From an optimization exercise on the open Yosys and OpenROAD flow, aimed at small area and a short achievable clock period; shortcuts taken in it are not production practice.
RTL that was checked went through simulation tests only; none was proved equivalent to the original.
Not every run is shown, and edits may drop behaviour that the tests do not exercise.
No functional check of the RTL was part of runs 2 to 4.
Power and IR drop assume default switching activity.

<file path="flow/config.mk">
export PLATFORM = sky130hd
export DESIGN_NAME = alu_top
export DESIGN_NICKNAME = alu_top
export VERILOG_FILES = /design/flow/design.v
export SDC_FILE = /design/flow/constraint.sdc
export NUM_CORES = 4
export LEC_CHECK = 0
export CAP_MARGIN = 20
export CORE_MARGIN = 2
export CORE_UTILIZATION = 40
export SLEW_MARGIN = 20
</file>
<file path="flow/constraint.sdc">
create_clock -name core_clock -period 6.0 [get_ports {clk}]
set_input_delay 1.2000 -clock core_clock [delete_from_list [all_inputs] [get_ports {clk}]]
set_output_delay 1.2000 -clock core_clock [all_outputs]
set_load 0.01 [all_outputs]
</file>
<file path="flow/design.v">
`timescale 1ns / 1ps
module alu_top(
    input             clk,
    input      [31:0] a,
    input      [31:0] b,
    input      [3:0]  aluc,
    output reg [31:0] r,
    output reg        zero,
    output reg        carry,
    output reg        negative,
    output reg        overflow
    );
    reg  [31:0] a_q;
    reg  [31:0] b_q;
    reg  [3:0]  aluc_q;
    wire [31:0] r_w;
    wire        zero_w;
    wire        carry_w;
    wire        negative_w;
    wire        overflow_w;
    alu u_alu(
        .a(a_q), .b(b_q), .aluc(aluc_q),
        .r(r_w), .zero(zero_w), .carry(carry_w),
        .negative(negative_w), .overflow(overflow_w)
    );
    always @(posedge clk) begin
        a_q      <= a;
        b_q      <= b;
        aluc_q   <= aluc;
        r        <= r_w;
        zero     <= zero_w;
        carry    <= carry_w;
        negative <= negative_w;
        overflow <= overflow_w;
    end
endmodule

`timescale 1ns / 1ps
module alu(
    input [31:0] a,		
    input  [31:0] b,
    input [3:0] aluc,		     
    output reg [31:0] r,		 
    output reg zero,			 
    output reg carry,			 
    output reg negative,		 
    output reg overflow		     
    );
    reg mid;
    always @(*)
    begin
    overflow=0;             
    carry=0;
    zero=0;                 
    negative=0;             
    case (aluc)
    4'b0000: {carry,r}=$unsigned(a)+$unsigned(b);         
    4'b0010:                                                 
    begin
    r=$signed(a)+$signed(b);                               
    overflow=a[31]&b[31]^a[30]&b[30];                      
    negative=r[31];
    end    
    4'b0001:{carry,r}=$unsigned(a)-$unsigned(b);      
    4'b0011:                                                  
    begin
    r=$signed(a)-$signed(b);
   overflow=((a[31]==0&&b[31]==1&&r[31]==1)|| (a[31]==1&&b[31]==0&&r[31]==0))?1:0;
    negative=r[31];
    end
    4'b0100:r=a&b;        	 
    4'b0101:r=a|b;        	 
    4'b0110:r=a^b;            
    4'b0111:r=~(a|b);         
    4'b1001:r={b[15:0],16'b0};
    4'b1000:r={b[15:0],16'b0};
    4'b1011:
    begin
    r=( $signed(a)<$signed(b) )? 1:0;             
zero=(a-b==0)?1:0;
    negative=r;
    end
    4'b1010:
    begin
    r=(a<b)? 1:0;         
zero=(a-b==0)?1:0;	
    carry=r[0];
    end
   4'b1100:
        begin
        r=$signed(b)>>>a;                   
        carry=(a<32)? b[a[4:0]] : 1'b0;    
        end
        4'b1110:
        begin
        r=b<<a;              
        if(a>0)              
        carry=(a<=32)? b[6'd32-a[5:0]] : 1'b0;    
        end
        4'b1111:
        begin
        r=b<<a;              
        if(a>0)              
        carry=(a<=32)? b[6'd32-a[5:0]] : 1'b0;    
        end
        4'b1101:
        begin
        r=b>>a;        
        carry=(a<32)? b[a[4:0]] : 1'b0;    
        end
    endcase
    if(aluc!=4'b1011&&aluc!=4'b1010)
    zero=(r==0)?1:0;             
    if(aluc!=4'b1011&&aluc!=4'b0010&&aluc!=4'b0011)
    negative=r[31];
    end
endmodule
</file>
<file path="flow/run.sh">
#!/bin/bash
# synth_recipe.tcl (not shown) runs the flow's synth.tcl, then flattens the netlist and writes it again
# the make line also repeats each setting of config.mk as NAME=value (left out here)
make -C /OpenROAD-flow-scripts/flow DESIGN_CONFIG=/design/flow/config.mk WORK_HOME=/design/flow/orfs CLKGATE_MAP_FILE= SYNTH_SCRIPT=/design/flow/synth_recipe.tcl finish
</file>
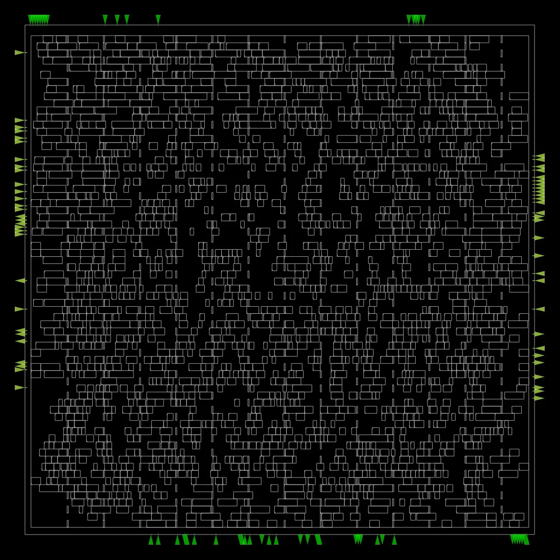
Run 1: placement view
Filler Cell Count: 3603
number of tapcells: 461
fraction of standard cell area that is sequential: 12.8%
non-filler instance count after layout: 2357

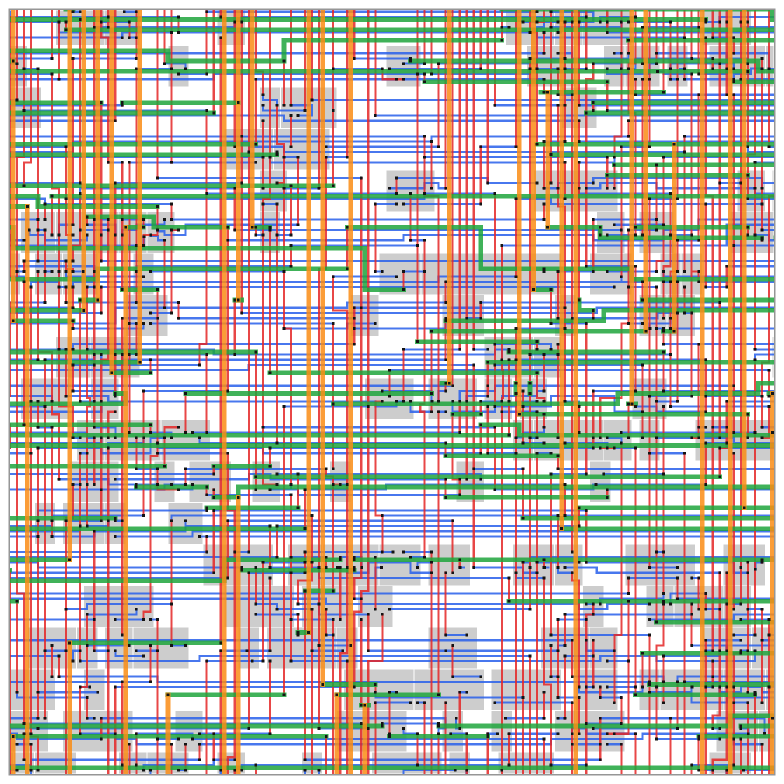
Run 1: close-up of the layout
Region (72, 72) to (122, 122) microns. Cells in grey, sequential cells in the stronger grey; small squares are vias.
[met1] blue
[met3] green
[met4] orange
[met2] red
cells with their middle in the window: 141
sequential cells in the window: 0
most frequent: nor2_1 (16), ha_1 (12), a21oi_1 (11)

==> flow_results.org, run 1 <==
** Worst setup path
- In this design, the critical path's most frequently occurring cell is o211ai_1.
- Data on the critical path is required at its endpoint by about 6300 ps.
- The critical path goes through clkinv_1 > ha_1 > a21oi_1 > o211ai_1 > a21boi_0 > mux2_2 > a211oi_1 > o211ai_1 > nor4_1 > o21ai_0 > nor4_2 > nand4b_1 > or4_1 > nand2_1.
- The kind of cell with the highest combined delay along the critical path is simple AND/OR/NAND/NOR gates.
- Worst r2r path cells :: 14
- For this run, the slowest stage of the critical path takes just under 800 ps.
- Along the worst path, the maximum fanout reaches 19.
- The number of buffers and inverters on the critical path is 1.
- The critical path is of the flop to flop type.
- The endpoint identified for the worst register-to-register timing path is zero.
- STA classifies the critical path startpoint as a flop.
- Register-to-register path setup slack :: ~560 ps
- At the worst endpoint, the arrival time is between 5000 and 6000 ps.
- Type of element capturing the critical path :: flop
- On the critical path, the stage with the largest delay is an instance of dfxtp_1.
- The startpoint identified for the worst register-to-register timing path is a_q[4].

** Synthesis
- In this run the cell area of the synthesized design comes to around 15000 sq um.
- After synthesis, the share of flip-flops with an asynchronous set or reset is 0%.
- Fraction of post-synthesis cell area in the top cell type by area :: between 10% and 20%
- Counting flops with a built-in enable in the synthesized netlist gives 0.
- In the post-synthesis netlist, the biggest area contributors are dfxtp_1 14%, mux4_2 11%, ha_1 8.4%.
- Instance count of the mapped netlist :: around 1900
- Summing the sequential cell areas from Yosys gives 14.3% of the chip area.
- Post-synthesis area per instance :: 7.83 sq um
- Cell type contributing the most total cell area after synthesis :: dfxtp_1
- Number of synthesis warnings :: 2
- Most used standard cells in the synthesized netlist :: 157 x nor2_1, 128 x a21oi_1, 128 x nand2_1, 105 x inv_1, 104 x dfxtp_1
- The number of nets handed over by synthesis was around 2000.
- After synthesis the netlist holds a flip-flop and latch count of 104.
- In the post-synthesis netlist, the cell with the most instances is nor2_1.
- Number of distinct library cell variants in the gate-level netlist after synthesis :: between 90 and 100
- Primary FF master, synth :: dfxtp_1

** Worst hold path
- The tightest min-delay check is of the flop to flop type.
- Worst Hold Endpoint :: overflow
- Along the worst hold path, the cell count comes to 3.
- Startpoint of the tightest hold check path :: a_q[31]

** Clock network
- Once the clock tree was built, the resizer swapped 0 gates to a different size.
- Clock-pin slew was measured on the worst setup and hold paths at about 80 ps.
- The cell sitting at the root of the clock tree is a clkbuf_16.
- Clk sinks :: around 100
- Buffers added to address setup during post-CTS repair amount to 0.
- In this run the number of H-tree levels came out at 3.
- In this run the deepest clock path goes through 2 buffers.
- Clock tree synthesis inserted a total of 9 buffers.
- Clock latency on the worst-skew pair, taken at its later pin, is 400 ps.
- Clock tree from TritonCTS :: built
- Buffers inserted to repair hold after CTS numbered 0.

** Routing
- The count of nets left with antenna violations once routing finished came out at 0.
- Total iterations of the first detailed-routing run :: 6
- Summed over all nets, wire length on met2 after detailed routing comes to approximately 33000 microns.
- The routed layout has about 17000 vias.
- After detailed routing, the average wire length per cell comes to about 34 microns.
- After detailed routing, the wire length on met1 is 30800 microns.
- WL final :: roughly 80000 microns
- The detailed router used layers up to and including met5.
- In the detailed route, the total length drawn on met3 is between 9000 and 10000 microns.
- Number of design rule violations left after detail routing :: 0
- Initial detailed-routing violation count :: 2613
- Dividing the detail-routed via count by the number of cells gives slightly above 7.

** Floorplanning
- Cell row count :: slightly below 70
- roughly 110 I/O pins were placed.
- Once the floorplan was initialized, standard cells occupied approximately two fifths of the core.
- Height of the chip :: ~200 microns
- Floorplan core area :: between 30000 and 40000 sq um
- Die Footprint :: 37800 sq um
- Overall die width :: around 190 microns

** Placed design
- Placer congestion estimate :: about 1.1
- After detailed placement, the design holds a cell count of between 2000 and 2500.
- Buffers placed on the I/O ports in this run total 104.
- Summed over all nets, the half-perimeter wirelength after detailed placement is a little over 60000 microns.

** Final layout
- Fraction of final layout cells with drive strength greater than 1 :: between 10% and 20%
- Number of nets in the finished design :: a little over 2000
- From synthesis to final layout, the design area changed by 13.0%.

** Timing
- Worst max-slew margin expressed relative to the limit :: roughly 28%
- Worst Max-Slew Pin Slew :: about 1100 ps
- Final hold violation count :: 0
- Setup repair after global routing left no endpoint under its margin.
- Period Utilization, post-route :: around 90%
- Setup-violating endpoint count in the final report :: 0
- Timing would allow up to 0.184 GHz.
- Final critical path time including I/O delays and setup :: about 5400 ps
- Worst setup skew after layout :: between 10 and 15 ps
- Number of slew-limit violations in the final report :: 0
- Hold_ws :: about 930 ps
- Sum of negative setup slack :: 0 ps

** Power
- The worst-case IR drop observed on VDD is between 0.1 and 0.15 mV.
- Power per unit of standard cell area :: between 150 and 200 nW/um^2
- In this run the static leakage power is between 0.006 and 0.007 uW.

** Global routing
- After global routing the overflow that remains totals 0.
- Maximum number of pins on one net before global-route repair :: 80
- Via count of the first global-routing pass :: between 15000 and 20000
- Antenna violations before repair :: 3
- All-layer global routing usage :: between 40% and 50%
- The first global-routing pass estimated 113000 microns of wire.

** Outcome
- The flow ran to the end and the layout has no timing, DRC or antenna violations.

** Job
- Maximum Capacitance Violations :: 0
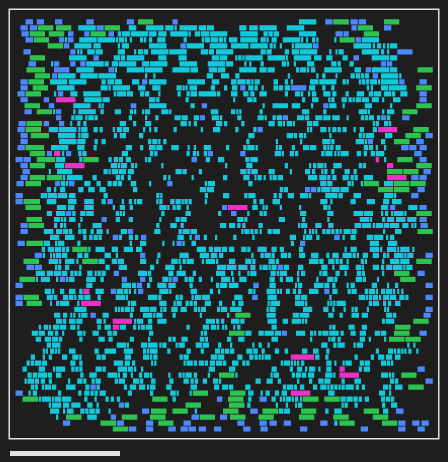
Run 1: cell classes on the final placement
Bar = 50 microns.
[flip-flops] green | cells: 104 | share of their area: 13%
[clock drivers and dummy loads] magenta | cells: 16 | share of their area: 1.9%
[other buffers and delay cells] blue | cells: 191 | share of their area: 11%
[all other logic] cyan | cells: 1584 | share of their area: 74%

run 1: placed cells by master (no fill, tap or decap), types with 15 or more instances in the layout:
master	netlist	layout
o211ai_1	33	33
dfxtp_1	104	98
ha_1	98	98
xnor2_1	75	75
buf_4	10	84
clkdlybuf4s50_1	0	104
a221oi_1	22	22
nand2_1	128	128
a22oi_1	31	31
a31oi_1	22	22
nand2b_1	21	21
nand3_1	47	47
nor3_1	61	61
inv_1	105	105
nor2b_1	15	15
mux2_2	25	25
o31ai_1	17	17
mux2i_1	77	77
a21oi_1	128	128
nor2_1	157	157
a211oi_1	26	26
mux4_2	70	70
nor4_1	22	22
o22ai_1	27	27
o21ai_0	87	87
run 1: report_power, final:
part	leakage (uW)	switching, uW	internal, uW
clock	0.000147	312	328
combinational	0.00532	867	550
sequential	0.000876	92.8	749
run 1: area by class of cell:
class | count | area [sq um] | area share (%)
antenna | 1 | 2.50 | 0.0153
inverter | 109 | 409 | 2.50
clock inverter | 7 | 77.6 | 0.473
clock buffer | 9 | 225 | 1.37
sequential | 104 | 2100 | 12.8
tap | 461 | 577 | 3.52
multi-input combinational | 1475 | 11300 | 68.8
timing repair buffer | 191 | 1730 | 10.6
run 1: how the worst max path moves through the flow:
| stage | from | end | slack (ps) | cells after the start |
|---|---|---|---|---|
| final | a_q[4] | zero | 560 | 14 |
| after global routing | a_q[4] | zero | 290 | 14 |
| after CTS | a_q[4] | zero | 760 | 14 |
| after detailed placement | a_q[4] | zero | 780 | 14 |
| after global placement | a_q[4] | zero | 800 | 14 |
| after floorplan | a_q[0] | zero | 1210 | 20 |
run 1: metal layers:
layer / up-vias / GRT usage, %
li1: 7025 / -
met1: 7922 / 53.4
met2: 1341 / 60.5
met3: 307 / 10.2
met4: 2 / 26.6
met5: - / 0
run 1: per-stage QoR:
stage               utilization, %  power [uW]  cell area [sq um]  setup slack, ps
finish                        46.0        2900              16400              564
global route                  46.0        2990              16400              286
CTS                           46.0        2860              16400              759
detailed placement            45.1        2210              16100              781
global placement              45.1        2210              16100              803
floorplan                        -        1660              14500             1210
run 1: sequential cells by signal (all words and copies together), names as in the netlist:
register,count
a_q,32
b_q,32
r,32
aluc_q,4
carry,1
negative,1
overflow,1
zero,1
run 1: logic make-up after synthesis:
| group | after synthesis | share of synthesized area (%) |
|---|---|---|
| XOR/XNOR | 87 | 5.25 |
| buffers and inverters | 275 | 7.96 |
| multiplexers | 172 | 18.1 |
| AO/OA/AOI/OAI | 565 | 26.7 |
| flip-flops | 104 | 14.3 |
| adder cells (fa/ha/maj) | 100 | 8.73 |
| AND/OR/NAND/NOR | 551 | 18.9 |
run 1: tightest hold or removal path, stage by stage, from the launching register on:
cell      delay, ps
dfxtp_1         360
ha_1            270
mux2i_1         150
a211oi_1        100
Run 1, supply network:
Pins as bars on the die edge. Tap cells in grey.
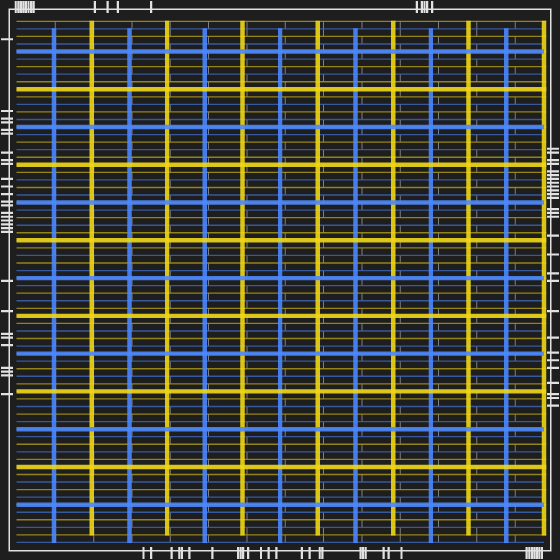

==> run 2: changes to the inputs <==
==> flow/design.v (replaced) <==
`timescale 1ns / 1ps
module alu_top(
    input             clk,
    input      [31:0] a,
    input      [31:0] b,
    input      [3:0]  aluc,
    output reg [31:0] r,
    output reg        zero,
    output reg        carry,
    output reg        negative,
    output reg        overflow
    );
    reg  [31:0] a_q;
    reg  [31:0] b_q;
    reg  [3:0]  aluc_q;
    wire [31:0] r_w;
    wire        zero_w;
    wire        carry_w;
    wire        negative_w;
    wire        overflow_w;
    alu u_alu(
        .a(a_q), .b(b_q), .aluc(aluc_q),
        .r(r_w), .zero(zero_w), .carry(carry_w),
        .negative(negative_w), .overflow(overflow_w)
    );
    always @(posedge clk) begin
        a_q      <= a;
        b_q      <= b;
        aluc_q   <= aluc;
        r        <= r_w;
        zero     <= zero_w;
        carry    <= carry_w;
        negative <= negative_w;
        overflow <= overflow_w;
    end
endmodule

`timescale 1ns / 1ps
module alu(
    input  [31:0] a,
    input  [31:0] b,
    input  [3:0]  aluc,
    output [31:0] r,
    output        zero,
    output        carry,
    output        negative,
    output        overflow
    );
    wire op_arith = (aluc[3:2] == 2'b00);             
    wire op_logic = (aluc[3:2] == 2'b01);             
    wire op_lui   = (aluc[3:1] == 3'b100);            
    wire op_slt   = (aluc[3:1] == 3'b101);            
    wire op_shift = (aluc[3:2] == 2'b11);             
    wire op_left  = (aluc[3:1] == 3'b111);            
    wire op_sra   = (aluc == 4'b1100);
    wire        inv = aluc[0] | aluc[3];
    wire [31:0] bx  = b ^ {32{inv}};
    wire [32:0] s   = {1'b0, a} + {1'b0, bx} + {32'b0, inv};
    wire [31:0] sum = s[31:0];
    wire        cout = s[32];
    wire [31:0] p  = a ^ bx;
    wire [31:0] kz = {p[31:1] ~^ (a[30:0] | bx[30:0]), p[0] ~^ inv};
    wire sum_zero  = &kz;
    wire eq   = ~|(a ^ b);
    wire lt_u = ~cout;
    wire lt_s = (a[31] ^ b[31]) ? a[31] : sum[31];
    wire lt   = aluc[0] ? lt_s : lt_u;
    reg [31:0] lg;
    always @(*) begin
        case (aluc[1:0])
            2'b00: lg = a & b;
            2'b01: lg = a | b;
            2'b10: lg = a ^ b;
            default: lg = ~(a | b);
        endcase
    end
    wire [31:0] brev;
    genvar i;
    generate for (i = 0; i < 32; i = i + 1) begin : g_rev
        assign brev[i] = b[31 - i];
    end endgenerate
    wire        fill = op_sra & b[31];
    wire [32:0] x    = {op_left ? brev : b, 1'b0};
    wire [32:0] y    = $signed({fill, x}) >>> a[4:0];
    wire [31:0] yr   = y[32:1];
    wire [31:0] yl;
    generate for (i = 0; i < 32; i = i + 1) begin : g_rrev
        assign yl[i] = yr[31 - i];
    end endgenerate
    wire big   = |a[31:5];
    wire a_is32 = (a == 32'd32);
    wire [31:0] sh = big ? (op_left ? 32'b0 : {32{fill}}) : (op_left ? yl : yr);
    wire sh_carry = op_left ? (big ? (a_is32 & b[0]) : y[0]) : (~big & y[1]);
    wire [31:0] other = ({32{op_logic}} & lg)
                      | ({32{op_lui}}   & {b[15:0], 16'b0})
                      | ({32{op_shift}} & sh);
    assign r = op_arith ? sum : (other | {31'b0, op_slt & lt});
    assign zero = op_arith ? sum_zero : op_slt ? eq : ~|other;
    assign negative = r[31] | (aluc == 4'b1011 & lt_s);
    assign carry = (aluc == 4'b0000 & cout)
                 | (aluc == 4'b0001 & ~cout)
                 | (aluc == 4'b1010 & lt_u)
                 | (op_shift & sh_carry);
    assign overflow = (aluc == 4'b0010 & ((a[31] & b[31]) ^ (a[30] & b[30])))
                    | (aluc == 4'b0011 & (a[31] ^ b[31]) & (sum[31] ^ a[31]));
endmodule
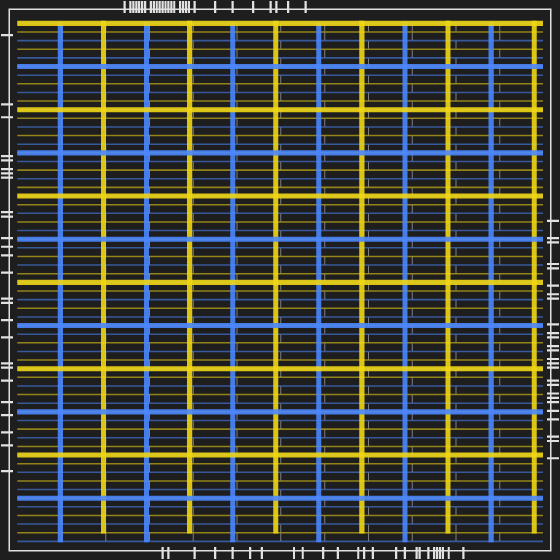
Run 2: supply network
Pins as bars on the die edge. Tap cells in grey.
[VSS] blue
[VDD] yellow
met5 straps: 12
signal pins: 105
tap cells: 341
rows: 60
met4 straps: 12

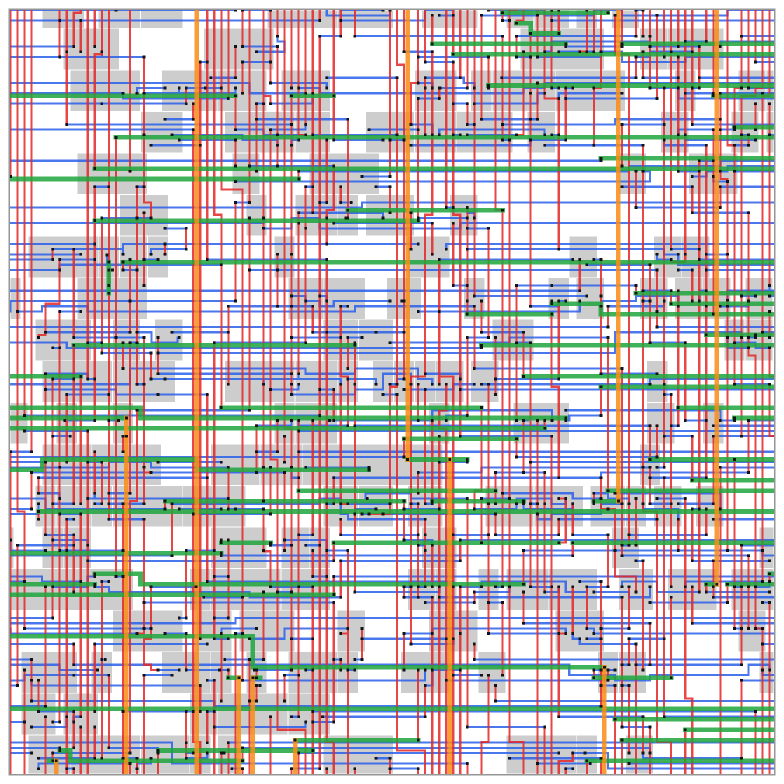
Run 2: close-up of the layout
Region (60, 60) to (110, 110) microns. Cells in grey, sequential cells in the stronger grey; small squares are vias.
[met2] red
[met4] orange
[met3] green
[met1] blue
sequential cells in the window: 0
cells with their middle in the window: 156
most frequent: o21ai_0 (18), nand2_1 (17), ha_1 (16)

==> run 2 against run 1 <==
Power fell by 10%. Critical endpoint is now r[0]. Routed wire length fell by 43%. Fmax rose by 14%. Largest cell class unchanged.
==> flow_results.org, run 2 <==
** Clock network
- Clk sinks :: 104
- TritonCTS built the clock tree.
- Post-CTS Setup Inserts :: 0
- Hold repair after CTS inserted 0 buffers.
- In this run, post-CTS repair resized a total of 0 instances.
- TritonCTS created 9 clock buffers.
- In this run the deepest clock path goes through 2 buffers.
- Root buf cell :: clkbuf_16
- Clock-pin slew on the worst setup and hold paths :: around 90 ps
- Number of H-tree levels :: 3
- For the worst-skew pair, the clock arrives at the later sink with an insertion delay of around 380 ps.

** Worst setup path
- In this run the critical register-to-register path is captured at r[0].
- Largest fanout of any net on the critical path :: 18
- The worst setup path is captured at a flop.
- Worst r2r path cells :: 16
- Register-to-register path setup slack :: ~1200 ps
- The worst register-to-register path begins at aluc_q[3].
- WS Path Type :: flop to flop
- Worst-path cell with the longest stage delay :: nor2_4
- Launching element type of the critical path :: flop
- For the worst setup path, the data required time is 6310 ps.
- For this run, the slowest stage of the critical path takes 540 ps.
- Traced cell by cell, the critical path runs through nor2_4 > buf_4 > xnor2_1 > inv_1 > ha_1 > nand4_1 > nor4b_1 > o32a_1 > a31o_2 > a21oi_1 > o31ai_1 > a31oi_1 > xnor2_1 > mux2_1 > nand3_1 > a31oi_1.
- Arrival time reported for the critical path endpoint :: between 5000 and 6000 ps

** Power
- LEAKAGE :: ~0.0055 uW
- Total chip power :: approximately 2600 uW
- Power per unit of standard cell area :: between 200 and 250 nW/um^2
- The worst-case IR drop observed on VDD is roughly 0.13 mV.

** Timing
- The tightest hold path in the finished design has a slack of approximately 890 ps.
- Timing-limited maximum frequency :: about 0.21 GHz
- Worst max-slew margin expressed relative to the limit :: between 30% and 40%
- The clock arrives with roughly 20 ps of skew.
- Final critical path time including I/O delays and setup :: about 4800 ps
- The final critical path takes up 79.8% of the cycle.
- For the pin with the worst max-slew slack, the measured transition is 988 ps.
- Summed over all failing endpoints, the final setup total negative slack is 0 ps.
- The final count of pins violating max slew is 0.
- Setup repair after global routing left no endpoint under its margin.
- Setup-violating endpoint count in the final report :: 0
- Final hold violation count :: 0

** Routing
- For this block, the initial DRC count from the detailed router was 1499.
- In this run the remaining antenna-violating nets after routing total 0.
- WL final :: 45500 microns
- Routed wire per std cell :: roughly 26 microns
- Number of design rule violations left after detail routing :: 0
- The first TritonRoute pass finished after 7 iterations.
- Dividing the detail-routed via count by the number of cells gives between 6 and 7.

** Floorplanning
- In this run the standard cell core region covers ~27000 sq um.
- The initialized floorplan defines 60 standard-cell rows.
- Initial Util :: 40.8%
- Height of the chip :: 170 microns
- The floorplan step set the die width to between 150 and 200 microns.
- Num ports :: about 110
- Die Footprint :: ~29000 sq um

** Synthesis
- Post-synthesis area per instance :: just over 8 sq um
- Yosys printed 2 warnings.
- The share of the Yosys chip area taken by registers is about a fifth.
- Most used standard cells in the synthesized netlist :: 125 x ha_1, 111 x nand2_1, 104 x dfxtp_1, 97 x inv_1, 95 x o21ai_0
- Synthesized Nets :: approximately 1500
- Counting flops with an async set or reset pin after synthesis yields a share of 0%.
- Instance count of the mapped netlist :: about 1400
- In this run, synthesis inferred 0 flip-flops with an integrated enable.
- For this run, the leading register cell type out of synthesis is dfxtp_1.
- Library cell with the highest instance count after synthesis :: ha_1
- After synthesis the cells add up to ~11000 sq um.
- In this run the biggest area consumer among cell types represents about a fifth of the synthesized area.
- In this run, synthesis produced a sequential element count of ~100.
- Synthesis instantiated 78 different standard cells from the library.
- Main area contributors after synthesis :: dfxtp_1 19%, ha_1 14%, mux2i_1 8.5%
- Summed over all instances, the cell type with the most area after synthesis is dfxtp_1.

** Final layout
- The library cells used most frequently in the layout, excluding fill and tap cells, are 125 x ha_1, 111 x nand2_1, 104 x clkdlybuf4s50_1.
- ANT cells :: 0
- At the end of the flow, the number of nets in the layout was around 1600.
- Filler Cell Count :: about 2700
- The post-route netlist has ~7.0% of its cells at a drive strength greater than 1.
- Design Area, Final :: roughly 13000 sq um
- Registers with the most flip-flops :: a_q: 32 flops, b_q: 32 flops, r: 32 flops
- Compared with the post-synthesis result, the final layout area differs by 13.7%.
- Final core utilization :: a little under half

** Global routing
- Wire length of the first global-routing pass :: around 66000 microns
- Maximum number of pins on one net before global-route repair :: between 70 and 80
- After global routing the overflow that remains totals 0.
- Global routing used a little under a third of the available tracks.
- Antenna violations before repair :: 0
- The via count of the first global-routing pass came to 9898.

** Worst hold path
- Worst hold path depth :: 4
- For hold timing, the worst endpoint is overflow.
- In this run the worst hold path is classified as flop to flop.
- Startpoint of the tightest hold check path :: a_q[31]

** Placed design
- Placer congestion estimate :: roughly 1
- Summing all placed instances gives a cell area of between 10000 and 15000 sq um.
- Port buffering added about 100 buffers.
- Post-detail-place hpwl :: roughly 35000 microns

** Outcome
- The run finished with no timing, DRC or antenna violations.

** Job
- Maximum Capacitance Violations :: 0
==> run 2: cell types whose count changed after synthesis, sizes merged, moves of 21 or more <==
| cell | previous run | this run |
|---|---|---|
| o22ai | 27 | 5 |
| buf | 73 | 33 |
| a21oi | 130 | 80 |
| ha | 98 | 125 |
| xor2 | 12 | 39 |
| nor2 | 161 | 80 |
| mux4 | 70 | 28 |
| clkbuf | 93 | 65 |
| nand3 | 47 | 26 |
| nor3 | 62 | 14 |
==> run 2: through the flow <==
stage / cells / setup slack (ps)
4_1_cts: 1734 / 1320
3_3_place_gp: 1718 / 1480
3_5_place_dp: 1718 / 1330
2_1_floorplan: 1351 / 1480
6_report: 1734 / 1210
5_1_grt: 1734 / 780
==> run 2: routing by layer <==
metal / GRT usage, % / up-vias / routed length, microns
li1: - / 4923 / -
met1: 45.1 / 5245 / 19700
met2: 46.1 / 687 / 19600
met3: 6.12 / 76 / 4910
met4: 10.0 / 0 / 1390
met5: 0 / - / 0
==> run 2: kinds of logic after synthesis <==
| family | share of synthesized area, % |
|---|---|
| xor+xnor | 9.92 |
| simple gates | 13.9 |
| buf+inv | 7.22 |
| fa+ha+maj | 14.3 |
| flops | 18.9 |
| mux | 15.6 |
| compound gates | 20.2 |
==> run 2: how the worst max path moves through the flow <==
stage,startpoint,to,slack [ps],depth (start not counted)
finish,aluc_q[3],r[0],1210,16
global route,aluc_q[3],r[0],780,16
CTS,aluc_q[3],r[0],1320,16
detailed placement,aluc_q[3],r[0],1330,16
global placement,aluc_q[3],r[0],1480,16
floorplan,aluc_q[0],r[0],1480,20
==> run 2: worst max-delay path, delay by kind of cell (launching register included) <==
kind                     cells  cell delay (ps)
AND/OR/NAND/NOR              4             1050
AO/OA/AOI/OAI                6             1530
flip-flops                   1              500
XOR/XNOR                     2              510
adder cells (fa/ha/maj)      1              410
buffers and inverters        2              500
multiplexers                 1              190
==> run 2: power by group <==
part	switching, uW	internal, uW	total, uW
clock network	340	296	636
registers	89.8	751	841
logic	661	460	1120
total	1090	1510	2600
==> run 2: final cells by class <==
cell class | instances | area, sq um | share of cell area [%]
clock buffer | 9 | 225 | 1.79
multi-input combinational | 1050 | 8170 | 65.1
tap | 341 | 427 | 3.40
timing repair buffer | 124 | 1190 | 9.49
clock inverter | 7 | 70.1 | 0.558
inverter | 99 | 372 | 2.96
sequential | 104 | 2090 | 16.6
Run 2, placement view:
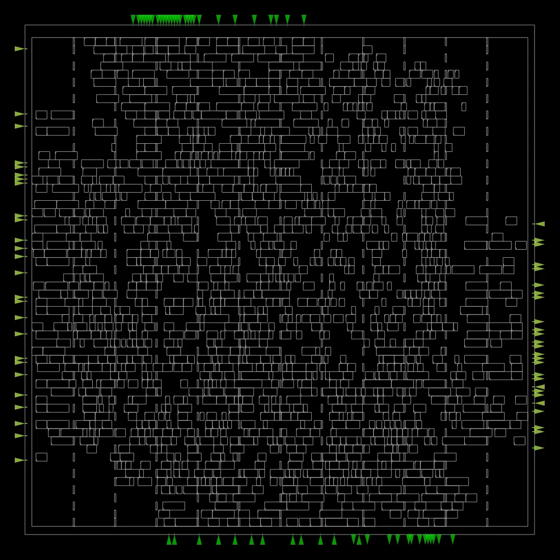

==> run 3: changes to the inputs <==
--- a/flow/config.mk
+++ b/flow/config.mk
@@ -10,2 +10,3 @@
 export CORE_UTILIZATION = 40
+export SETUP_SLACK_MARGIN = 3.5
 export SLEW_MARGIN = 20
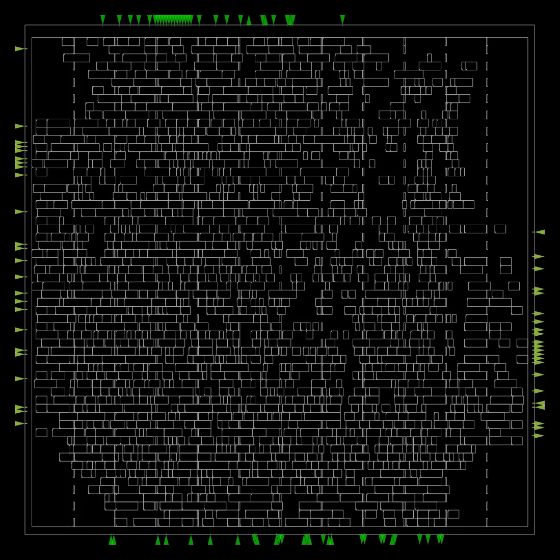
Run 3: placement view
number of tapcells: 341
cell row count: 60
Filler Cell Count: 2423
floorplan core area: 27000 sq um

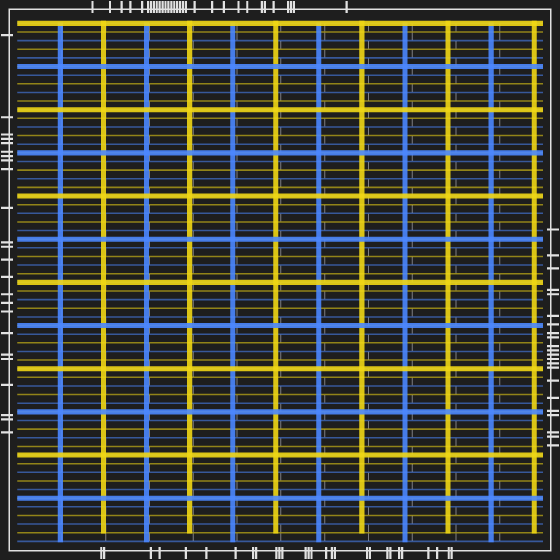
Run 3: supply network
Pins as bars on the die edge. Tap cells in grey.
[VSS] blue
[VDD] yellow
met1 rails: 61
tap cells: 341

==> run 3 against run 2 <==
Synthesized cell count unchanged. Clock-buffer cell count increased by 1. Worst hold slack lost 40 ps. Critical path depth did not move. First-iteration DRC count decreased by 3.8%. Largest cell class unchanged. Largest power group unchanged.
==> flow_results.org, run 3 <==
** Worst setup path
- Largest fanout of any net on the critical path :: 8
- Slowest stage delay, CP :: 830 ps
- WP buf/inv :: 5
- Cell repeated most along the worst path :: buf_6
- By startpoint and endpoint, the worst setup path is classified as flop to flop.
- Gate family responsible for the most delay along the worst path :: compound AO/OA/AOI/OAI gates
- At the worst endpoint, the arrival time is 3740 ps.
- Worst-path cell with the longest stage delay :: dfxtp_1
- STA classifies the critical path startpoint as a flop.
- Required time at the endpoint of the critical path :: 6230 ps
- Traced cell by cell, the critical path runs through xnor2_2 > inv_1 > ha_1 > nand4_1 > o221ai_2 > a221oi_2 > nand2_1 > a21oi_4 > buf_4 > buf_6 > buf_6 > buf_6 > nor2_4 > a31oi_4 > xor2_2 > o21ai_1.
- The worst setup path is captured at a flop.

** Timing
- Period Utilization, post-route :: 58.4%
- After routing, the total negative slack on setup checks comes to 0 ps.
- Setup-violating endpoint count in the final report :: 0
- For this run, the top clock speed supported by timing is 0.286 GHz.
- Measured against its own limit, the worst slew margin works out to a little under a third.
- The hold violation count in the final report is 0.
- Final worst slack :: approximately 2500 ps
- The final count of pins violating max slew is 0.
- Counting I/O delays and the setup requirement, the final critical path takes roughly 3500 ps.
- Worst setup skew after layout :: 18.8 ps
- For the pin with the worst max-slew slack, the measured transition is 1020 ps.
- Setup repair after global routing missed its margin :: true

** Job
- Maximum Capacitance Violations :: 0

** Synthesis
- Most used standard cells in the synthesized netlist :: 125 x ha_1, 111 x nand2_1, 104 x dfxtp_1, 97 x inv_1, 95 x o21ai_0
- Number of enable-type register cells in the synthesized netlist :: 0
- Multiplexer area fraction after synthesis :: between 10% and 20%
- Counting every net in the synthesized netlist gives 1546.
- The mapped netlist covers ~11000 sq um.
- Compound-gate portion of the synthesized area :: around 20%
- Arithmetic-cell share of the synthesized area counting full adders, half adders and majority gates :: approximately 14%
- Summing the areas of all xor and xnor instances in the mapped netlist gives a little under 10% of the synthesized area.
- Number of distinct library cell variants in the gate-level netlist after synthesis :: a little under 80
- Seq cells post-synth :: roughly 100
- Fraction of post-synthesis cell area in the top cell type by area :: a little under a fifth
- After Yosys synthesis, and, or, nand and nor cells account for around 14% of the synthesized area.
- Proportion of synthesized flip-flops having asynchronous set or reset :: 0%
- Combinational family with the most area after synthesis :: compound AO/OA/AOI/OAI gates
- Sequential-to-total area share from yosys stat :: 18.9%
- Summed over all instances, the cell type with the most area after synthesis is dfxtp_1.
- Library cell with the highest instance count after synthesis :: ha_1
- Among all flip-flop cells after synthesis, the most frequent one is dfxtp_1.
- Counting every instance in the synthesized netlist gives approximately 1400.
- After synthesis, the cell types taking the most area are dfxtp_1 19%, ha_1 14%, mux2i_1 8.5%.
- Number of synthesis warnings :: 2
- Post-synthesis area per instance :: between 8 and 9 sq um

** Final layout
- The largest registers in the layout are a_q: 32 flops, b_q: 32 flops, r: 32 flops.
- Most common library cell in the layout ignoring fill and taps :: nand2_1
- In the final layout, the share of cells above drive strength 1 is between 20% and 30%.
- Commonest cells after routing, fill and taps aside :: 107 x nand2_1, 105 x ha_1, 104 x clkdlybuf4s50_1
- Number of nets in the finished design :: between 1500 and 2000
- Seq. cell area :: roughly 2100 sq um
- Total area of multi-input combinational cells :: 9430 sq um
- Once layout is complete, the utilization of the core stands at between 50 and 60%.
- Relative to the synthesized area, the layout overhead comes to 35.8%.
- After routing the design area is roughly 15000 sq um.

** Power
- Total chip power :: approximately 3000 uW
- IR analysis of the VDD net gives a maximum drop of approximately 0.12 mV.
- Power per unit of standard cell area :: 200 nW/um^2
- The analysis attributes to cell leakage a power of ~0.0064 uW.

** Worst hold path
- The tightest min-delay check is of the flop to flop type.

** Clock network
- The longest clock path from root to sink contains 2 buffers.
- Later-pin clock latency in the skew report :: between 300 and 400 ps
- Clock tree synthesis inserted a total of 9 buffers.
- For this design, the sink count on the clock tree is between 100 and 150.
- The cell sitting at the root of the clock tree is a clkbuf_16.
- CTS built an H-tree with a depth of 3.
- Clock-pin slew on the worst setup and hold paths :: around 80 ps
- CTS hold repair buffers :: 0
- TritonCTS built the clock tree.

** Placed design
- Summed over all nets, the half-perimeter wirelength after detailed placement is roughly 37000 microns.
- At the placement stage, the worst setup path has a slack of 1750 ps.
- Buffers placed on the I/O ports in this run total 104.
- Placed instance area :: 12300 sq um
- Placer congestion estimate :: between 0.9 and 1

** Floorplanning
- The die covers 28900 sq um.
- Num ports :: between 100 and 150
- The die is approximately 170 microns tall.
- Initial Util :: between 40% and 50%
- The die is roughly 170 microns wide.

** Global routing
- Antenna violations before repair :: 1
- For this run, the total global-route usage over all layers was measured as approximately 34%.
- The via count of the first global-routing pass came to 11061.
- Wire length of the first global-routing pass :: 72700 microns
- Residual overflow from global routing :: 0
- Maximum number of pins on one net before global-route repair :: 63

** Outcome
- The flow ran to the end and the layout has no timing, DRC or antenna violations.

** Routing
- In the routed design, unresolved DRC markers number 0.
- Dividing the detail-routed wire length by the instance count gives approximately 28 microns.
- Before antenna repair, the detailed router went through 5 iterations.
- The detail route stage leaves a number of antenna-violating nets equal to 0.
- WL final :: 51100 microns
- The detailed router finished its first iteration with around 1400 violations.
- The detailed router placed about 12000 vias in this run.
- Using the TritonRoute via totals, the vias-per-cell ratio works out to around 6.4.
==> run 3: area by class of cell <==
| cell class | count | area share [%] |
|---|---|---|
| flip-flops and latches | 104 | 14.2 |
| well taps | 341 | 2.85 |
| repair buffers | 226 | 15.5 |
| inverters | 99 | 2.54 |
| clock inverters | 6 | 0.467 |
| clock buffers | 10 | 1.59 |
| diodes | 1 | 0.0167 |
| multi-input cells | 1051 | 62.9 |
==> run 3: repair_timing <==
| item | CTS | global route |
|---|---|---|
| setup endpoints to repair | 36 | 36 |
| buffers inserted | 64 | 27 |
| gates cloned | 7 | 0 |
| pin swaps | 54 | 53 |
| gates resized for setup | 185 | 125 |
==> run 3: cells by family (layout without fill, tap and decap cells) <==
logic type,count (synthesis),count (layout)
flip-flops,104,104
buffers and inverters,197,341
XOR/XNOR,125,125
AO/OA/AOI/OAI,341,341
multiplexers,135,135
AND/OR/NAND/NOR,323,324
adder cells (fa/ha/maj),126,126
other,0,1
==> run 3: report_power, final <==
group	switching [uW]	total, uW	internal (uW)
clock network	331	640	309
registers	87.6	839	751
logic	831	1520	690
==> run 3: final timing paths <==
| check | endpoint | cells after the start | start | slack [ps] |
|---|---|---|---|---|
| worst max register to register | r[25] | 16 | b_q[15] | 2500 |
| worst max-delay path | r[25] | 16 | b_q[15] | 2500 |
| worst min register to register | r[22] | 2 | b_q[6] | 850 |
| worst min-delay path | r[22] | 2 | b_q[6] | 850 |
==> run 3: tightest hold or removal path, stage by stage (launching register included) <==
cell and delay (ps):
dfxtp_2 580, a221oi_2 150, o21ai_2 80
==> run 3: metal layers <==
metal | vias up | wire [microns] | track usage, %
met3 | 188 | 5920 | 7.05
met4 | 0 | 3090 | 16.6
met2 | 856 | 21600 | 51.4
met1 | 5657 | 20500 | 47.0
met5 | - | 0 | 0
li1 | 5143 | - | -
==> run 3: stage by stage <==
stage,hold WS [ps],std cells
2_1_floorplan,627,1351
3_3_place_gp,827,1723
3_5_place_dp,827,1723
4_1_cts,808,1810
5_1_grt,846,1838
6_report,849,1838
Run 3, close-up of the layout:
Region (60, 60) to (110, 110) microns. Cells in grey, sequential cells in the stronger grey; small squares are vias.
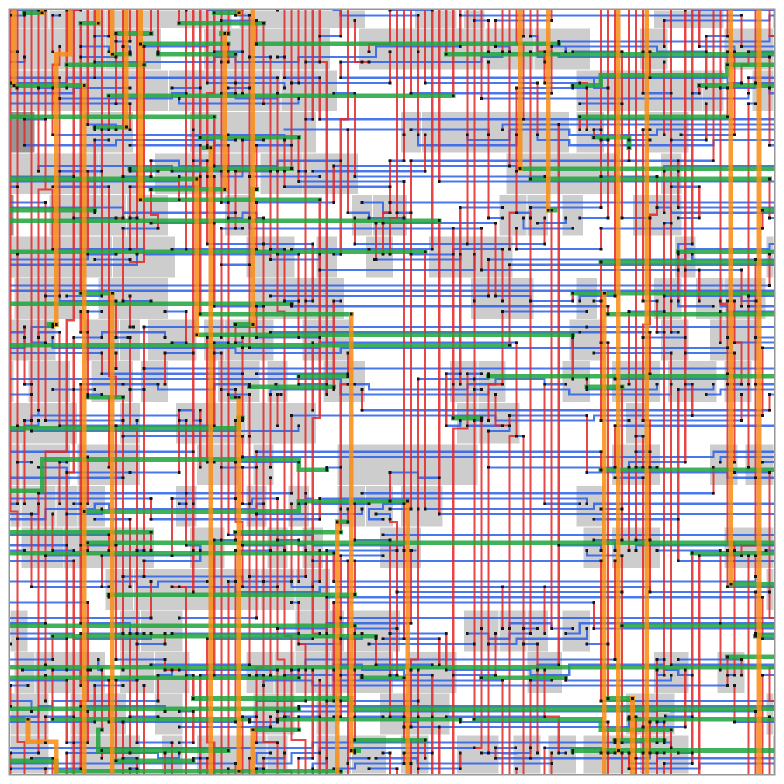

==> run 4: changes to the inputs <==
--- a/flow/design.v
+++ b/flow/design.v
@@ -57,6 +57,14 @@
     wire [31:0] bx  = b ^ {32{inv}};
-    wire [32:0] s   = {1'b0, a} + {1'b0, bx} + {32'b0, inv};
-    wire [31:0] sum = s[31:0];
-    wire        cout = s[32];
-    wire [31:0] p  = a ^ bx;
+    wire [31:0] p   = a ^ bx;
+    wire [31:0] g   = a & bx;
+    wire [31:0] g0 = {g[31:1], g[0] | (p[0] & inv)};
+    wire [31:0] g1, p1, g2, p2, g3, p3, g4, p4, g5, p5;
+    sk_level #(0) u_l0 (.gi(g0), .pi(p),  .go(g1), .po(p1));
+    sk_level #(1) u_l1 (.gi(g1), .pi(p1), .go(g2), .po(p2));
+    sk_level #(2) u_l2 (.gi(g2), .pi(p2), .go(g3), .po(p3));
+    sk_level #(3) u_l3 (.gi(g3), .pi(p3), .go(g4), .po(p4));
+    sk_level #(4) u_l4 (.gi(g4), .pi(p4), .go(g5), .po(p5));
+    wire [31:0] c    = {g5[30:0], inv};         
+    wire [31:0] sum  = p ^ c;
+    wire        cout = g5[31];
     wire [31:0] kz = {p[31:1] ~^ (a[30:0] | bx[30:0]), p[0] ~^ inv};
@@ -106 +114,19 @@
 endmodule
+module sk_level #(parameter L = 0) (
+    input  [31:0] gi,
+    input  [31:0] pi,
+    output [31:0] go,
+    output [31:0] po
+    );
+    genvar k;
+    generate for (k = 0; k < 32; k = k + 1) begin : g_bit
+        if (k & (1 << L)) begin : g_op
+            localparam integer J = ((k >> L) << L) - 1;
+            assign go[k] = gi[k] | (pi[k] & gi[J]);
+            assign po[k] = pi[k] & pi[J];
+        end else begin : g_pass
+            assign go[k] = gi[k];
+            assign po[k] = pi[k];
+        end
+    end endgenerate
+endmodule
--- a/flow/config.mk
+++ b/flow/config.mk
@@ -7,6 +7,6 @@
 export LEC_CHECK = 0
+export ABC_AREA = 1
 export CAP_MARGIN = 20
 export CORE_MARGIN = 2
-export CORE_UTILIZATION = 40
-export SETUP_SLACK_MARGIN = 3.5
+export CORE_UTILIZATION = 60
 export SLEW_MARGIN = 20
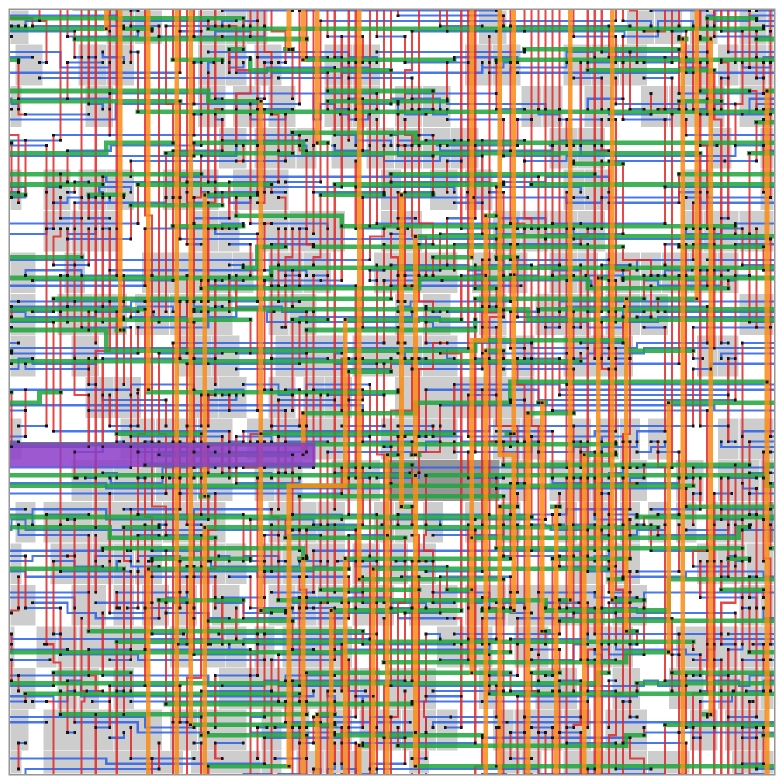
Run 4: close-up of the layout
Region (42, 42) to (92, 92) microns. Cells in grey, sequential cells in the stronger grey; small squares are vias.
[met3] green
[met2] red
[met4] orange
[met5] purple
[met1] blue
cells with their middle in the window: 287
sequential cells in the window: 1
netlist names of flops here include: negative (1)
most frequent: nand3_1 (83), nand2_1 (51)

==> run 4 against run 3 <==
Non-clock buffer count down 106. Clock power down 8.1%. Cell count down 1.7%. Area after synthesis down 7.8%. Core utilization up 14 points. Clock skew down 10 ps. Global-route usage up 7.9 points. First-iteration DRC count up 27%. Cell area down 23%. Largest power group unchanged.
==> flow_results.org, run 4 <==
** Synthesis
- For this run, the leading register cell type out of synthesis is dfxtp_1.
- Mapped Area :: just over 10000 sq um
- Yosys mapped the design onto 47 distinct sky130hd cell types.
- Synthesized Nets :: 1729
- Number of synthesis warnings :: 2
- Main area contributors after synthesis :: dfxtp_1 20%, nand3_1 17%, ha_1 15%
- Post-synthesis area per instance :: ~6.6 sq um
- By instance count, the leading cell after synthesis is nand3_1.
- Cell type contributing the most total cell area after synthesis :: dfxtp_1
- Synthesis produced 1531 cells.
- Fraction of post-synthesis cell area in the top cell type by area :: 20.5%
- Sequential-to-total area share from yosys stat :: about a fifth
- Proportion of synthesized flip-flops having asynchronous set or reset :: 0%
- The synthesized design contains ~100 register bits.

** Floorplanning
- Cell row count :: between 40 and 50
- For this design the top-level I/O count stands at 105.
- Die Footprint :: ~18000 sq um
- Measured along the x axis, the die boundary spans 134 microns.
- Floorplan core area :: 16600 sq um
- Height of the chip :: ~130 microns
- For this configuration, the core starts out at a cell density of 61.4%.

** Global routing
- Via count of the first global-routing pass :: around 10000
- Antenna violations before repair :: 1
- All-layer global routing usage :: around 42%
- Wire length of the first global-routing pass :: roughly 59000 microns
- Entering global routing, the biggest net connects 74 pins.
- The total overflow left after global routing is 0.

** Timing
- Final worst slack :: around 1500 ps
- Setup repair after global routing left no endpoint under its margin.
- Worst Max-Slew Pin Slew :: roughly 1200 ps
- Setup-violating endpoint count in the final report :: 0
- The final critical path takes up between 70 and 80% of the cycle.
- Final critical path time including I/O delays and setup :: roughly 4500 ps
- The hold violation count in the final report is 0.
- After routing, the total negative slack on setup checks comes to 0 ps.
- The worst pin sits at a relative slew slack of approximately a fifth.
- Static timing analysis puts the maximum clock frequency at approximately 0.22 GHz.
- Worst setup skew after layout :: between 8 and 9 ps
- Number of slew-limit violations in the final report :: 0

** Worst hold path
- The worst hold path passes through 3 cells.
- The min-delay analysis places its worst path in the category flop to flop.
- Worst Hold Endpoint :: overflow
- Startpoint of the tightest hold check path :: a_q[31]

** Routing
- Total iterations of the first detailed-routing run :: 10
- Vias after detailed routing :: between 10000 and 15000
- In the routed layout, each cell is associated on average with a via count of around 6.3.
- For this block, the initial DRC count from the detailed router was between 1500 and 2000.
- The detail route stage leaves a number of antenna-violating nets equal to 0.
- WL final :: between 30000 and 40000 microns
- Number of design rule violations left after detail routing :: 0
- In the final routed layout, each cell accounts on average for 21.2 microns.

** Final layout
- Number of nets in the finished design :: about 1800
- ANT cells :: 0
- Final core utilization :: 69.5%
- Leaving out fill and tap cells, the most frequent cells in the layout are 342 x nand3_1, 338 x nand2_1, 146 x inv_1.
- Leaving out filler cells and counting taps, the final layout contains around 1800.
- Summing all non-filler instances in the final layout gives an area of roughly 12000 sq um.
- The largest registers in the layout are a_q: 32 flops, b_q: 32 flops, r: 32 flops.
- The layout has around 1500 filler cells.
- Compared with the post-synthesis result, the final layout area differs by 13.3%.
- Leaving out fill and tap cells, the most frequent cell in the layout is nand3_1.
- Fraction of final layout cells with drive strength greater than 1 :: ~3.4%

** Power
- Register share of total power :: 34.8%
- Summed over all nets, the switching power comes to slightly above 900 uW.
- Net switching is between 30% and 40% of the power.
- The worst-case IR drop observed on VDD is about 0.19 mV.
- Internal power comes to 1410 uW.
- Power per unit of standard cell area :: between 200 and 250 nW/um^2
- Part of the power in combinational logic :: approximately two fifths
- Part of the power in the clock network :: between 20% and 30%

** Worst setup path
- Measured in cells, the most critical reg-to-reg path has a length of 20.
- By startpoint and endpoint, the worst setup path is classified as flop to flop.
- Startpoint of the most critical register-to-register path :: aluc_q[3]
- Of all nets on the critical path, the largest fanout is 21.
- Register-to-register path setup slack :: between 1000 and 1500 ps
- Data arrives at the worst endpoint at between 4000 and 5000 ps.
- Data on the critical path is required at its endpoint by 6210 ps.
- The worst setup path is captured at a flop.
- Launching element type of the critical path :: flop

** Clock network
- Clock-pin slew was measured on the worst setup and hold paths at 80 ps.
- Root buf cell :: clkbuf_16
- TritonCTS created 9 clock buffers.
- For the worst-skew pair, the clock arrives at the later sink with an insertion delay of 370 ps.
- CTS hold repair buffers :: 0
- Longest Clk Path Bufs :: 2
- Clock tree from TritonCTS :: built
- Post-CTS timing repair inserted 0 buffers for setup.
- CTS built an H-tree with a depth of 3.
- Gates resized during post-CTS repair numbered 0.
- Counting every sink on the clock net gives between 100 and 150.

** Placed design
- Count of buffers inserted at the top-level ports :: roughly 100
- Timing analysis after detailed placement gives a worst setup slack of 1680 ps.
- Post-detail-place hpwl :: roughly 30000 microns
- The number of placed instances, taps included, is ~1800.
- Placed instance area :: between 10000 and 15000 sq um
- Placer congestion estimate :: roughly 1.1

** Outcome
- Outcome :: complete, no violations

** Job
- Maximum Capacitance Violations :: 0
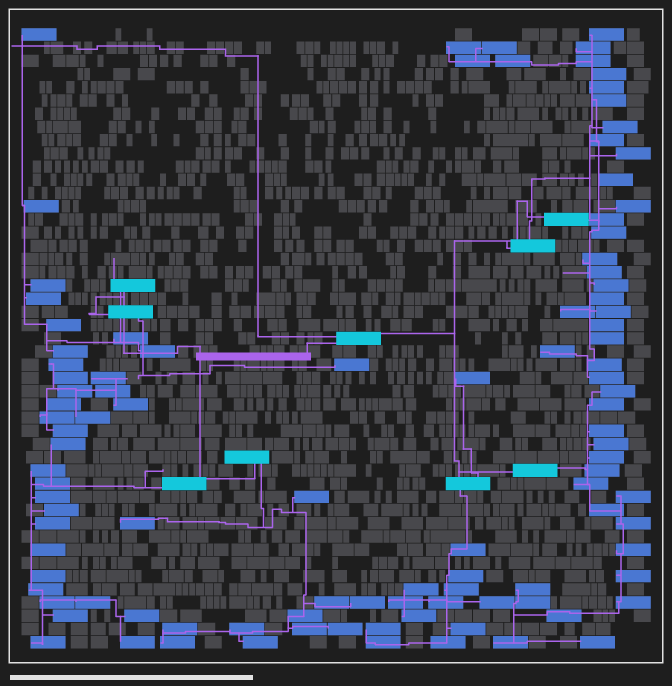
Run 4: clock distribution
Bar = 50 microns.
[flip-flops] blue | count: 104
[cells driving clock nets] cyan | count: 9
[clock wires] purple | length: 1380 microns
flops lie: widely spread

## run 4: logic make-up (layout without fill, tap and decap cells)
kind of cell | Yosys count | in the layout | share of synthesized area, %
AND/OR/NAND/NOR | 820 | 820 | 36.4
adder cells (fa/ha/maj) | 129 | 129 | 16.2
flip-flops | 104 | 104 | 20.5
buffers and inverters | 234 | 289 | 9.49
XOR/XNOR | 82 | 82 | 7.06
AO/OA/AOI/OAI | 162 | 162 | 10.3
## run 4: cell type report
cell class	instances	area [sq um]	area share, %
Sequential cell	104	2080	18.1
Tap cell	220	275	2.39
Inverter	153	574	4.98
Timing Repair Buffer	120	1170	10.1
Clock inverter	6	50.0	0.434
Clock buffer	10	239	2.07
Multi-Input combinational cell	1193	7140	61.9
## run 4: per-stage QoR
| step | hold slack [ps] | power [uW] |
|---|---|---|
| 2_1_floorplan | 545 | 1400 |
| 3_3_place_gp | 625 | 1700 |
| 3_5_place_dp | 630 | 1710 |
| 4_1_cts | 644 | 2300 |
| 5_1_grt | 698 | 2440 |
| 6_report | 662 | 2330 |
## run 4: power by group through the flow
stage               clock network [uW]  registers [uW]  logic, uW
finish                             588             809        930
global route                       617             813       1010
CTS                                590             805        899
detailed placement                   0             822        892
global placement                     0             821        881
floorplan                            0             814        582
## run 4: worst max-delay path by stage
stage / to / from / slack (ps)
after global routing: r[0] / aluc_q[3] / 1300
final: r[0] / aluc_q[3] / 1480
after global placement: r[0] / aluc_q[3] / 1730
after CTS: r[0] / aluc_q[3] / 1670
after floorplan: r[27] / aluc_q[3] / 2370
after detailed placement: r[0] / aluc_q[3] / 1680
## run 4: metal layers
metal | vias to the layer above | GRT usage (%) | wire, microns | part of all wire (%)
li1 | 5267 | - | - | -
met1 | 5129 | 54.1 | 14400 | 38
met2 | 866 | 64.0 | 15900 | 41
met3 | 191 | 11.7 | 5220 | 14
met4 | 4 | 23.9 | 2780 | 7.2
met5 | - | 0 | 35 | 0.091
## run 4: worst max-delay path, stage by stage, from the launching register on
cell and delay, ps:
dfxtp_1 820, nor2_4 210, nand2_1 130, o21ai_0 130, fa_1 440, inv_1 110
nand3_1 90, nand2_1 110, nand3_1 80, nand2_1 120, nand2_1 100, a31oi_1 280
a21oi_1 240, o21ai_4 360, nand3_1 170, nand2_1 110, nand2_1 80, nand2_1 130
o21ai_0 120, o21ai_0 320, nand3_1 200
Run 4, placement view:
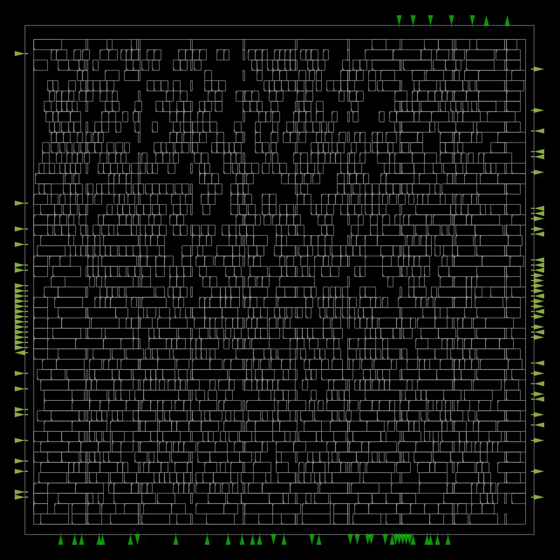

==> run 5: changes to the inputs <==
--- a/flow/design.v
+++ b/flow/design.v
@@ -52,6 +52,6 @@
     wire op_slt   = (aluc[3:1] == 3'b101);            
-    wire op_shift = (aluc[3:2] == 2'b11);             
     wire op_left  = (aluc[3:1] == 3'b111);            
+    wire op_right = (aluc[3:1] == 3'b110);            
     wire op_sra   = (aluc == 4'b1100);
-    wire        inv = aluc[0] | aluc[3];
+    wire        inv = ~aluc[2] & (aluc[0] | aluc[3]);
     wire [31:0] bx  = b ^ {32{inv}};
@@ -69,5 +69,4 @@
     wire        cout = g5[31];
-    wire [31:0] kz = {p[31:1] ~^ (a[30:0] | bx[30:0]), p[0] ~^ inv};
+    wire [31:0] kz = {p[31:1] ~^ (g[30:0] | p[30:0]), p[0] ~^ inv};
     wire sum_zero  = &kz;
-    wire eq   = ~|(a ^ b);
     wire lt_u = ~cout;
@@ -75,11 +74,6 @@
     wire lt   = aluc[0] ? lt_s : lt_u;
-    reg [31:0] lg;
-    always @(*) begin
-        case (aluc[1:0])
-            2'b00: lg = a & b;
-            2'b01: lg = a | b;
-            2'b10: lg = a ^ b;
-            default: lg = ~(a | b);
-        endcase
-    end
+    wire t_and = op_logic & ~aluc[1];                 
+    wire t_xor = op_logic & (aluc[1] ^ aluc[0]);      
+    wire t_nor = op_logic & aluc[1] & aluc[0];        
+    wire [31:0] lg = ({32{t_and}} & g) | ({32{t_xor}} & p) | ({32{t_nor}} & ~(g | p));
     wire [31:0] brev;
@@ -89,5 +83,6 @@
     end endgenerate
+    wire        big  = |a[31:5];
     wire        fill = op_sra & b[31];
-    wire [32:0] x    = {op_left ? brev : b, 1'b0};
-    wire [32:0] y    = $signed({fill, x}) >>> a[4:0];
+    wire [31:0] xs   = big ? {32{fill}} : (op_left ? brev : b);
+    wire [32:0] y    = $signed({fill, xs, 1'b0}) >>> a[4:0];
     wire [31:0] yr   = y[32:1];
@@ -97,11 +92,10 @@
     end endgenerate
-    wire big   = |a[31:5];
-    wire a_is32 = (a == 32'd32);
-    wire [31:0] sh = big ? (op_left ? 32'b0 : {32{fill}}) : (op_left ? yl : yr);
+    wire a_is32   = ~|a[31:6] & a[5] & ~|a[4:0];
     wire sh_carry = op_left ? (big ? (a_is32 & b[0]) : y[0]) : (~big & y[1]);
-    wire [31:0] other = ({32{op_logic}} & lg)
+    wire [31:0] other = lg
                       | ({32{op_lui}}   & {b[15:0], 16'b0})
-                      | ({32{op_shift}} & sh);
+                      | ({32{op_right}} & yr)
+                      | ({32{op_left}}  & yl);
     assign r = op_arith ? sum : (other | {31'b0, op_slt & lt});
-    assign zero = op_arith ? sum_zero : op_slt ? eq : ~|other;
+    assign zero = (op_arith | op_slt) ? sum_zero : ~|other;
     assign negative = r[31] | (aluc == 4'b1011 & lt_s);
@@ -110,3 +104,3 @@
                  | (aluc == 4'b1010 & lt_u)
-                 | (op_shift & sh_carry);
+                 | ((op_left | op_right) & sh_carry);
     assign overflow = (aluc == 4'b0010 & ((a[31] & b[31]) ^ (a[30] & b[30])))
@@ -122,3 +116,3 @@
     generate for (k = 0; k < 32; k = k + 1) begin : g_bit
-        if (k & (1 << L)) begin : g_op
+        if ((k >> L) % 2 == 1) begin : g_op
             localparam integer J = ((k >> L) << L) - 1;
--- a/flow/config.mk
+++ b/flow/config.mk
@@ -10,3 +10,3 @@
 export CORE_MARGIN = 2
-export CORE_UTILIZATION = 60
+export CORE_UTILIZATION = 45
 export SLEW_MARGIN = 20
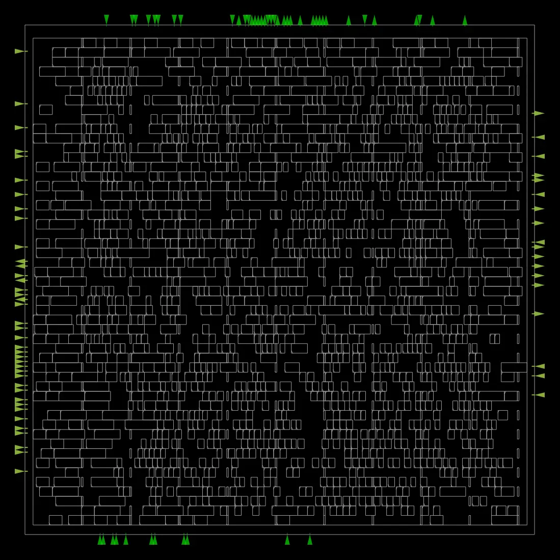
Run 5: placement view
Filler Cell Count: 2075
final core utilization: 53.5%
non-filler instance count after layout: 1722
fraction of standard cell area that is sequential: 19.9%
number of tapcells: 265

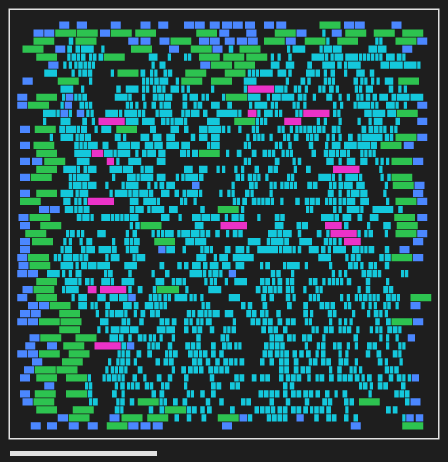
Run 5: cell classes on the final placement
Bar = 50 microns.
[flip-flops] green | cells: 104 | share of their area: 21%
[other buffers and delay cells] blue | cells: 119 | share of their area: 11%
[all other logic] cyan | cells: 1218 | share of their area: 65%
[clock drivers and dummy loads] magenta | cells: 16 | share of their area: 3.1%

==> run 5 against run 4 <==
Fmax is 7.4% higher. Via count is 15% lower. Global-route usage is 8.9 points lower. Routed wire length is 8.0% lower. Critical endpoint unchanged. First-iteration DRC count is 18% lower. Largest power group unchanged. Still clean. Cell area is 9.4% lower.
==> flow_results.org, run 5 <==
** Outcome
- Outcome :: complete, no violations

** Timing
- The final count of pins violating max slew was 0.
- Counting I/O delays and the setup requirement, the final critical path takes 4210 ps.
- Timing-limited maximum frequency :: 0.237 GHz
- Setup-violating endpoint count in the final report :: 0
- The tightest hold path in the finished design has a slack of ~610 ps.
- The hold violation count in the final report was 0.
- Worst max-slew margin expressed relative to the limit :: a little under 30%
- Worst setup skew after layout :: 16.3 ps
- Worst Max-Slew Pin Slew :: about 1100 ps
- For the final routed database, the setup TNS stands at 0 ps.
- Setup repair after global routing missed its margin :: false
- The final critical path takes up a little over two thirds of the cycle.
- After layout, the worst setup slack is approximately 1800 ps.

** Synthesis
- Seq cells post-synth :: around 100
- The most used flip-flop cell after synthesis is dfxtp_1.
- nand3_1 is the most common cell in the netlist.
- Dividing the synthesized area by the synthesized cell count gives ~6.4 sq um.
- dfxtp_1 takes more of the synthesized area than any other cell.
- The mapped netlist covers about 9000 sq um.
- Sorting the synthesized cells by area gives the leading types as dfxtp_1 23%, nand3_1 17%, nand2_1 12%.
- In this run, distinct cell masters in the synthesized netlist total 47.
- Sequential-to-total area share from yosys stat :: about 23%
- The synthesized design devotes to its leading area cell type between 20% and 30% of total area.
- Number of synthesis warnings :: 1
- The synthesized design contains 0 enable-type register cells.
- In the synthesized netlist, the cells that appear most often are 308 x nand3_1, 296 x nand2_1, 142 x inv_1, 104 x dfxtp_1, 101 x nor2_1.
- Synthesis handed over a netlist of 1395 instances.
- Synthesized Nets :: 1538
- Proportion of synthesized flip-flops having asynchronous set or reset :: 0%

** Placed design
- Placed instance area :: between 10000 and 15000 sq um
- OpenSTA, run right after detailed placement, puts the worst setup slack at approximately 1600 ps.
- The congestion estimate from routability-driven global placement came to 1.04.
- The wire-length estimate of the detail-placed layout is between 20000 and 30000 microns.
- Count of buffers inserted at the top-level ports :: ~100

** Clock network
- The number of clock buffers added by TritonCTS is 9.
- Number of H-tree levels :: 3
- TritonCTS built the clock tree.
- CTS hold repair buffers :: 0
- After clock tree synthesis, the repair step resized 0 gates.
- Post-CTS Setup Inserts :: 0
- In this run the clock root is driven by a clkbuf_16.
- Later-pin clock latency in the skew report :: ~380 ps
- Clk sinks :: 104
- Longest Clk Path Bufs :: 2
- Clock-pin slew was measured on the worst setup and hold paths at 80 ps.

** Worst setup path
- Arrival time reported for the critical path endpoint :: ~4500 ps
- The worst setup path is launched from a flop.
- The critical path is of the flop to flop type.
- Cell repeated most along the worst path :: nand2_1
- The critical path contains buffers and inverters numbering 3 combined.
- The worst register-to-register path has a setup slack of roughly 1800 ps.
- Slowest stage delay, CP :: 430 ps
- The critical path goes through o21ai_4 > buf_4 > xor2_1 > inv_1 > ha_1 > a21oi_1 > o21ai_0 > nand2_1 > nand2_1 > nand2_1 > a31oi_1 > nand2_1 > nand2_1 > nand2_1 > nand2_1 > nand2_1 > nand2_1 > a21oi_1 > nor2_1 > inv_1 > nand3_1 > nand3_1 > nand2_1 > nand3_1.
- End of the worst register-to-register path :: r[0]
- The slowest stage of the critical path is the o21ai_4 cell.
- Data on the critical path is required at its endpoint by approximately 6300 ps.
- Type of element capturing the critical path :: flop
- In this run the critical register-to-register path is launched from aluc_q[3].
- Worst r2r path cells :: 24
- Largest fanout of any net on the critical path :: 12
- Gate family responsible for the most delay along the worst path :: simple AND/OR/NAND/NOR gates

** Worst hold path
- Tightest Hold Check Type :: flop to flop
- The worst hold path terminates at overflow.
- Worst hold path depth :: 3
- In this run the most critical hold path is launched from a_q[31].

** Final layout
- With fillers left out, the area of the finished cells amounts to 10400 sq um.
- The library cells used most frequently in the layout, excluding fill and tap cells, are 308 x nand3_1, 296 x nand2_1, 142 x inv_1.
- Number of nets in the finished design :: approximately 1600
- ANT cells :: 0
- From synthesis to final layout, the design area changed by 16.4%.
- Registers with the most flip-flops :: a_q: 32 flops, b_q: 32 flops, r: 32 flops
- Fraction of final layout cells with drive strength greater than 1 :: under 10%
- Most common library cell in the layout ignoring fill and taps :: nand3_1

** Routing
- After detailed routing, the number of remaining DRC violations is 0.
- The final layout contains routed wiring with a total length of 35300 microns.
- Before antenna repair, the detailed router went through 6 iterations.
- For this block, the via count after detailed routing is between 9000 and 10000.
- Routed wire per std cell :: around 20 microns
- Using the TritonRoute via totals, the vias-per-cell ratio works out to roughly 5.7.
- Initial detailed-routing violation count :: 1502
- Antenna Violating Nets Remaining :: 0

** Floorplanning
- Initial Util :: a little under half
- From left edge to right edge, the die measures between 100 and 150 microns.
- Height of the chip :: about 150 microns
- around 110 I/O pins were placed.
- The floorplan step defined a die boundary enclosing 21100 sq um.
- Floorplan core area :: 19500 sq um
- The floorplan has 51 rows.

** Power
- VDD sags by at most roughly 0.14 mV.
- LEAKAGE :: ~0.0050 uW
- The design draws approximately 2300 uW.
- Power spread over the standard cell area amounts to around 220 nW/um^2.

** Job
- Maximum Capacitance Violations :: 0

** Global routing
- The number of antenna violations at the first check in global routing is 0.
- Residual overflow from global routing :: 0
- The via count of the first global-routing pass was roughly 9000.
- Maximum number of pins on one net before global-route repair :: 64
- Global routing used 33.4% of the available tracks across all layers.
- The first global-routing pass estimated around 54000 microns of wire.
-- run 5: kinds of logic after synthesis --
| kind of cell | share of synthesized area, % |
|---|---|
| simple gates | 36.8 |
| compound gates | 11.0 |
| flops | 23.2 |
| buf+inv | 10.6 |
| xor+xnor | 7.71 |
| fa+ha+maj | 10.7 |
-- run 5: final cells by class --
type / count / area, sq um
inverter: 161 / 604
timing repair buffer: 119 / 1150
tap: 265 / 332
clock buffer: 9 / 225
multi-input combinational: 1057 / 5960
fill: 2075 / 9080
sequential: 104 / 2080
clock inverter: 7 / 85.1
-- run 5: metrics by stage --
stage / util (%) / instances
floorplan: - / 1395
global placement: 51.9 / 1706
detailed placement: 51.9 / 1706
CTS: 53.5 / 1722
global route: 53.5 / 1722
finish: 53.5 / 1722
-- run 5: how the worst max path moves through the flow --
stage               depth (start not counted)   end  startpoint
finish                                     24  r[0]   aluc_q[3]
detailed placement                         24  r[0]      a_q[0]
CTS                                        24  r[0]      a_q[0]
floorplan                                  25  r[0]   aluc_q[3]
global route                               24  r[0]   aluc_q[3]
global placement                           24  r[0]      a_q[0]
-- run 5: routing by layer --
metal  up-vias  part of all wire, %  global-route usage, %
li1       4717                    -                      -
met1      4440                   43                   46.6
met2       538                   42                   49.0
met3        77                   11                   7.96
met4         0                  4.5                   14.3
met5         -                    0                      0
-- run 5: power breakdown --
group	switching [uW]	total, uW	internal, uW
clock	330	628	298
combinational	521	872	352
sequential	50.1	808	758
-- run 5: worst register-to-register path, delay by kind of cell, from the launching register on --
kind	cells	cell delay, ps
AND/OR/NAND/NOR	14	1450
AO/OA/AOI/OAI	5	1110
buffers and inverters	3	470
flip-flops	1	420
adder cells (fa/ha/maj)	1	330
XOR/XNOR	1	310
Run 5, clock distribution:
Bar = 50 microns.
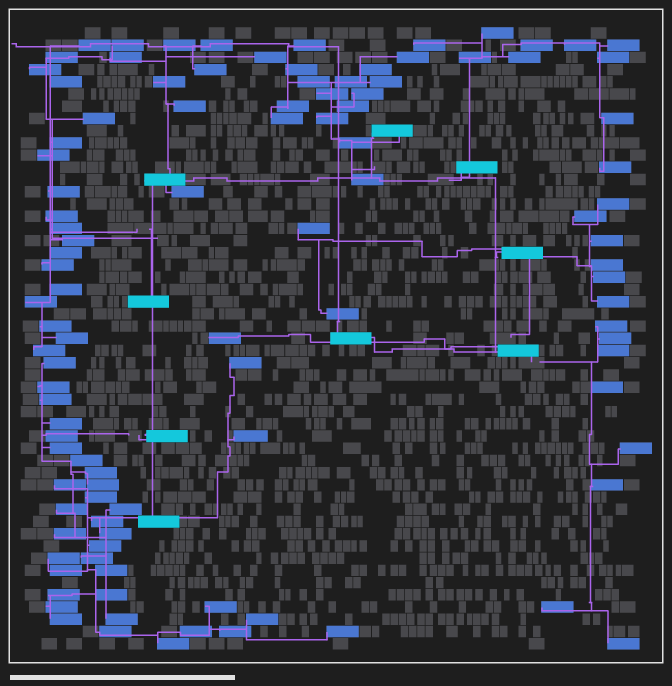

==> run 6: changes to the inputs <==
==> flow/flow/run.sh (new file) <==
#!/bin/bash
# Layout flow: the standard synthesis, then the combinational logic is
# mapped again onto the standard cells with a delay-oriented ABC script (the
# registers, their names and cell types are kept as the standard synthesis
# made them), then the standard layout from floorplan to finish with
# buf_1 port buffers.
# Each tool's output goes to a log file of its own in this folder.
set -euo pipefail
here=$(pwd)
res=$here/orfs/results/${FLOW_PLATFORM}/alu_top/base
lib=$FLOW_HOME/platforms/${FLOW_PLATFORM}/lib/sky130_fd_sc_hd__tt_025C_1v80.lib
yosys_bin=$FLOW_HOME/../tools/install/yosys/bin/yosys
[[ -x $yosys_bin ]] || yosys_bin=yosys

# 1. standard synthesis
bash standard.sh synth > "$here/flow_synth.log" 2>&1

# 2. map the combinational logic again
cp "$res/1_2_yosys.v" "$here/standard_synth.v"
dont_use=""
for c in $(sed -n '/^export DONT_USE_CELLS/,/^#/p' "$FLOW_HOME/platforms/${FLOW_PLATFORM}/config.mk" | grep -o 'sky130_fd_sc_hd__[A-Za-z0-9_]*'); do
  dont_use="$dont_use -dont_use $c"
done
cat > "$here/remap.ys" <<EOS
read_liberty -ignore_miss_func $lib
read_verilog $here/standard_synth.v
hierarchy -top $FLOW_TOP
setattr -mod -set keep_hierarchy 1 sky130_fd_sc_hd__dfxtp_1
flatten
opt_clean -purge
abc -script $here/flow/remap.abc -liberty $lib $dont_use
opt_clean -purge
hilomap -singleton -hicell sky130_fd_sc_hd__conb_1 HI -locell sky130_fd_sc_hd__conb_1 LO
splitnets
opt_clean -purge
select $FLOW_TOP
tee -o $here/remap_stat.txt stat -liberty $lib
write_verilog -noattr -nohex -nodec -selected $here/remap.v
EOS
"$yosys_bin" -s "$here/remap.ys" > "$here/remap.log" 2>&1
cp "$here/remap.v" "$res/1_2_yosys.v"
rm -f "$res/1_synth.odb" "$res/1_synth.sdc"

# 3. standard layout on the new netlist
bash standard.sh "BUFFER_PORTS_ARGS=-buffer_cell sky130_fd_sc_hd__buf_1" finish > "$here/flow_finish.log" 2>&1
==> flow/flow/remap.abc (new file) <==
strash
 dch -f
 map
 topo
 stime -c
 buffer -c
 upsize -c
 dnsize -c
 dnsize -c
==> flow/standard.sh (new file) <==
#!/bin/bash
# synth_recipe.tcl (not shown) runs the flow's synth.tcl, then flattens the netlist and writes it again
# the make line also repeats each setting of config.mk as NAME=value (left out here)
make -C /OpenROAD-flow-scripts/flow DESIGN_CONFIG=/design/flow/config.mk WORK_HOME=/design/flow/orfs CLKGATE_MAP_FILE= SYNTH_SCRIPT=/design/flow/synth_recipe.tcl "${@:-finish}"
--- a/flow/config.mk
+++ b/flow/config.mk
@@ -7,3 +7,2 @@
 export LEC_CHECK = 0
-export ABC_AREA = 1
 export CAP_MARGIN = 20
removed: flow/run.sh
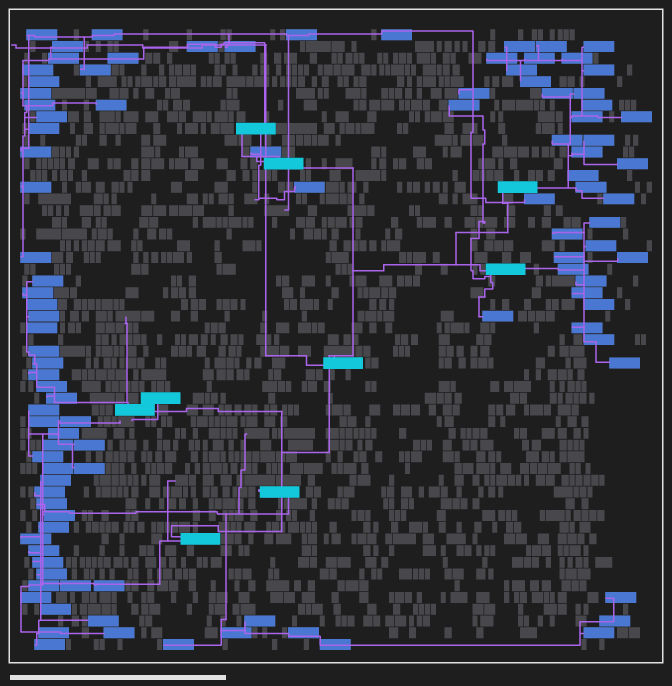
Run 6: clock distribution
Bar = 50 microns.
[cells driving clock nets] cyan | count: 9
[clock wires] purple | length: 1780 microns
[flip-flops] blue | count: 104
routed clock nets: 10

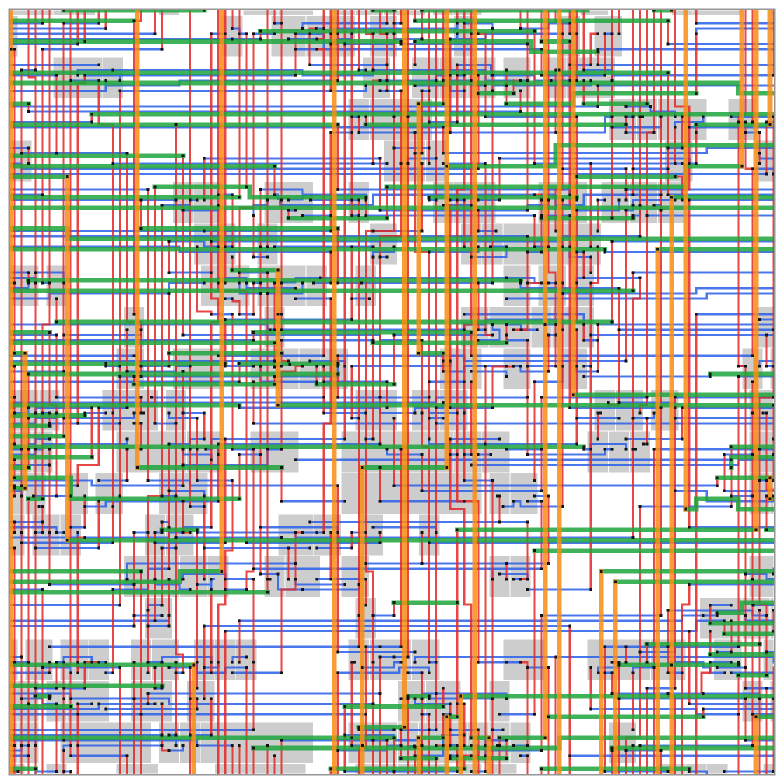
Run 6: close-up of the layout
Region (51, 51) to (101, 101) microns. Cells in grey, sequential cells in the stronger grey; small squares are vias.
[met3] green
[met4] orange
[met2] red
[met1] blue
cells with their middle in the window: 164
most frequent: nand2_1 (42), a21oi_1 (27), nand3_1 (22)
sequential cells in the window: 0

==> run 6 against run 5 <==
Core utilization is 2.8 points lower. Clock-buffer cell count stayed put. Global-route usage is 13 points higher. Clock skew is 3.3 ps higher. Via count is 34% higher. Power is 0.13% lower. Die area is 8.5% higher. Sequential power is 1% lower. Still clean on timing, DRC and antenna. Sequential share of layout area is 0.52 points lower. Critical path type unchanged.
==> flow_results.org, run 6 <==
** Outcome
- Outcome :: complete, no violations

** Timing
- Setup-violating endpoint count in the final report :: 0
- Timing-limited maximum frequency :: ~0.21 GHz
- The hold violation count in the final report is 0.
- In this run the tightest slew margin relative to its limit is between 20% and 30%.
- Worst Max-Slew Pin Slew :: between 1000 and 1500 ps
- Setup repair after global routing left no endpoint under its margin.
- The worst path uses 78.5% of the clock period.
- The worst path in the final design needs a cycle of between 4000 and 5000 ps, including I/O delays and setup.
- Number of slew-limit violations in the final report :: 0
- The clock arrives with 19.6 ps of skew.
- After routing, the total negative slack on setup checks comes to 0 ps.

** Worst hold path
- Tightest Hold Check Type :: flop to flop
- Worst hold path depth :: 4
- For hold timing, the worst endpoint is overflow.
- Startpoint of the tightest hold check path :: a_q[30]

** Floorplanning
- The region available for standard cell placement spans between 20000 and 25000 sq um.
- Die Footprint :: between 20000 and 25000 sq um
- Cell row count :: 53
- Height of the chip :: 151 microns
- For this configuration, the core starts out at a cell density of a little under half.
- The die is about 150 microns wide.
- In this run the count of I/O pins placed on the die edge is 105.

** Clock network
- Clock tree from TritonCTS :: built
- Number of instances resized during post-cts repair :: 0
- Post-CTS Setup Inserts :: 0
- The H-tree was split into 3 levels.
- CTS buffer count :: 9
- The clock drives around 100 sinks.
- Clock-pin slew was measured on the worst setup and hold paths at ~100 ps.
- The tree is rooted in a clkbuf_16.
- Clock latency on the worst-skew pair, taken at its later pin, is 390 ps.
- The clock passes through at most 2 buffers.
- In this run, post-CTS hold repair placed 0 buffers.

** Worst setup path
- The slowest stage of the critical path is the a2111oi_1 cell.
- Worst r2r path cells :: 11
- Startpoint of the most critical register-to-register path :: aluc_q[1]
- Required time at the endpoint of the critical path :: ~6300 ps
- The endpoint identified for the worst register-to-register timing path is r[26].
- The critical path in this run is classified as flop to flop.
- Arrival time reported for the critical path endpoint :: roughly 5000 ps
- Among the stages of the critical path, the cell type that occurs most often is o21ai_0.
- The critical path starts at aluc_q[1].
- Largest fanout of any net on the critical path :: 33
- STA classifies the critical path startpoint as a flop.
- Register-to-register path setup slack :: between 1000 and 1500 ps
- Slowest stage delay, CP :: 900 ps
- The worst setup path is captured at a flop.
- Crit path cell chain :: inv_1 > nor2_4 > buf_4 > o21ai_0 > a2111oi_1 > o221ai_1 > nand4_1 > nor2_1 > a21oi_1 > a21boi_0 > o21ai_0

** Final layout
- The library cell used most frequently in the layout, excluding fill and tap cells, is nand2_1.
- Design Area, Final :: around 11000 sq um
- Area added between synthesis and finish :: 9.82%
- In the final layout, the registers with the most flip-flops are a_q: 32 flops, b_q: 32 flops, r: 32 flops.
- Number of nets in the finished design :: 1695
- Leaving out fill and tap cells, the most frequent cells in the layout are 389 x nand2_1, 153 x nand3_1, 115 x inv_1.
- Non-filler instance count after layout :: 1911
- Of the cells placed in the final design, the portion with a size suffix greater than 1 is roughly 7.4%.

** Routing
- After detailed routing, the average wire length per cell comes to about 28 microns.
- Initial detailed-routing violation count :: approximately 2600
- Total iterations of the first detailed-routing run :: 9
- Summed over all layers, the routed wires come to 52700 microns.
- Number of design rule violations left after detail routing :: 0
- Antenna Violating Nets Remaining :: 0
- Vias after detailed routing :: between 10000 and 15000
- DR vias/cell :: 6.86

** Power
- Power per unit of standard cell area :: between 200 and 250 nW/um^2
- Largest vdd supply drop :: ~0.17 mV
- In this run the static leakage power is 0.00460 uW.

** Synthesis
- Mapped Area :: 9760 sq um
- Synthesized Nets :: between 1500 and 2000
- Instance count of the mapped netlist :: 1536
- For this run, the number of Yosys warnings is 1.
- Post-synthesis area per instance :: roughly 6.4 sq um

** Global routing
- The via count of the first global-routing pass is about 11000.
- Global routing finished with a remaining overflow of 0.
- The number of antenna violations at the first check in global routing came to 3.
- The first global-routing pass estimated 75300 microns of wire.
- Entering global routing, the biggest net connects 52 pins.
- All-layer global routing usage :: between 40% and 50%

** Placed design
- The count of buffers added on input and output ports is approximately 100.
- Count of placed standard cells including taps :: 1890
- The wire-length estimate of the detail-placed layout is approximately 42000 microns.
- Placed instance area :: around 10000 sq um
- At the end of routability-driven placement, the weighted congestion stood at 1.14.

** Job
- Across the run, the number of max-cap violations was 0.
-- run 6: cell types whose count changed in the layout (fill, tap and decap cells not counted), sizes merged, moves of 57 or more --
cell	before	now
nand3	310	158
o211ai	3	60
buf	15	130
clkdlybuf4s50	104	0
nand2	298	403
ha	69	0
-- run 6: power by group --
part	internal [uW]	switching (uW)
Clock	301	349
Sequential	748	48.8
Combinational	228	631
-- run 6: layer usage --
layer | global-route usage, % | vias to the layer above | routed length, microns
li1 | - | 5732 | -
met3 | 19.1 | 210 | 8890
met4 | 21.6 | 2 | 3100
met5 | 2.27 | - | 64
met2 | 63.7 | 1238 | 20700
met1 | 60.9 | 5929 | 20000
-- run 6: critical path, delay by kind of cell, from the launching register on --
kind	cells	cell delay, ps
AO/OA/AOI/OAI	6	2260
AND/OR/NAND/NOR	3	1110
flip-flops	1	620
buffers and inverters	2	550
-- run 6: worst max-delay path by stage --
| stage | endpoint | cells past startpoint |
|---|---|---|
| 6_report | r[26] | 11 |
| 3_5_place_dp | r[26] | 11 |
| 2_1_floorplan | r[2] | 12 |
| 4_1_cts | r[26] | 11 |
| 3_3_place_gp | r[26] | 11 |
| 5_1_grt | r[26] | 11 |
-- run 6: layout make-up --
| type | count | area [sq um] |
|---|---|---|
| Antenna cell | 5 | 12.5 |
| Clock buffer | 9 | 225 |
| Clock inverter | 7 | 86.3 |
| Sequential cell | 104 | 2080 |
| Tap cell | 275 | 344 |
| Inverter | 128 | 480 |
| Timing Repair Buffer | 130 | 586 |
| Fill cell | 2238 | 10400 |
| Multi-Input combinational cell | 1253 | 6900 |
-- run 6: through the flow --
| step | setup WS (ps) | hold slack (ps) | util, % | power, uW |
|---|---|---|---|---|
| after detailed placement | 1560 | 653 | 49.1 | 1610 |
| final | 1290 | 690 | 50.7 | 2310 |
| after floorplan | 2690 | 562 | - | 1310 |
| after CTS | 1510 | 668 | 50.6 | 2250 |
| after global routing | 1190 | 730 | 50.6 | 2380 |
| after global placement | 1430 | 636 | 49.1 | 1620 |
Run 6, placement view:
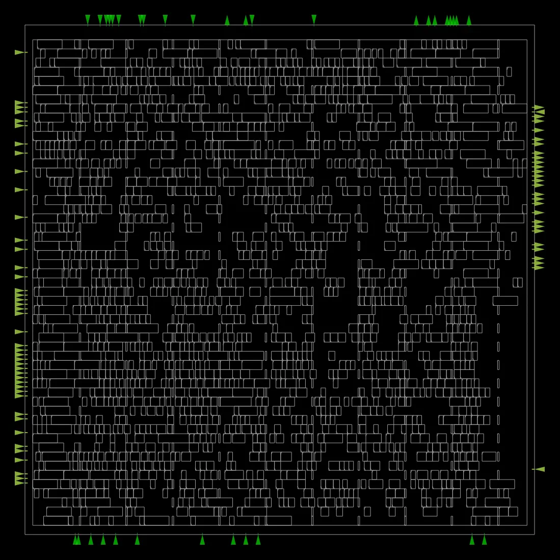

==> run 7: changes to the inputs <==
==> flow/flow/remap.abc (replaced) <==
strash
 dch -f
 map
 topo
 stime -c
 buffer -c
 upsize -c
 dnsize -c
--- a/flow/config.mk
+++ b/flow/config.mk
@@ -7,5 +7,6 @@
 export LEC_CHECK = 0
+export ABC_AREA = 1
 export CAP_MARGIN = 20
 export CORE_MARGIN = 2
-export CORE_UTILIZATION = 45
+export CORE_UTILIZATION = 40
 export SLEW_MARGIN = 20
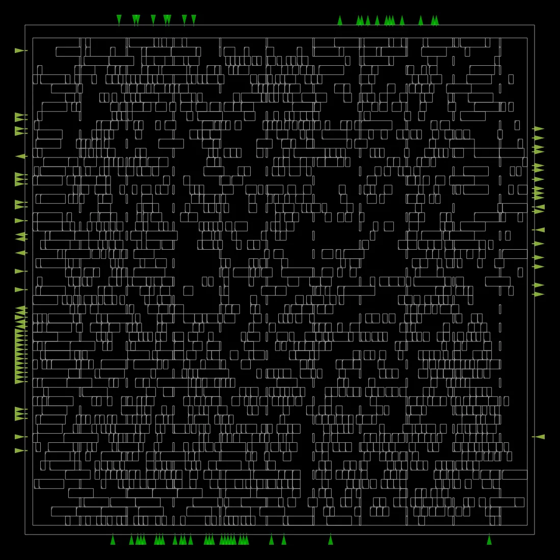
Run 7: placement view
fraction of standard cell area that is sequential: 21.8%
layout sequential cell count: 104
number of tapcells: 275
final core utilization: 45.3%

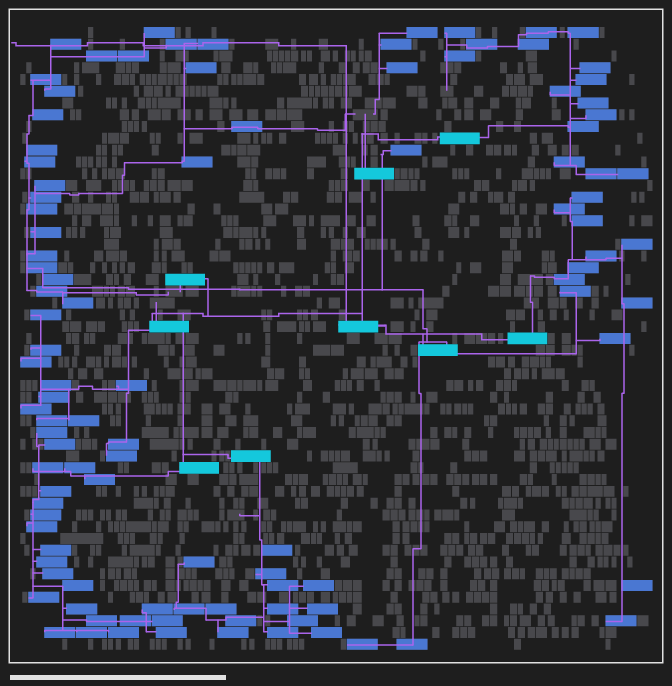
Run 7: clock distribution
Bar = 50 microns.
[clock wires] purple | length: 1700 microns
[flip-flops] blue | count: 104
[cells driving clock nets] cyan | count: 9
routed clock nets: 10
flops lie: widely spread

==> run 7 against run 6 <==
Still clean on timing, DRC and antenna. Worst hold slack worse by 140 ps. Clock skew up 4.5 ps. Cell area down 11%. Sequential cell count is the same. Area after synthesis down 12%. Clock-buffer cell count did not move. Register-to-register slack better by 420 ps. Cell count shrank 9.1%. Synthesized cell count shrank 10%. Clock power rose by 0.9%. Via count is 18% lower. Routed wire length is 18% lower. Critical endpoint is now zero. Largest power group is now registers. Highest routed layer is now met4.
==> flow_results.org, run 7 <==
** Outcome
- Outcome :: complete, no violations

** Worst setup path
- Crit. path cell count :: 13
- Gate family responsible for the most delay along the worst path :: compound AO/OA/AOI/OAI gates
- STA classifies the critical path startpoint as a flop.
- Worst r2r path cells :: 13
- In this design, the stage delay of the slowest critical-path cell is 860 ps.
- The startpoint identified for the worst register-to-register timing path is a_q[7].
- At the worst endpoint, the required time is 6240 ps.
- Following the worst setup path forward leads to its endpoint at zero.
- Crit path cell chain :: nor4_1 > nand3b_1 > o21ai_4 > buf_4 > nand3_1 > nand3_1 > o211ai_1 > nand4_1 > a32oi_1 > o221ai_1 > nor3_1 > nand4_1 > o22ai_1
- Worst setup startpoint :: a_q[7]
- At the worst endpoint, the arrival time is between 4000 and 5000 ps.
- Register-to-register path setup slack :: 1710 ps
- The worst setup path is of the flop to flop kind.
- End of the worst register-to-register path :: zero
- STA classifies the critical path endpoint as a flop.
- The number of buffers and inverters on the critical path is 1.
- In this run the worst path has a maximum fanout of 45.
- Worst-path cell with the longest stage delay :: o21ai_4

** Final layout
- Leaving out fill and tap cells, the most frequent cell in the layout is nand2_1.
- Registers with the most flip-flops :: a_q: 32 flops, b_q: 32 flops, r: 32 flops
- Commonest cells after routing, fill and taps aside :: 290 x nand2_1, 223 x nand3_1, 135 x inv_1
- Fraction of final layout cells with drive strength greater than 1 :: a little under 7%
- Design Area, Final :: roughly 9600 sq um
- The area growth from synthesis to layout is 11.0%.
- Number of nets in the finished design :: between 1500 and 2000
- The number of antenna diodes in the final layout is 0.

** Power
- VDD sags by at most roughly 0.13 mV.
- LEAKAGE :: about 0.0041 uW
- Power per unit of standard cell area :: between 200 and 250 nW/um^2

** Global routing
- All-layer global routing usage :: 38.2%
- Entering global routing, the biggest net connects 68 pins.
- Residual overflow from global routing :: 0
- Antenna violations before repair :: 0
- Wire length of the first global-routing pass :: 62400 microns
- Via count of the first global-routing pass :: 9484

** Routing
- Dividing the detail-routed via count by the number of cells gives roughly 6.
- Vias after detailed routing :: between 10000 and 15000
- Routed length on met2 :: around 18000 microns
- After detailed routing, the total wire length is 43000 microns.
- Total iterations of the first detailed-routing run :: 6
- In the final routed layout, each cell accounts on average for between 20 and 25 microns.
- Wire segments on met3 add up to approximately 5000 microns in the final route.
- The detailed router used layers up to and including met4.
- After the first detailed-routing iteration, the DRC count stood at around 1400.
- In this run the remaining antenna-violating nets after routing total 0.
- Number of design rule violations left after detail routing :: 0
- Met1 Routed Length :: between 15000 and 20000 microns

** Placed design
- The wire-length estimate of the detail-placed layout is about 35000 microns.
- At the end of routability-driven placement, the weighted congestion stood at 1.04.
- Worst slack, placed :: between 1500 and 2000 ps
- Count of buffers inserted at the top-level ports :: around 100
- The placed instances occupy a cell area of 9230 sq um.

** Floorplanning
- Floorplan core area :: around 21000 sq um
- Die Footprint :: 22700 sq um
- Once the floorplan was initialized, standard cells occupied 40.8% of the core.
- Cell row count :: 53
- Overall die width :: 151 microns
- Num ports :: around 110
- Measured along the y axis, the die boundary spans roughly 150 microns.

** Clock network
- Clock-pin slew on the worst setup and hold paths :: approximately 90 ps
- Buffers inserted to repair hold after CTS numbered 0.
- Buffers inserted during clock tree synthesis total 9.
- Clock latency on the worst-skew pair, taken at its later pin, is ~380 ps.
- The root buffer cell chosen for the clock tree is clkbuf_16.
- Longest Clk Path Bufs :: 2
- TritonCTS built the clock tree.
- The H-tree generated during clock tree synthesis spans 3 levels.
- After clock tree synthesis, the setup repair step added 0 buffers.
- Clk sinks :: 104
- After clock tree synthesis, the repair step resized 0 gates.

** Timing
- Setup-violating endpoint count in the final report :: 0
- Setup repair after global routing missed its margin :: false
- Hold_ws :: ~550 ps
- For the pin with the worst max-slew slack, the measured transition is around 980 ps.
- Derived from the worst setup path, the maximum achievable clock frequency is between 0.2 and 0.25 GHz.
- The final count of pins violating max slew came to 0.
- For the final database, setup skew stands at 24.1 ps.
- The hold violation count in the final report was 0.
- In the post-route analysis, the smallest setup slack over all paths is 1710 ps.
- Summed over all failing endpoints, the final setup total negative slack is 0 ps.
- Dividing the final minimum period by the clock period gives around 70%.
- Headroom to the max-slew limit came out at between 30% and 40%.
- Final critical path time including I/O delays and setup :: about 4300 ps

** Synthesis
- Counting every net in the synthesized netlist gives about 1400.
- For this run, the number of Yosys warnings is 1.
- Mapped Area :: between 8000 and 9000 sq um
- After synthesis, the mean cell area works out to 6.26 sq um.
- Synthesis handed over a netlist of around 1400 instances.

** Job
- Maximum Capacitance Violations :: 0

** Worst hold path
- Tightest Hold Check Type :: flop to flop
run 7: stage by stage:
stage | utilization [%] | std cells | total power [uW]
final | 45.3 | 1737 | 2220
after CTS | 45.3 | 1737 | 2210
after global routing | 45.3 | 1737 | 2320
after global placement | 43.8 | 1721 | 1560
after detailed placement | 43.8 | 1721 | 1550
after floorplan | - | 1375 | 1280
run 7: worst min path at each step:
stage	to	slack (ps)	cells after the start	from
final	overflow	550	2	b_q[30]
after global routing	overflow	620	2	b_q[30]
after CTS	overflow	550	2	b_q[30]
after detailed placement	overflow	540	2	b_q[30]
after global placement	overflow	550	2	b_q[30]
after floorplan	overflow	520	2	b_q[30]
run 7: cell type report:
type | count | area [sq um]
inverters | 148 | 556
well taps | 275 | 344
repair buffers | 125 | 548
clock inverters | 7 | 96.3
flip-flops and latches | 104 | 2080
fillers | 2320 | 11500
clock buffers | 9 | 225
multi-input cells | 1069 | 5710
run 7: report_power, final:
part	switching [uW]	total (uW)	internal (uW)
Sequential	40.5	794	753
Clock	349	656	307
Combinational	556	772	217
Total	945	2220	1280
run 7: tightest hold or removal path: stages (launching register included):
cell,delay (ps)
dfxtp_1,310
a21oi_1,120
o31ai_1,80
run 7: layer usage:
layer  vias to the layer above  global-route usage, %
met5                         -                      0
li1                       4993                      -
met2                       719                   55.9
met4                         0                   17.1
met1                      4885                   53.1
met3                        99                   9.03
Run 7, routing congestion:
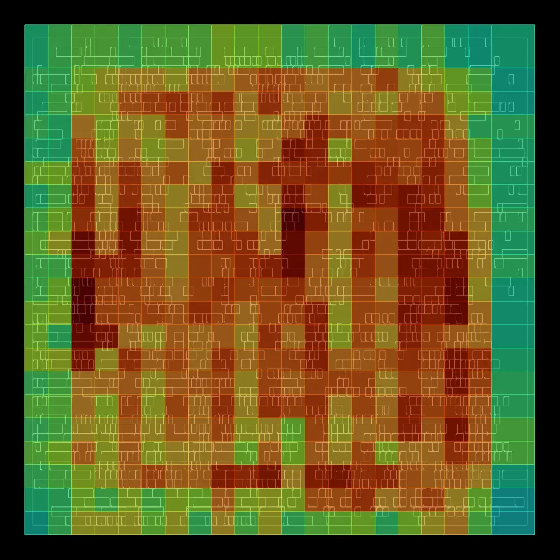

==> run 8: changes to the inputs <==
--- a/flow/config.mk
+++ b/flow/config.mk
@@ -11,2 +11,3 @@
 export CORE_UTILIZATION = 40
+export GPL_TIMING_DRIVEN = 0
 export SLEW_MARGIN = 20
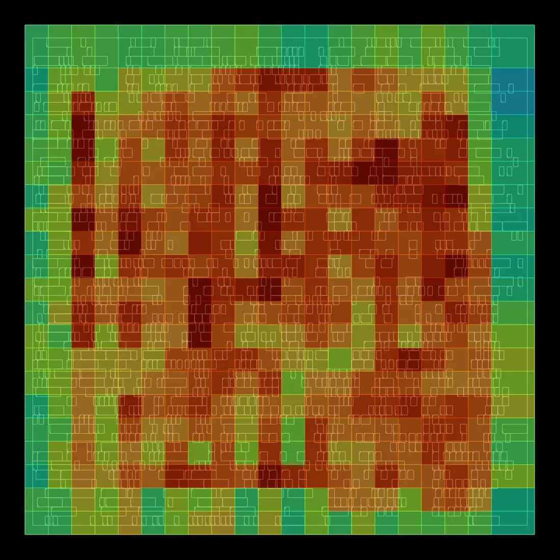
Run 8: routing congestion
met3 Usage GRT: 10.5%
Routed wire per std cell: 24.9 microns

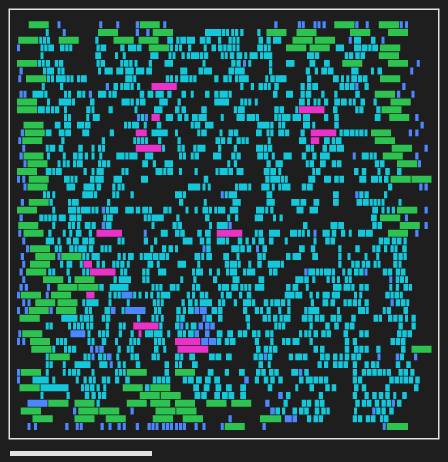
Run 8: cell classes on the final placement
Bar = 50 microns.
[clock drivers and dummy loads] magenta | cells: 16 | share of their area: 3.3%
[flip-flops] green | cells: 104 | share of their area: 22%
[all other logic] cyan | cells: 1217 | share of their area: 67%
[other buffers and delay cells] blue | cells: 158 | share of their area: 7.3%

==> run 8 against run 7 <==
Still clean. Die area stayed put. First-iteration DRC count is 4.8% lower. Register-to-register slack worse by 300 ps. Area after synthesis stayed put. Cell area is 1.0% higher. Critical path type unchanged. Highest routed layer unchanged.
==> flow_results.org, run 8 <==
** Worst setup path
- Required time at the endpoint of the critical path :: approximately 6200 ps
- The worst register-to-register path ends at zero.
- The worst register-to-register path begins at aluc_q[3].
- The setup path with the least slack is of type flop to flop.
- Register-to-register path setup slack :: 1410 ps
- Largest fanout of any net on the critical path :: 11
- The number of cells on the worst reg-to-reg path is 14.
- For the worst setup path, the data arrival time is about 4800 ps.
- Type of element capturing the critical path :: flop
- Launching element type of the critical path :: flop

** Placed design
- Count of buffers inserted at the top-level ports :: ~100
- Post-detail-place hpwl :: ~36000 microns
- At the end of routability-driven placement, the weighted congestion stood at between 1 and 1.5.

** Synthesis
- Instance count of the mapped netlist :: around 1400
- Post-synthesis area per instance :: 6.26 sq um
- Number of synthesis warnings :: 1
- The mapped netlist covers about 8600 sq um.
- The number of nets in the synthesized netlist is 1444.

** Final layout
- Number of nets in the finished design :: 1559
- Commonest cells after routing, fill and taps aside :: 290 x nand2_1, 224 x nand3_1, 135 x inv_1
- Seq. cell area :: roughly 2100 sq um
- In the final layout, the share of cells above drive strength 1 is about 6.8%.
- The area growth from synthesis to layout is 12.1%.
- Filler Cell Count :: 2353
- In the final layout, the multi-input gates occupy 5690 sq um.
- Registers with the most flip-flops :: a_q: 32 flops, b_q: 32 flops, r: 32 flops
- Most common library cell in the layout ignoring fill and taps :: nand2_1

** Floorplanning
- The die covers between 20000 and 25000 sq um.
- Height of the chip :: 151 microns
- For this design the top-level I/O count stands at 105.
- In this run the core area contains 53 standard-cell rows.
- Initial Util :: approximately 41%
- In this run the standard cell core region covers about 21000 sq um.
- Measured along the x axis, the die boundary spans between 150 and 200 microns.

** Timing
- Period Utilization, post-route :: approximately three quarters
- Sum of negative setup slack :: 0 ps
- Timing-limited maximum frequency :: roughly 0.22 GHz
- Worst Max-Slew Pin Slew :: ~1000 ps
- Number of slew-limit violations in the final report :: 0
- Setup repair after global routing missed its margin :: false
- Final critical path time including I/O delays and setup :: approximately 4600 ps
- The hold violation count in the final report was 0.
- Setup-violating endpoint count in the final report :: 0
- Headroom to the max-slew limit came out at 30.2%.
- Worst setup skew after layout :: 9.34 ps

** Routing
- DR vias/cell :: between 6 and 7
- Total iterations of the first detailed-routing run :: 6
- Initial detailed-routing violation count :: 1377
- Wires add up to about 44000 microns.
- After detailed routing, the number of remaining DRC violations is 0.
- Vias after detailed routing :: ~11000
- In this run the remaining antenna-violating nets after routing total 0.

** Power
- The worst-case IR drop observed on VDD is between 0.1 and 0.15 mV.
- Overall power consumption after layout is estimated at roughly 2200 uW.
- For this design the ratio of total power to cell area is 228 nW/um^2.
- LEAKAGE :: 0.00420 uW

** Clock network
- Root buf cell :: clkbuf_16
- Clock tree synthesis inserted a total of 9 buffers.
- TritonCTS built the clock tree.
- For this design, the CTS-stage hold fixing added 0 buffers.
- The H-tree was split into 3 levels.
- Once the clock tree was built, the setup fixing pass inserted 0 buffers.
- Counting every sink on the clock net gives 104.
- No sink is reached through more buffers than the 2 on the longest clock path.
- After clock tree synthesis, the clock-pin slew on the worst setup and hold paths is about 80 ps.
- Number of instances resized during post-cts repair :: 0
- Later-pin clock latency in the skew report :: about 370 ps

** Worst hold path
- Tightest Hold Check Type :: flop to flop
- Worst hold path depth :: 2
- The startpoint identified for the worst hold timing path is b_q[30].
- Worst Hold Endpoint :: overflow

** Global routing
- Wire length of the first global-routing pass :: 63500 microns
- Residual overflow from global routing :: 0
- The number of antenna violations at the first check in global routing is 1.
- Entering global routing, the biggest net connects 40 pins.
- Via count of the first global-routing pass :: between 9000 and 10000
- Global routing used between 30% and 40% of the available tracks.

** Outcome
- Outcome :: complete, no violations

** Job
- The tool flagged a number of max-cap violations equal to 0.
[run 8: area by class of cell]
| type | count | share of cell area (%) |
|---|---|---|
| multi-input cells | 1069 | 58.9 |
| well taps | 275 | 3.56 |
| inverters | 148 | 5.75 |
| repair buffers | 104 | 4.04 |
| diodes | 1 | 0.0259 |
| clock inverters | 6 | 0.791 |
| flip-flops and latches | 104 | 21.6 |
| plain buffers | 54 | 2.97 |
| clock buffers | 10 | 2.37 |
[run 8: metrics by stage]
step                      util [%]  setup WS (ps)  std cells  hold slack [ps]  instance area (sq um)
final                         45.8           1410       1771              583                   9650
after floorplan                  -           3180       1375              521                   8610
after global placement        44.3           1620       1754              553                   9340
after global routing          45.8           1290       1770              610                   9650
after CTS                     45.8           1740       1770              585                   9650
after detailed placement      44.3           1740       1754              567                   9350
[run 8: worst max-delay path by stage]
stage,from,end,depth (start not counted)
6_report,aluc_q[3],zero,14
5_1_grt,aluc_q[3],zero,14
4_1_cts,aluc_q[3],zero,14
3_5_place_dp,aluc_q[3],zero,14
3_3_place_gp,aluc_q[3],zero,14
2_1_floorplan,a_q[0],negative,15
[run 8: power by group]
group / internal (uW) / switching, uW / total, uW
Sequential: 754 / 52.4 / 806
Combinational: 220 / 554 / 774
Clock: 331 / 294 / 625
[run 8: metal layers]
metal	share of wire, %	global-route usage [%]	vias up	wire length, microns
met5	0	0	-	0
met4	5.2	16.8	0	2270
met3	12	10.5	130	5210
met2	41	57.6	741	18200
met1	42	52.8	5004	18400
li1	-	-	5053	-
[run 8: critical path, stage by stage (launching register included)]
cell      delay (ps)
dfxtp_1          600
nand2_1          150
nor4_2           870
inv_1            330
o21ai_2          240
buf_2            310
nand3_1          150
nand3_1          160
nand2_1          120
o211ai_1         270
a32oi_1          180
o221ai_1         720
nor3_1           140
nand4_1          140
o22ai_1           80
Run 8, placement view:
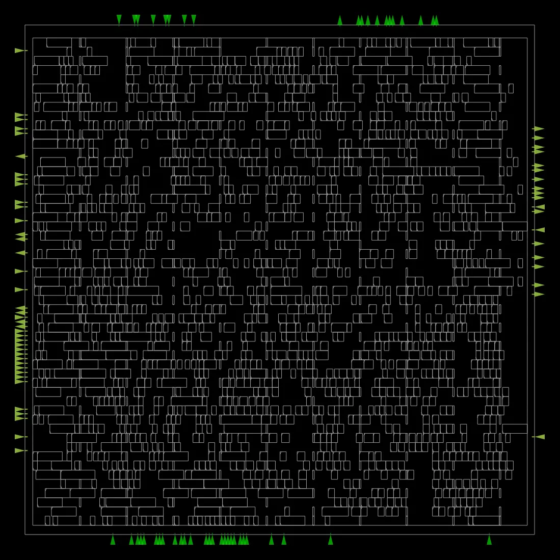

==> run 9: changes to the inputs <==
--- a/flow/config.mk
+++ b/flow/config.mk
@@ -11,3 +11,3 @@
 export CORE_UTILIZATION = 40
-export GPL_TIMING_DRIVEN = 0
+export SETUP_SLACK_MARGIN = 3.2
 export SLEW_MARGIN = 20
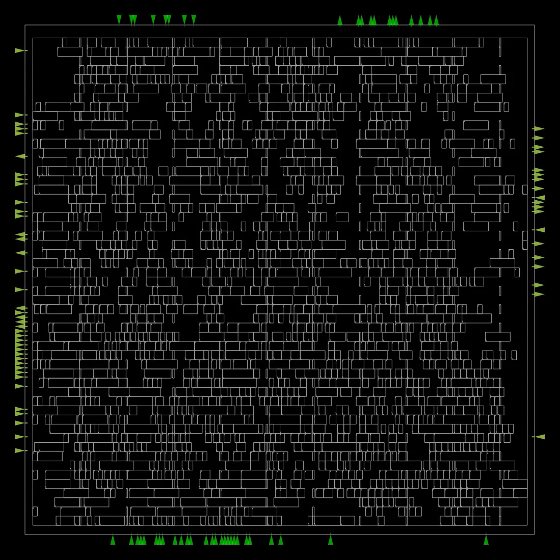
Run 9: placement view
final core utilization: 54.1%
cell row count: 53
fraction of standard cell area that is sequential: 18.5%

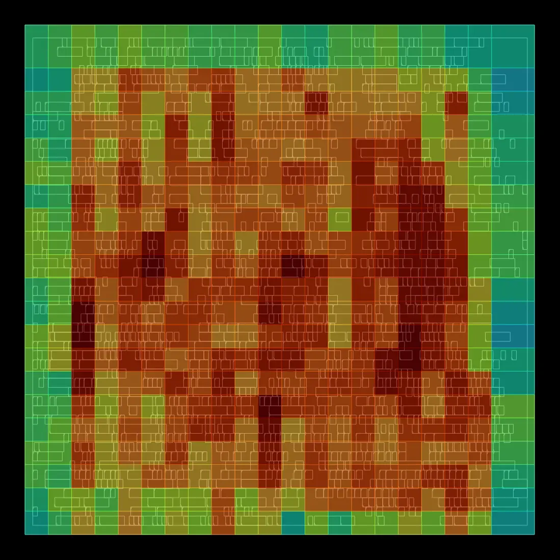
Run 9: routing congestion
met3 Usage GRT: 9.55%
GRT met1 Usage: 54.2%
Routed wire per std cell: 25.9 microns

==> run 9 against run 8 <==
Sequential share of layout area is 3.1 points lower. Sequential cell count stayed put. Worst hold slack better by 1.9 ps. Still clean. Combinational power grew 25%. Critical endpoint unchanged. Clock skew grew 7.3 ps. Clock power rose by 6.6%. Synthesized cell count stayed put. Largest power group is now combinational logic. Fmax up 38%. Die area is the same.
==> flow_results.org, run 9 <==
** Placed design
- Port buffering added approximately 100 buffers.
- Detailed placement finished with a half-perimeter wire length of around 35000 microns.
- Routability-driven placement finished with a final weighted congestion of around 1.1.
- Count of placed standard cells including taps :: between 1500 and 2000

** Routing
- Initial detailed-routing violation count :: around 1600
- Summing over every cut layer, the via total after detailed routing is between 10000 and 15000.
- After detailed routing, the number of remaining DRC violations is 0.
- The final layout contains routed wiring with a total length of between 40000 and 50000 microns.
- Total iterations of the first detailed-routing run :: 7
- In the routed layout, each cell is associated on average with a via count of 6.38.
- Antenna Violating Nets Remaining :: 0

** Worst setup path
- In this design, the stage delay of the slowest critical-path cell is a little over 400 ps.
- Register-to-register path setup slack :: 2690 ps
- Arrival time reported for the critical path endpoint :: ~3600 ps
- Type of element capturing the critical path :: flop
- Largest fanout of any net on the critical path :: 16
- Traced cell by cell, the critical path runs through nor4_4 > nand2_1 > nor2_4 > buf_12 > nand4_1 > nand3_2 > nand2_2 > o211ai_1 > nand4_1 > a32oi_2 > o221ai_4 > nor3_2 > nand4_1 > o22ai_1.
- The number of cells on the worst reg-to-reg path is 14.
- Cell repeated most along the worst path :: nand4_1
- Data on the critical path is required at its endpoint by around 6300 ps.
- Gate family responsible for the most delay along the worst path :: simple AND/OR/NAND/NOR gates
- End of the worst register-to-register path :: zero
- Launching element type of the critical path :: flop

** Worst hold path
- Worst Hold Endpoint :: overflow
- In this run the most critical hold path is launched from b_q[30].
- The worst hold path passes through 2 cells.

** Timing
- Subtracting the final worst setup slack from the clock period gives ~3300 ps.
- Setup-violating endpoint count in the final report :: 0
- Sum of negative setup slack :: 0 ps
- Setup repair after global routing could not meet its margin everywhere.
- Static timing analysis puts the maximum clock frequency at slightly above 0.3 GHz.
- Worst Max-Slew Pin Slew :: 835 ps
- On the final layout, the worst hold slack is around 580 ps.
- Final hold violation count :: 0
- In this run the tightest slew margin relative to its limit is between 40% and 50%.
- Worst setup skew after layout :: about 17 ps
- Number of slew-limit violations in the final report :: 0
- Period Utilization, post-route :: between 50% and 60%

** Final layout
- The largest registers in the layout are a_q: 32 flops, b_q: 32 flops, r: 32 flops.
- In the layout the commonest cells are 260 x nand2_1, 172 x nand3_1, 128 x inv_1.
- Most common library cell in the layout ignoring fill and taps :: nand2_1
- Non-filler instance count after layout :: ~1800
- Number of nets in the finished design :: 1587
- The number of antenna diodes in the final layout is 0.
- Of the cells placed in the final design, the portion with a size suffix greater than 1 is a little under a quarter.
- Relative to the synthesized area, the layout overhead comes to 32.5%.

** Outcome
- Outcome :: complete, no violations

** Floorplanning
- Floorplan core area :: approximately 21000 sq um
- Num ports :: 105
- Height of the chip :: between 150 and 200 microns
- Overall die width :: 151 microns
- Initial Util :: a little over 40%

** Global routing
- Residual overflow from global routing :: 0
- All-layer global routing usage :: 40.0%
- Wire length of the first global-routing pass :: roughly 66000 microns
- Antenna violations before repair :: 0
- Via count of the first global-routing pass :: between 10000 and 15000

** Synthesis
- Post-synthesis area per instance :: 6.26 sq um
- The number of nets handed over by synthesis was 1444.
- Mapped Area :: about 8600 sq um
- For this run, the number of Yosys warnings is 1.
- The cell count after synthesis came out at 1375.

** Power
- Largest vdd supply drop :: 0.147 mV
- LEAKAGE :: about 0.0048 uW

** Clock network
- The tree is rooted in a clkbuf_16.
- Clock tree from TritonCTS :: built
- Clk sinks :: 104
- Clock-pin slew was measured on the worst setup and hold paths at about 80 ps.
- The clock tree synthesis step divided the H-tree into 3 levels.

** Job
- Maximum Capacitance Violations :: 0
-- run 9: where the power goes --
group | total (uW) | leakage, uW | internal [uW] | switching (uW)
Sequential | 803 | 0.000878 | 753 | 50.6
Combinational | 964 | 0.00375 | 315 | 649
Clock | 666 | 0.000158 | 339 | 327
Total | 2430 | 0.00479 | 1410 | 1030
-- run 9: layout make-up --
type / count / area, sq um
fill: 2109 / 9680
multi-input combinational: 1070 / 6780
sequential: 104 / 2110
timing repair buffer: 184 / 1260
inverter: 148 / 572
tap: 275 / 344
clock buffer: 9 / 225
clock inverter: 7 / 100
timing repair inverter: 1 / 5.00
-- run 9: worst max-delay path by stage --
stage	slack (ps)	start	endpoint	depth (start not counted)
after CTS	2890	a_q[11]	zero	14
after detailed placement	1880	aluc_q[3]	zero	14
after global routing	2680	aluc_q[3]	zero	13
final	2690	a_q[7]	zero	14
after floorplan	3200	a_q[1]	negative	15
after global placement	1900	aluc_q[3]	zero	14
-- run 9: metal layers --
metal	vias to the layer above	share of wire, %	global-route usage [%]
met2	886	42	58.8
met4	0	6.3	20.4
met1	5298	39	54.2
li1	5130	-	-
met3	161	13	9.55
met5	-	0	0
-- run 9: worst register-to-register path: stages, from the launching register on --
cell and delay (ps):
dfxtp_2 370, nor4_4 410, nand2_1 160, nor2_4 180, buf_12 170, nand4_1 220, nand3_2 150, nand2_2 80
o211ai_1 290, nand4_1 240, a32oi_2 300, o221ai_4 200, nor3_2 220, nand4_1 120, o22ai_1 130
-- run 9: metrics by stage --
step,cell area (sq um),total power (uW)
floorplan,8610,1280
global placement,9200,1570
detailed placement,9200,1560
CTS,10800,2340
global route,11400,2520
finish,11400,2430
-- run 9: repair_timing --
item | CTS | global route
hold buffers | 0 | 0
buffers inserted | 40 | 14
gates resized for setup | 195 | 109
endpoints found under the setup margin | 36 | 36
gates cloned | 7 | 4
endpoints found under the hold margin | 0 | 0
pin swaps | 57 | 37
Run 9, supply network:
Pins as bars on the die edge. Tap cells in grey.
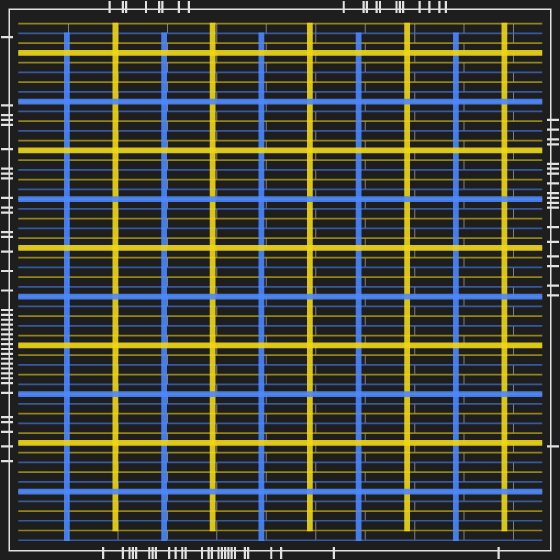

==> run 10: changes to the inputs <==
==> flow/flow/remap.abc (replaced) <==
strash
 dch -f
 amap
 topo
 stime -c
 buffer -c
 upsize -c
 dnsize -c
--- a/flow/config.mk
+++ b/flow/config.mk
@@ -11,3 +11,3 @@
 export CORE_UTILIZATION = 40
-export SETUP_SLACK_MARGIN = 3.2
+export SETUP_SLACK_MARGIN = 2.5
 export SLEW_MARGIN = 20
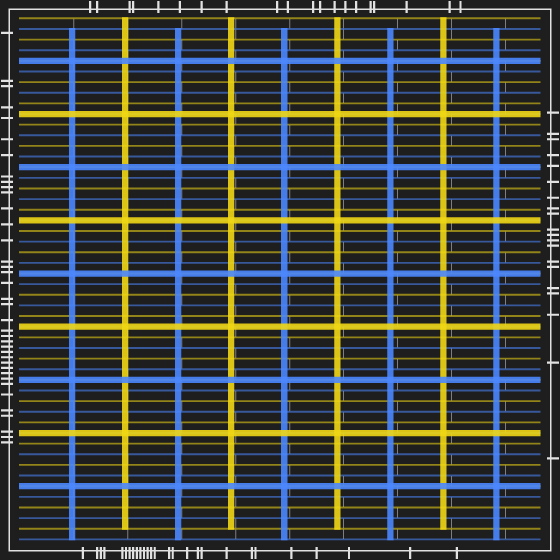
Run 10: supply network
Pins as bars on the die edge. Tap cells in grey.
[VSS] blue
[VDD] yellow
met5 straps: 9
tap cells: 229
signal pins: 105
met4 straps: 9
met1 rails: 50

==> run 10 against run 9 <==
Cell area is 16% lower. Register-to-register slack got worse by 1100 ps. Power fell by 6.5%. Global-route usage down 5.9 points. Routed wire length decreased by 27%. Die area fell by 16%.
==> flow_results.org, run 10 <==
** Outcome
- Outcome :: complete, no violations

** Worst setup path
- In this design, the stage delay of the slowest critical-path cell is between 300 and 400 ps.
- Among all stages on the critical path, the largest delay is contributed by a2111o_1.
- Largest fanout of any net on the critical path :: 6
- STA classifies the critical path endpoint as a flop.
- STA classifies the critical path startpoint as a flop.
- At the worst endpoint, the arrival time is about 4700 ps.
- The most numerous cell type found on the critical path is inv_2.
- Required time at the endpoint of the critical path :: 6240 ps
- The critical path is of the flop to flop type.

** Placed design
- Routability-driven placement finished with a final weighted congestion of 1.06.
- Post-detail-place hpwl :: ~25000 microns
- Once placement completed, the tool counted placed cells totaling 1345.
- Input and output buffers added on the ports amount to 104.

** Timing
- Period Utilization, post-route :: between 70 and 80%
- In this run the tightest slew margin relative to its limit is between 20% and 30%.
- Number of slew-limit violations in the final report :: 0
- Based on the critical path, the design can be clocked at up to between 0.2 and 0.25 GHz.
- Setup violations remaining at the end of the flow were counted as 0.
- The hold violation count in the final report was 0.
- At the pin with the least slew margin, the transition time is 1100 ps.
- After routing, the total negative slack on setup checks comes to 0 ps.
- Setup repair after global routing could not meet its margin everywhere.
- Worst setup skew after layout :: roughly 11 ps
- Final critical path time including I/O delays and setup :: between 4000 and 5000 ps

** Clock network
- In this run the deepest clock path goes through 2 buffers.
- The clock net in this run drives a total of between 100 and 150 sinks.
- Root buf cell :: clkbuf_16
- In this run, CTS created clock tree buffers numbering 9.
- After clock tree synthesis, the clock-pin slew on the worst setup and hold paths is approximately 80 ps.
- In this run the number of H-tree levels came out at 3.
- TritonCTS built the clock tree.
- Later-pin clock latency in the skew report :: roughly 370 ps

** Floorplanning
- The initial utilization of the core area, before any placement, comes to 40.5%.
- The die covers roughly 19000 sq um.
- The die is 138 microns tall.
- In this run the count of I/O pins placed on the die edge is between 100 and 150.
- Cell row count :: just under 50
- Overall die width :: approximately 140 microns

** Final layout
- The top cell types in the final layout, fill and taps aside, are 161 x nor2_1, 122 x o22ai_1, 105 x buf_1.
- Most common library cell in the layout ignoring fill and taps :: nor2_1
- Fraction of final layout cells with drive strength greater than 1 :: between 20% and 30%
- In the final layout, the multi-input gates occupy 5090 sq um.
- ANT cells :: 0
- The area growth from synthesis to layout is 32.7%.
- The sequential cells in the finished layout cover a total of between 2000 and 2500 sq um.
- Registers with the most flip-flops :: a_q: 32 flops, b_q: 32 flops, r: 32 flops
- The net count of the finished layout is ~1300.

** Routing
- The first detailed-routing pass took 6 iterations.
- DR vias/cell :: 6.37
- Routed wire per std cell :: approximately 23 microns
- The detailed router placed between 9000 and 10000 vias in this run.
- Initial detailed-routing violation count :: between 1500 and 2000
- Number of design rule violations left after detail routing :: 0
- Wires add up to about 34000 microns.
- In this run the remaining antenna-violating nets after routing total 0.

** Synthesis
- Number of synthesis warnings :: 1
- Post-synthesis area per instance :: between 6 and 7 sq um
- Synthesis produced a netlist with a net count of approximately 1100.
- Synthesis produced a netlist whose cell count is approximately 1000.
- Mapped Area :: 7200 sq um

** Global routing
- Maximum number of pins on one net before global-route repair :: 38
- For this run the aggregate overflow at the end of global routing stands at 0.
- Via count of the first global-routing pass :: 8273
- All-layer global routing usage :: between 30 and 40%
- The number of antenna violations at the first check in global routing came to 1.
- Wire length of the first global-routing pass :: 49900 microns

** Power
- Largest vdd supply drop :: about 0.14 mV
- Power spread over the standard cell area amounts to around 240 nW/um^2.
- LEAKAGE :: 0.00387 uW

** Worst hold path
- The tightest min-delay check is of the flop to flop type.

** Job
- Max-cap violations in this run came to 0.
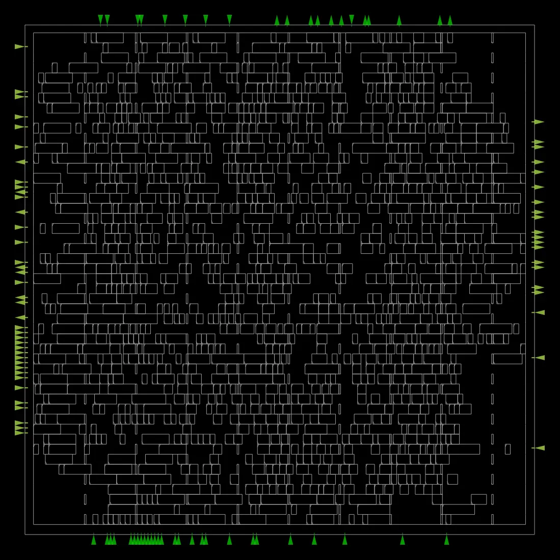
Run 10: placement view
non-filler instance count after layout: 1451
floorplan core area: 17800 sq um
Filler Cell Count: 1788
fraction of standard cell area that is sequential: 22.1%

## run 10: routing by layer
layer	wire length [microns]	share of wire, %	up-vias	GRT usage [%]
met2	14300	42	729	50.7
li1	-	-	4259	-
met5	0	0	-	0
met1	14100	42	4147	47.8
met3	3960	12	109	7.48
met4	1560	4.6	0	13.5
## run 10: repair_timing
action,CTS,global route
buffers inserted,67,17
gates resized for setup,105,73
pin swaps,35,9
hold buffers,0,0
gates cloned,6,0
setup endpoints to repair,36,36
## run 10: cell type report
type / instances / share of cell area [%]
clock buffer: 9 / 2.36
timing repair inverter: 5 / 0.328
inverter: 120 / 5.17
sequential: 104 / 22.1
multi-input combinational: 773 / 53.3
clock inverter: 7 / 0.852
timing repair buffer: 204 / 12.9
tap: 229 / 3.00
## run 10: path summary, 6_finish.rpt
path,cells after the start,slack (ps),start,endpoint
min,2,700,a_q[31],overflow
min reg2reg,2,700,a_q[31],overflow
max reg2reg,28,1540,aluc_q[0],r[0]
max,28,1540,aluc_q[0],r[0]
## run 10: power breakdown
group          total (uW)  leakage [uW]  internal (uW)  switching [uW]
combinational         863       0.00285            336             527
sequential            804      0.000877            751            53.0
clock                 607      0.000150            300             307
## run 10: metrics by stage
step / power, uW / area [sq um] / worst slack [ps] / hold WS (ps) / util [%]
2_1_floorplan: 1230 / 7240 / 2110 / 560 / -
3_3_place_gp: 1450 / 7850 / 1170 / 665 / 44.2
3_5_place_dp: 1440 / 7860 / 1120 / 652 / 44.2
4_1_cts: 2190 / 9100 / 1600 / 680 / 51.2
5_1_grt: 2370 / 9550 / 1340 / 715 / 53.7
6_report: 2270 / 9550 / 1540 / 702 / 53.7
## run 10: critical path, delay by kind of cell (launching register included)
kind            cells  cell delay [ps]
flops               1              350
buf+inv             7              630
simple gates       11             1500
compound gates     10             1860
Run 10, routing congestion:
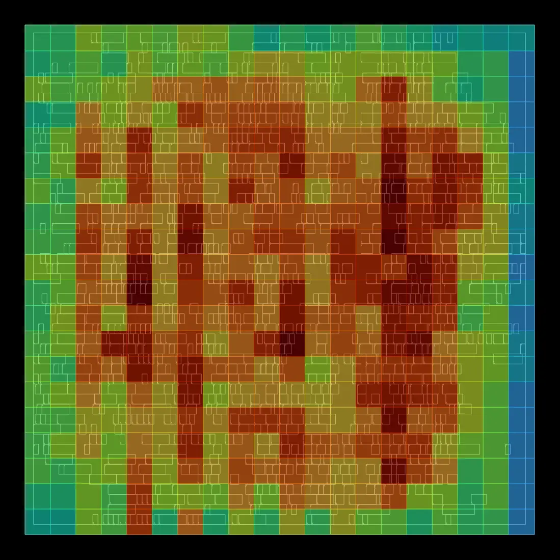

==> run 11: changes to the inputs <==
==> flow/flow/remap.abc (replaced) <==
strash
 dch -f
 map -D 2500
 topo
 stime -c
 buffer -c
 upsize -c
 dnsize -c
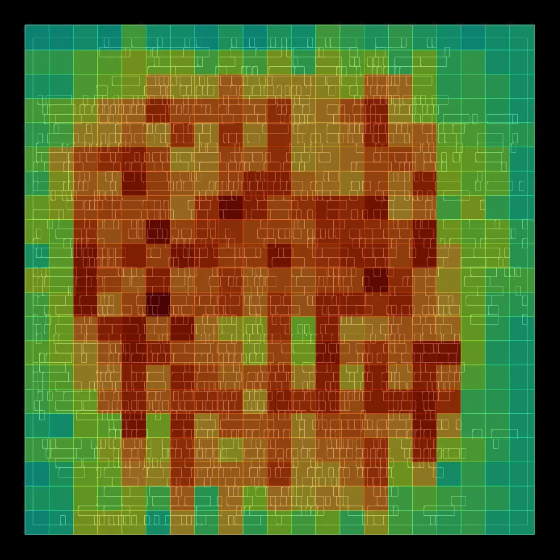
Run 11: routing congestion
GRT met1 Usage: 46.9%
Routed wire per std cell: 21.9 microns

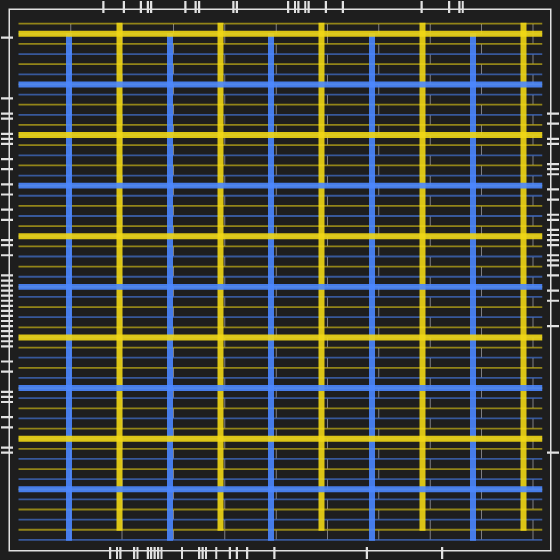
Run 11: supply network
Pins as bars on the die edge. Tap cells in grey.
[VDD] yellow
[VSS] blue
met5 straps: 10
met1 rails: 52

==> run 11 against run 10 <==
Still clean. Sequential share of layout area decreased by 0.67 points. Critical path depth decreased by 8. Clock-buffer cell count increased by 1. Die area increased by 10%. Register-to-register slack improved by 760 ps. Global-route usage decreased by 1.2 points. Synthesized cell count increased by 19%. Area after synthesis increased by 11%. Via count increased by 6.2%. Largest power group unchanged.
==> flow_results.org, run 11 <==
** Outcome
- Outcome :: complete, no violations

** Job
- Maximum Capacitance Violations :: 0

** Power
- LEAKAGE :: roughly 0.0043 uW
- VDD sags by at most around 0.15 mV.
- Power per unit of standard cell area :: 231 nW/um^2

** Routing
- Top layer used by detailed routing :: met4
- The routed design uses approximately 15000 microns of met2 wire.
- Number of design rule violations left after detail routing :: 0
- The detailed router finished its first iteration with 1833 violations.
- For this block, the via count after detailed routing is between 9000 and 10000.
- Using the TritonRoute via totals, the vias-per-cell ratio works out to approximately 5.9.
- Met1 Routed Length :: approximately 15000 microns
- In this run the remaining antenna-violating nets after routing total 0.
- Before antenna repair, the detailed router went through 7 iterations.
- WL final :: approximately 36000 microns
- Routed wire length on met3 :: about 4500 microns

** Clock network
- The later pin in the worst-skew pair is clocked with a latency of about 370 ps.
- After clock tree synthesis, the flow added hold-fix buffers numbering 0.
- In this run the number of H-tree levels came out at 3.
- The tree is rooted in a clkbuf_16.
- After clock tree synthesis, the clock-pin slew on the worst setup and hold paths is 70 ps.
- Buffers inserted during clock tree synthesis total 9.
- The clock passes through at most 2 buffers.
- Clk sinks :: 104
- TritonCTS built the clock tree.

** Final layout
- Registers with the most flip-flops :: a_q: 32 flops, b_q: 32 flops, r: 32 flops
- With fillers left out, the area of the finished cells amounts to 9820 sq um.
- The post-route netlist has between 10% and 20% of its cells at a drive strength greater than 1.
- After filler insertion, the fill cell instance count of the layout stands at between 2000 and 2500.
- Commonest cells after routing, fill and taps aside :: 259 x nand2_1, 165 x nor2_1, 132 x inv_1
- ANT cells :: 0
- Number of nets in the finished design :: 1451
- Area added between synthesis and finish :: 23.3%
- Most common library cell in the layout ignoring fill and taps :: nand2_1

** Global routing
- Maximum number of pins on one net before global-route repair :: 66
- The number of antenna violations at the first check in global routing came to 1.
- Wire length of the first global-routing pass :: roughly 53000 microns
- Residual overflow from global routing :: 0
- The via count of the first global-routing pass came to approximately 8600.
- Across every metal layer, demand over resource in global routing totals 32.8%.

** Floorplanning
- Num ports :: ~110
- The initialized floorplan defines 51 standard-cell rows.
- Die Footprint :: around 21000 sq um
- Measured along the x axis, the die boundary spans 145 microns.
- Floorplan core area :: 19500 sq um
- The die is between 100 and 150 microns tall.
- For this configuration, the core starts out at a cell density of roughly 40%.

** Timing
- Number of slew-limit violations in the final report :: 0
- Headroom to the max-slew limit came out at 47.2%.
- Sum of negative setup slack :: 0 ps
- Setup violations remaining at the end of the flow were counted as 0.
- Timing would allow up to 0.270 GHz.
- In the finished design, the share of the clock period the worst path needs comes to 61.7%.
- Setup repair after global routing missed its margin :: true
- Final hold violation count :: 0
- Worst Max-Slew Pin Slew :: between 700 and 800 ps
- Across the routed clock network, the largest skew measured is ~11 ps.
- For the finished layout, the period the worst path requires is 3700 ps.

** Worst setup path
- By instance count, the cell type seen most on the critical path is o21ai_1.
- On the worst path, the slowest cell contributes a delay of between 300 and 400 ps.
- On the critical path, the stage with the largest delay is an instance of nor4_4.
- The signal on the critical path passes through nor4_2 > nand2_1 > nor3_4 > nand3_4 > buf_12 > inv_12 > a21oi_1 > o21ai_1 > nand2_1 > o21ai_1 > o21ai_1 > nor2_1 > a31oi_2 > o21ai_2 > a21oi_2 > a21oi_2 > o21ai_2 > nor4_4 > nand4_1 > o22ai_1.
- Required time at the endpoint of the critical path :: ~6300 ps
- Arrival time reported for the critical path endpoint :: approximately 4000 ps
- Largest fanout of any net on the critical path :: 7
- The critical path in this run is classified as flop to flop.
- Launching element type of the critical path :: flop
- The worst setup path is captured at a flop.

** Worst hold path
- The min-delay analysis places its worst path in the category flop to flop.

** Synthesis
- Each instance of the synthesized netlist takes up on average 6.41 sq um.
- The number of nets handed over by synthesis was roughly 1300.
- Number of synthesis warnings :: 1
- Summing every instance area after synthesis gives around 8000 sq um.
- Instance count of the mapped netlist :: about 1200

** Placed design
- Placed instance area :: 8580 sq um
- Count of buffers inserted at the top-level ports :: ~100
- Placer congestion estimate :: ~1.1
- Post-detail-place hpwl :: approximately 27000 microns
[run 11: repair_timing]
item,in CTS,in global routing
gates cloned,5,2
pin swaps,15,19
setup buffers,17,25
resized for setup,57,80
endpoints found under the setup margin,36,25
[run 11: path summary, 6_finish.rpt]
| kind | startpoint | endpoint | cells past startpoint | slack (ps) |
|---|---|---|---|---|
| setup / recovery | a_q[27] | zero | 20 | 2300 |
| hold / removal | b_q[30] | overflow | 2 | 560 |
| setup reg to reg | a_q[27] | zero | 20 | 2300 |
| hold reg to reg | b_q[30] | overflow | 2 | 560 |
[run 11: power by group]
part | internal [uW] | leakage [uW] | switching, uW
sequential | 755 | 0.000877 | 38.2
combinational | 265 | 0.00323 | 555
clock | 365 | 0.000149 | 290
[run 11: worst max-delay path, delay by kind of cell, from the launching register on]
kind	cells	cell delay [ps]
AOI/OAI and AO/OA	10	1460
DFF	1	330
buffers and inverters	2	270
and+or+nand+nor	8	1540
[run 11: cell type report]
class	instances	area [sq um]	area share [%]
clock buffers	10	229	2.33
well taps	265	332	3.38
repair inverters	6	48.8	0.497
clock inverters	5	81.3	0.828
inverters	146	587	5.98
multi-input cells	954	5570	56.8
flip-flops and latches	104	2100	21.4
repair buffers	161	867	8.83
[run 11: layer usage]
layer	vias to the layer above	global-route usage (%)
li1	4515	-
met4	0	18.4
met5	-	0
met2	730	45.6
met3	123	6.57
met1	4446	46.9
[run 11: metrics by stage]
step	setup WS [ps]	hold WS (ps)	total power (uW)	util, %	cells
finish	2300	559	2270	50.3	1651
CTS	2350	562	2180	47.7	1624
detailed placement	1440	546	1500	44.0	1587
floorplan	2800	522	1260	-	1243
global placement	1430	568	1510	44.0	1587
global route	2190	632	2360	50.3	1651

-- what the ideal ports hide --
In the flow no input, the clock included, has a driving cell. The finished layouts below were timed again as built, in two steps.
Step 1: set_driving_cell puts a clkbuf_16 on clk and a buf_2 on each other input, an assumption about the parent block.
Step 2, shift: input delay + t, output delay - t, t = (earliest + latest rising clock arrival at the registers) / 2. This alone moves slack from input paths to output paths.
a / b / c = no drivers / after step 1 / after step 2; a / b = the first two.
| run | t, ns | slack for setup (ns) | hold WS [ns] | worst register clock-pin slew, ns |
|---|---|---|---|---|
| run 1 | 0.448 | 0.564 / 0.564 / 0.564 | 0.926 / 0.926 / 0.926 | 0.08 / 0.08 |
| run 2 | 0.423 | 1.212 / 1.212 / 1.212 | 0.888 / 0.888 / 0.888 | 0.10 / 0.10 |
| run 3 | 0.424 | 2.497 / 2.497 / 2.497 | 0.849 / 0.849 / 0.849 | 0.09 / 0.09 |
| run 4 | 0.415 | 1.477 / 1.477 / 1.477 | 0.662 / 0.662 / 0.662 | 0.08 / 0.08 |
| run 5 | 0.419 | 1.787 / 1.787 / 1.787 | 0.611 / 0.611 / 0.611 | 0.09 / 0.09 |
| run 6 | 0.433 | 1.293 / 1.293 / 1.293 | 0.690 / 0.690 / 0.690 | 0.10 / 0.10 |
| run 7 | 0.422 | 1.710 / 1.710 / 1.710 | 0.554 / 0.554 / 0.554 | 0.11 / 0.11 |
| run 8 | 0.416 | 1.414 / 1.414 / 1.414 | 0.583 / 0.583 / 0.583 | 0.08 / 0.08 |
| run 9 | 0.414 | 2.685 / 2.685 / 2.685 | 0.585 / 0.585 / 0.585 | 0.09 / 0.09 |
| run 10 | 0.403 | 1.542 / 1.542 / 1.542 | 0.702 / 0.702 / 0.702 | 0.09 / 0.09 |
| run 11 | 0.411 | 2.301 / 2.301 / 2.301 | 0.559 / 0.559 / 0.559 | 0.08 / 0.08 |
After both steps every run listed still meets setup and hold.
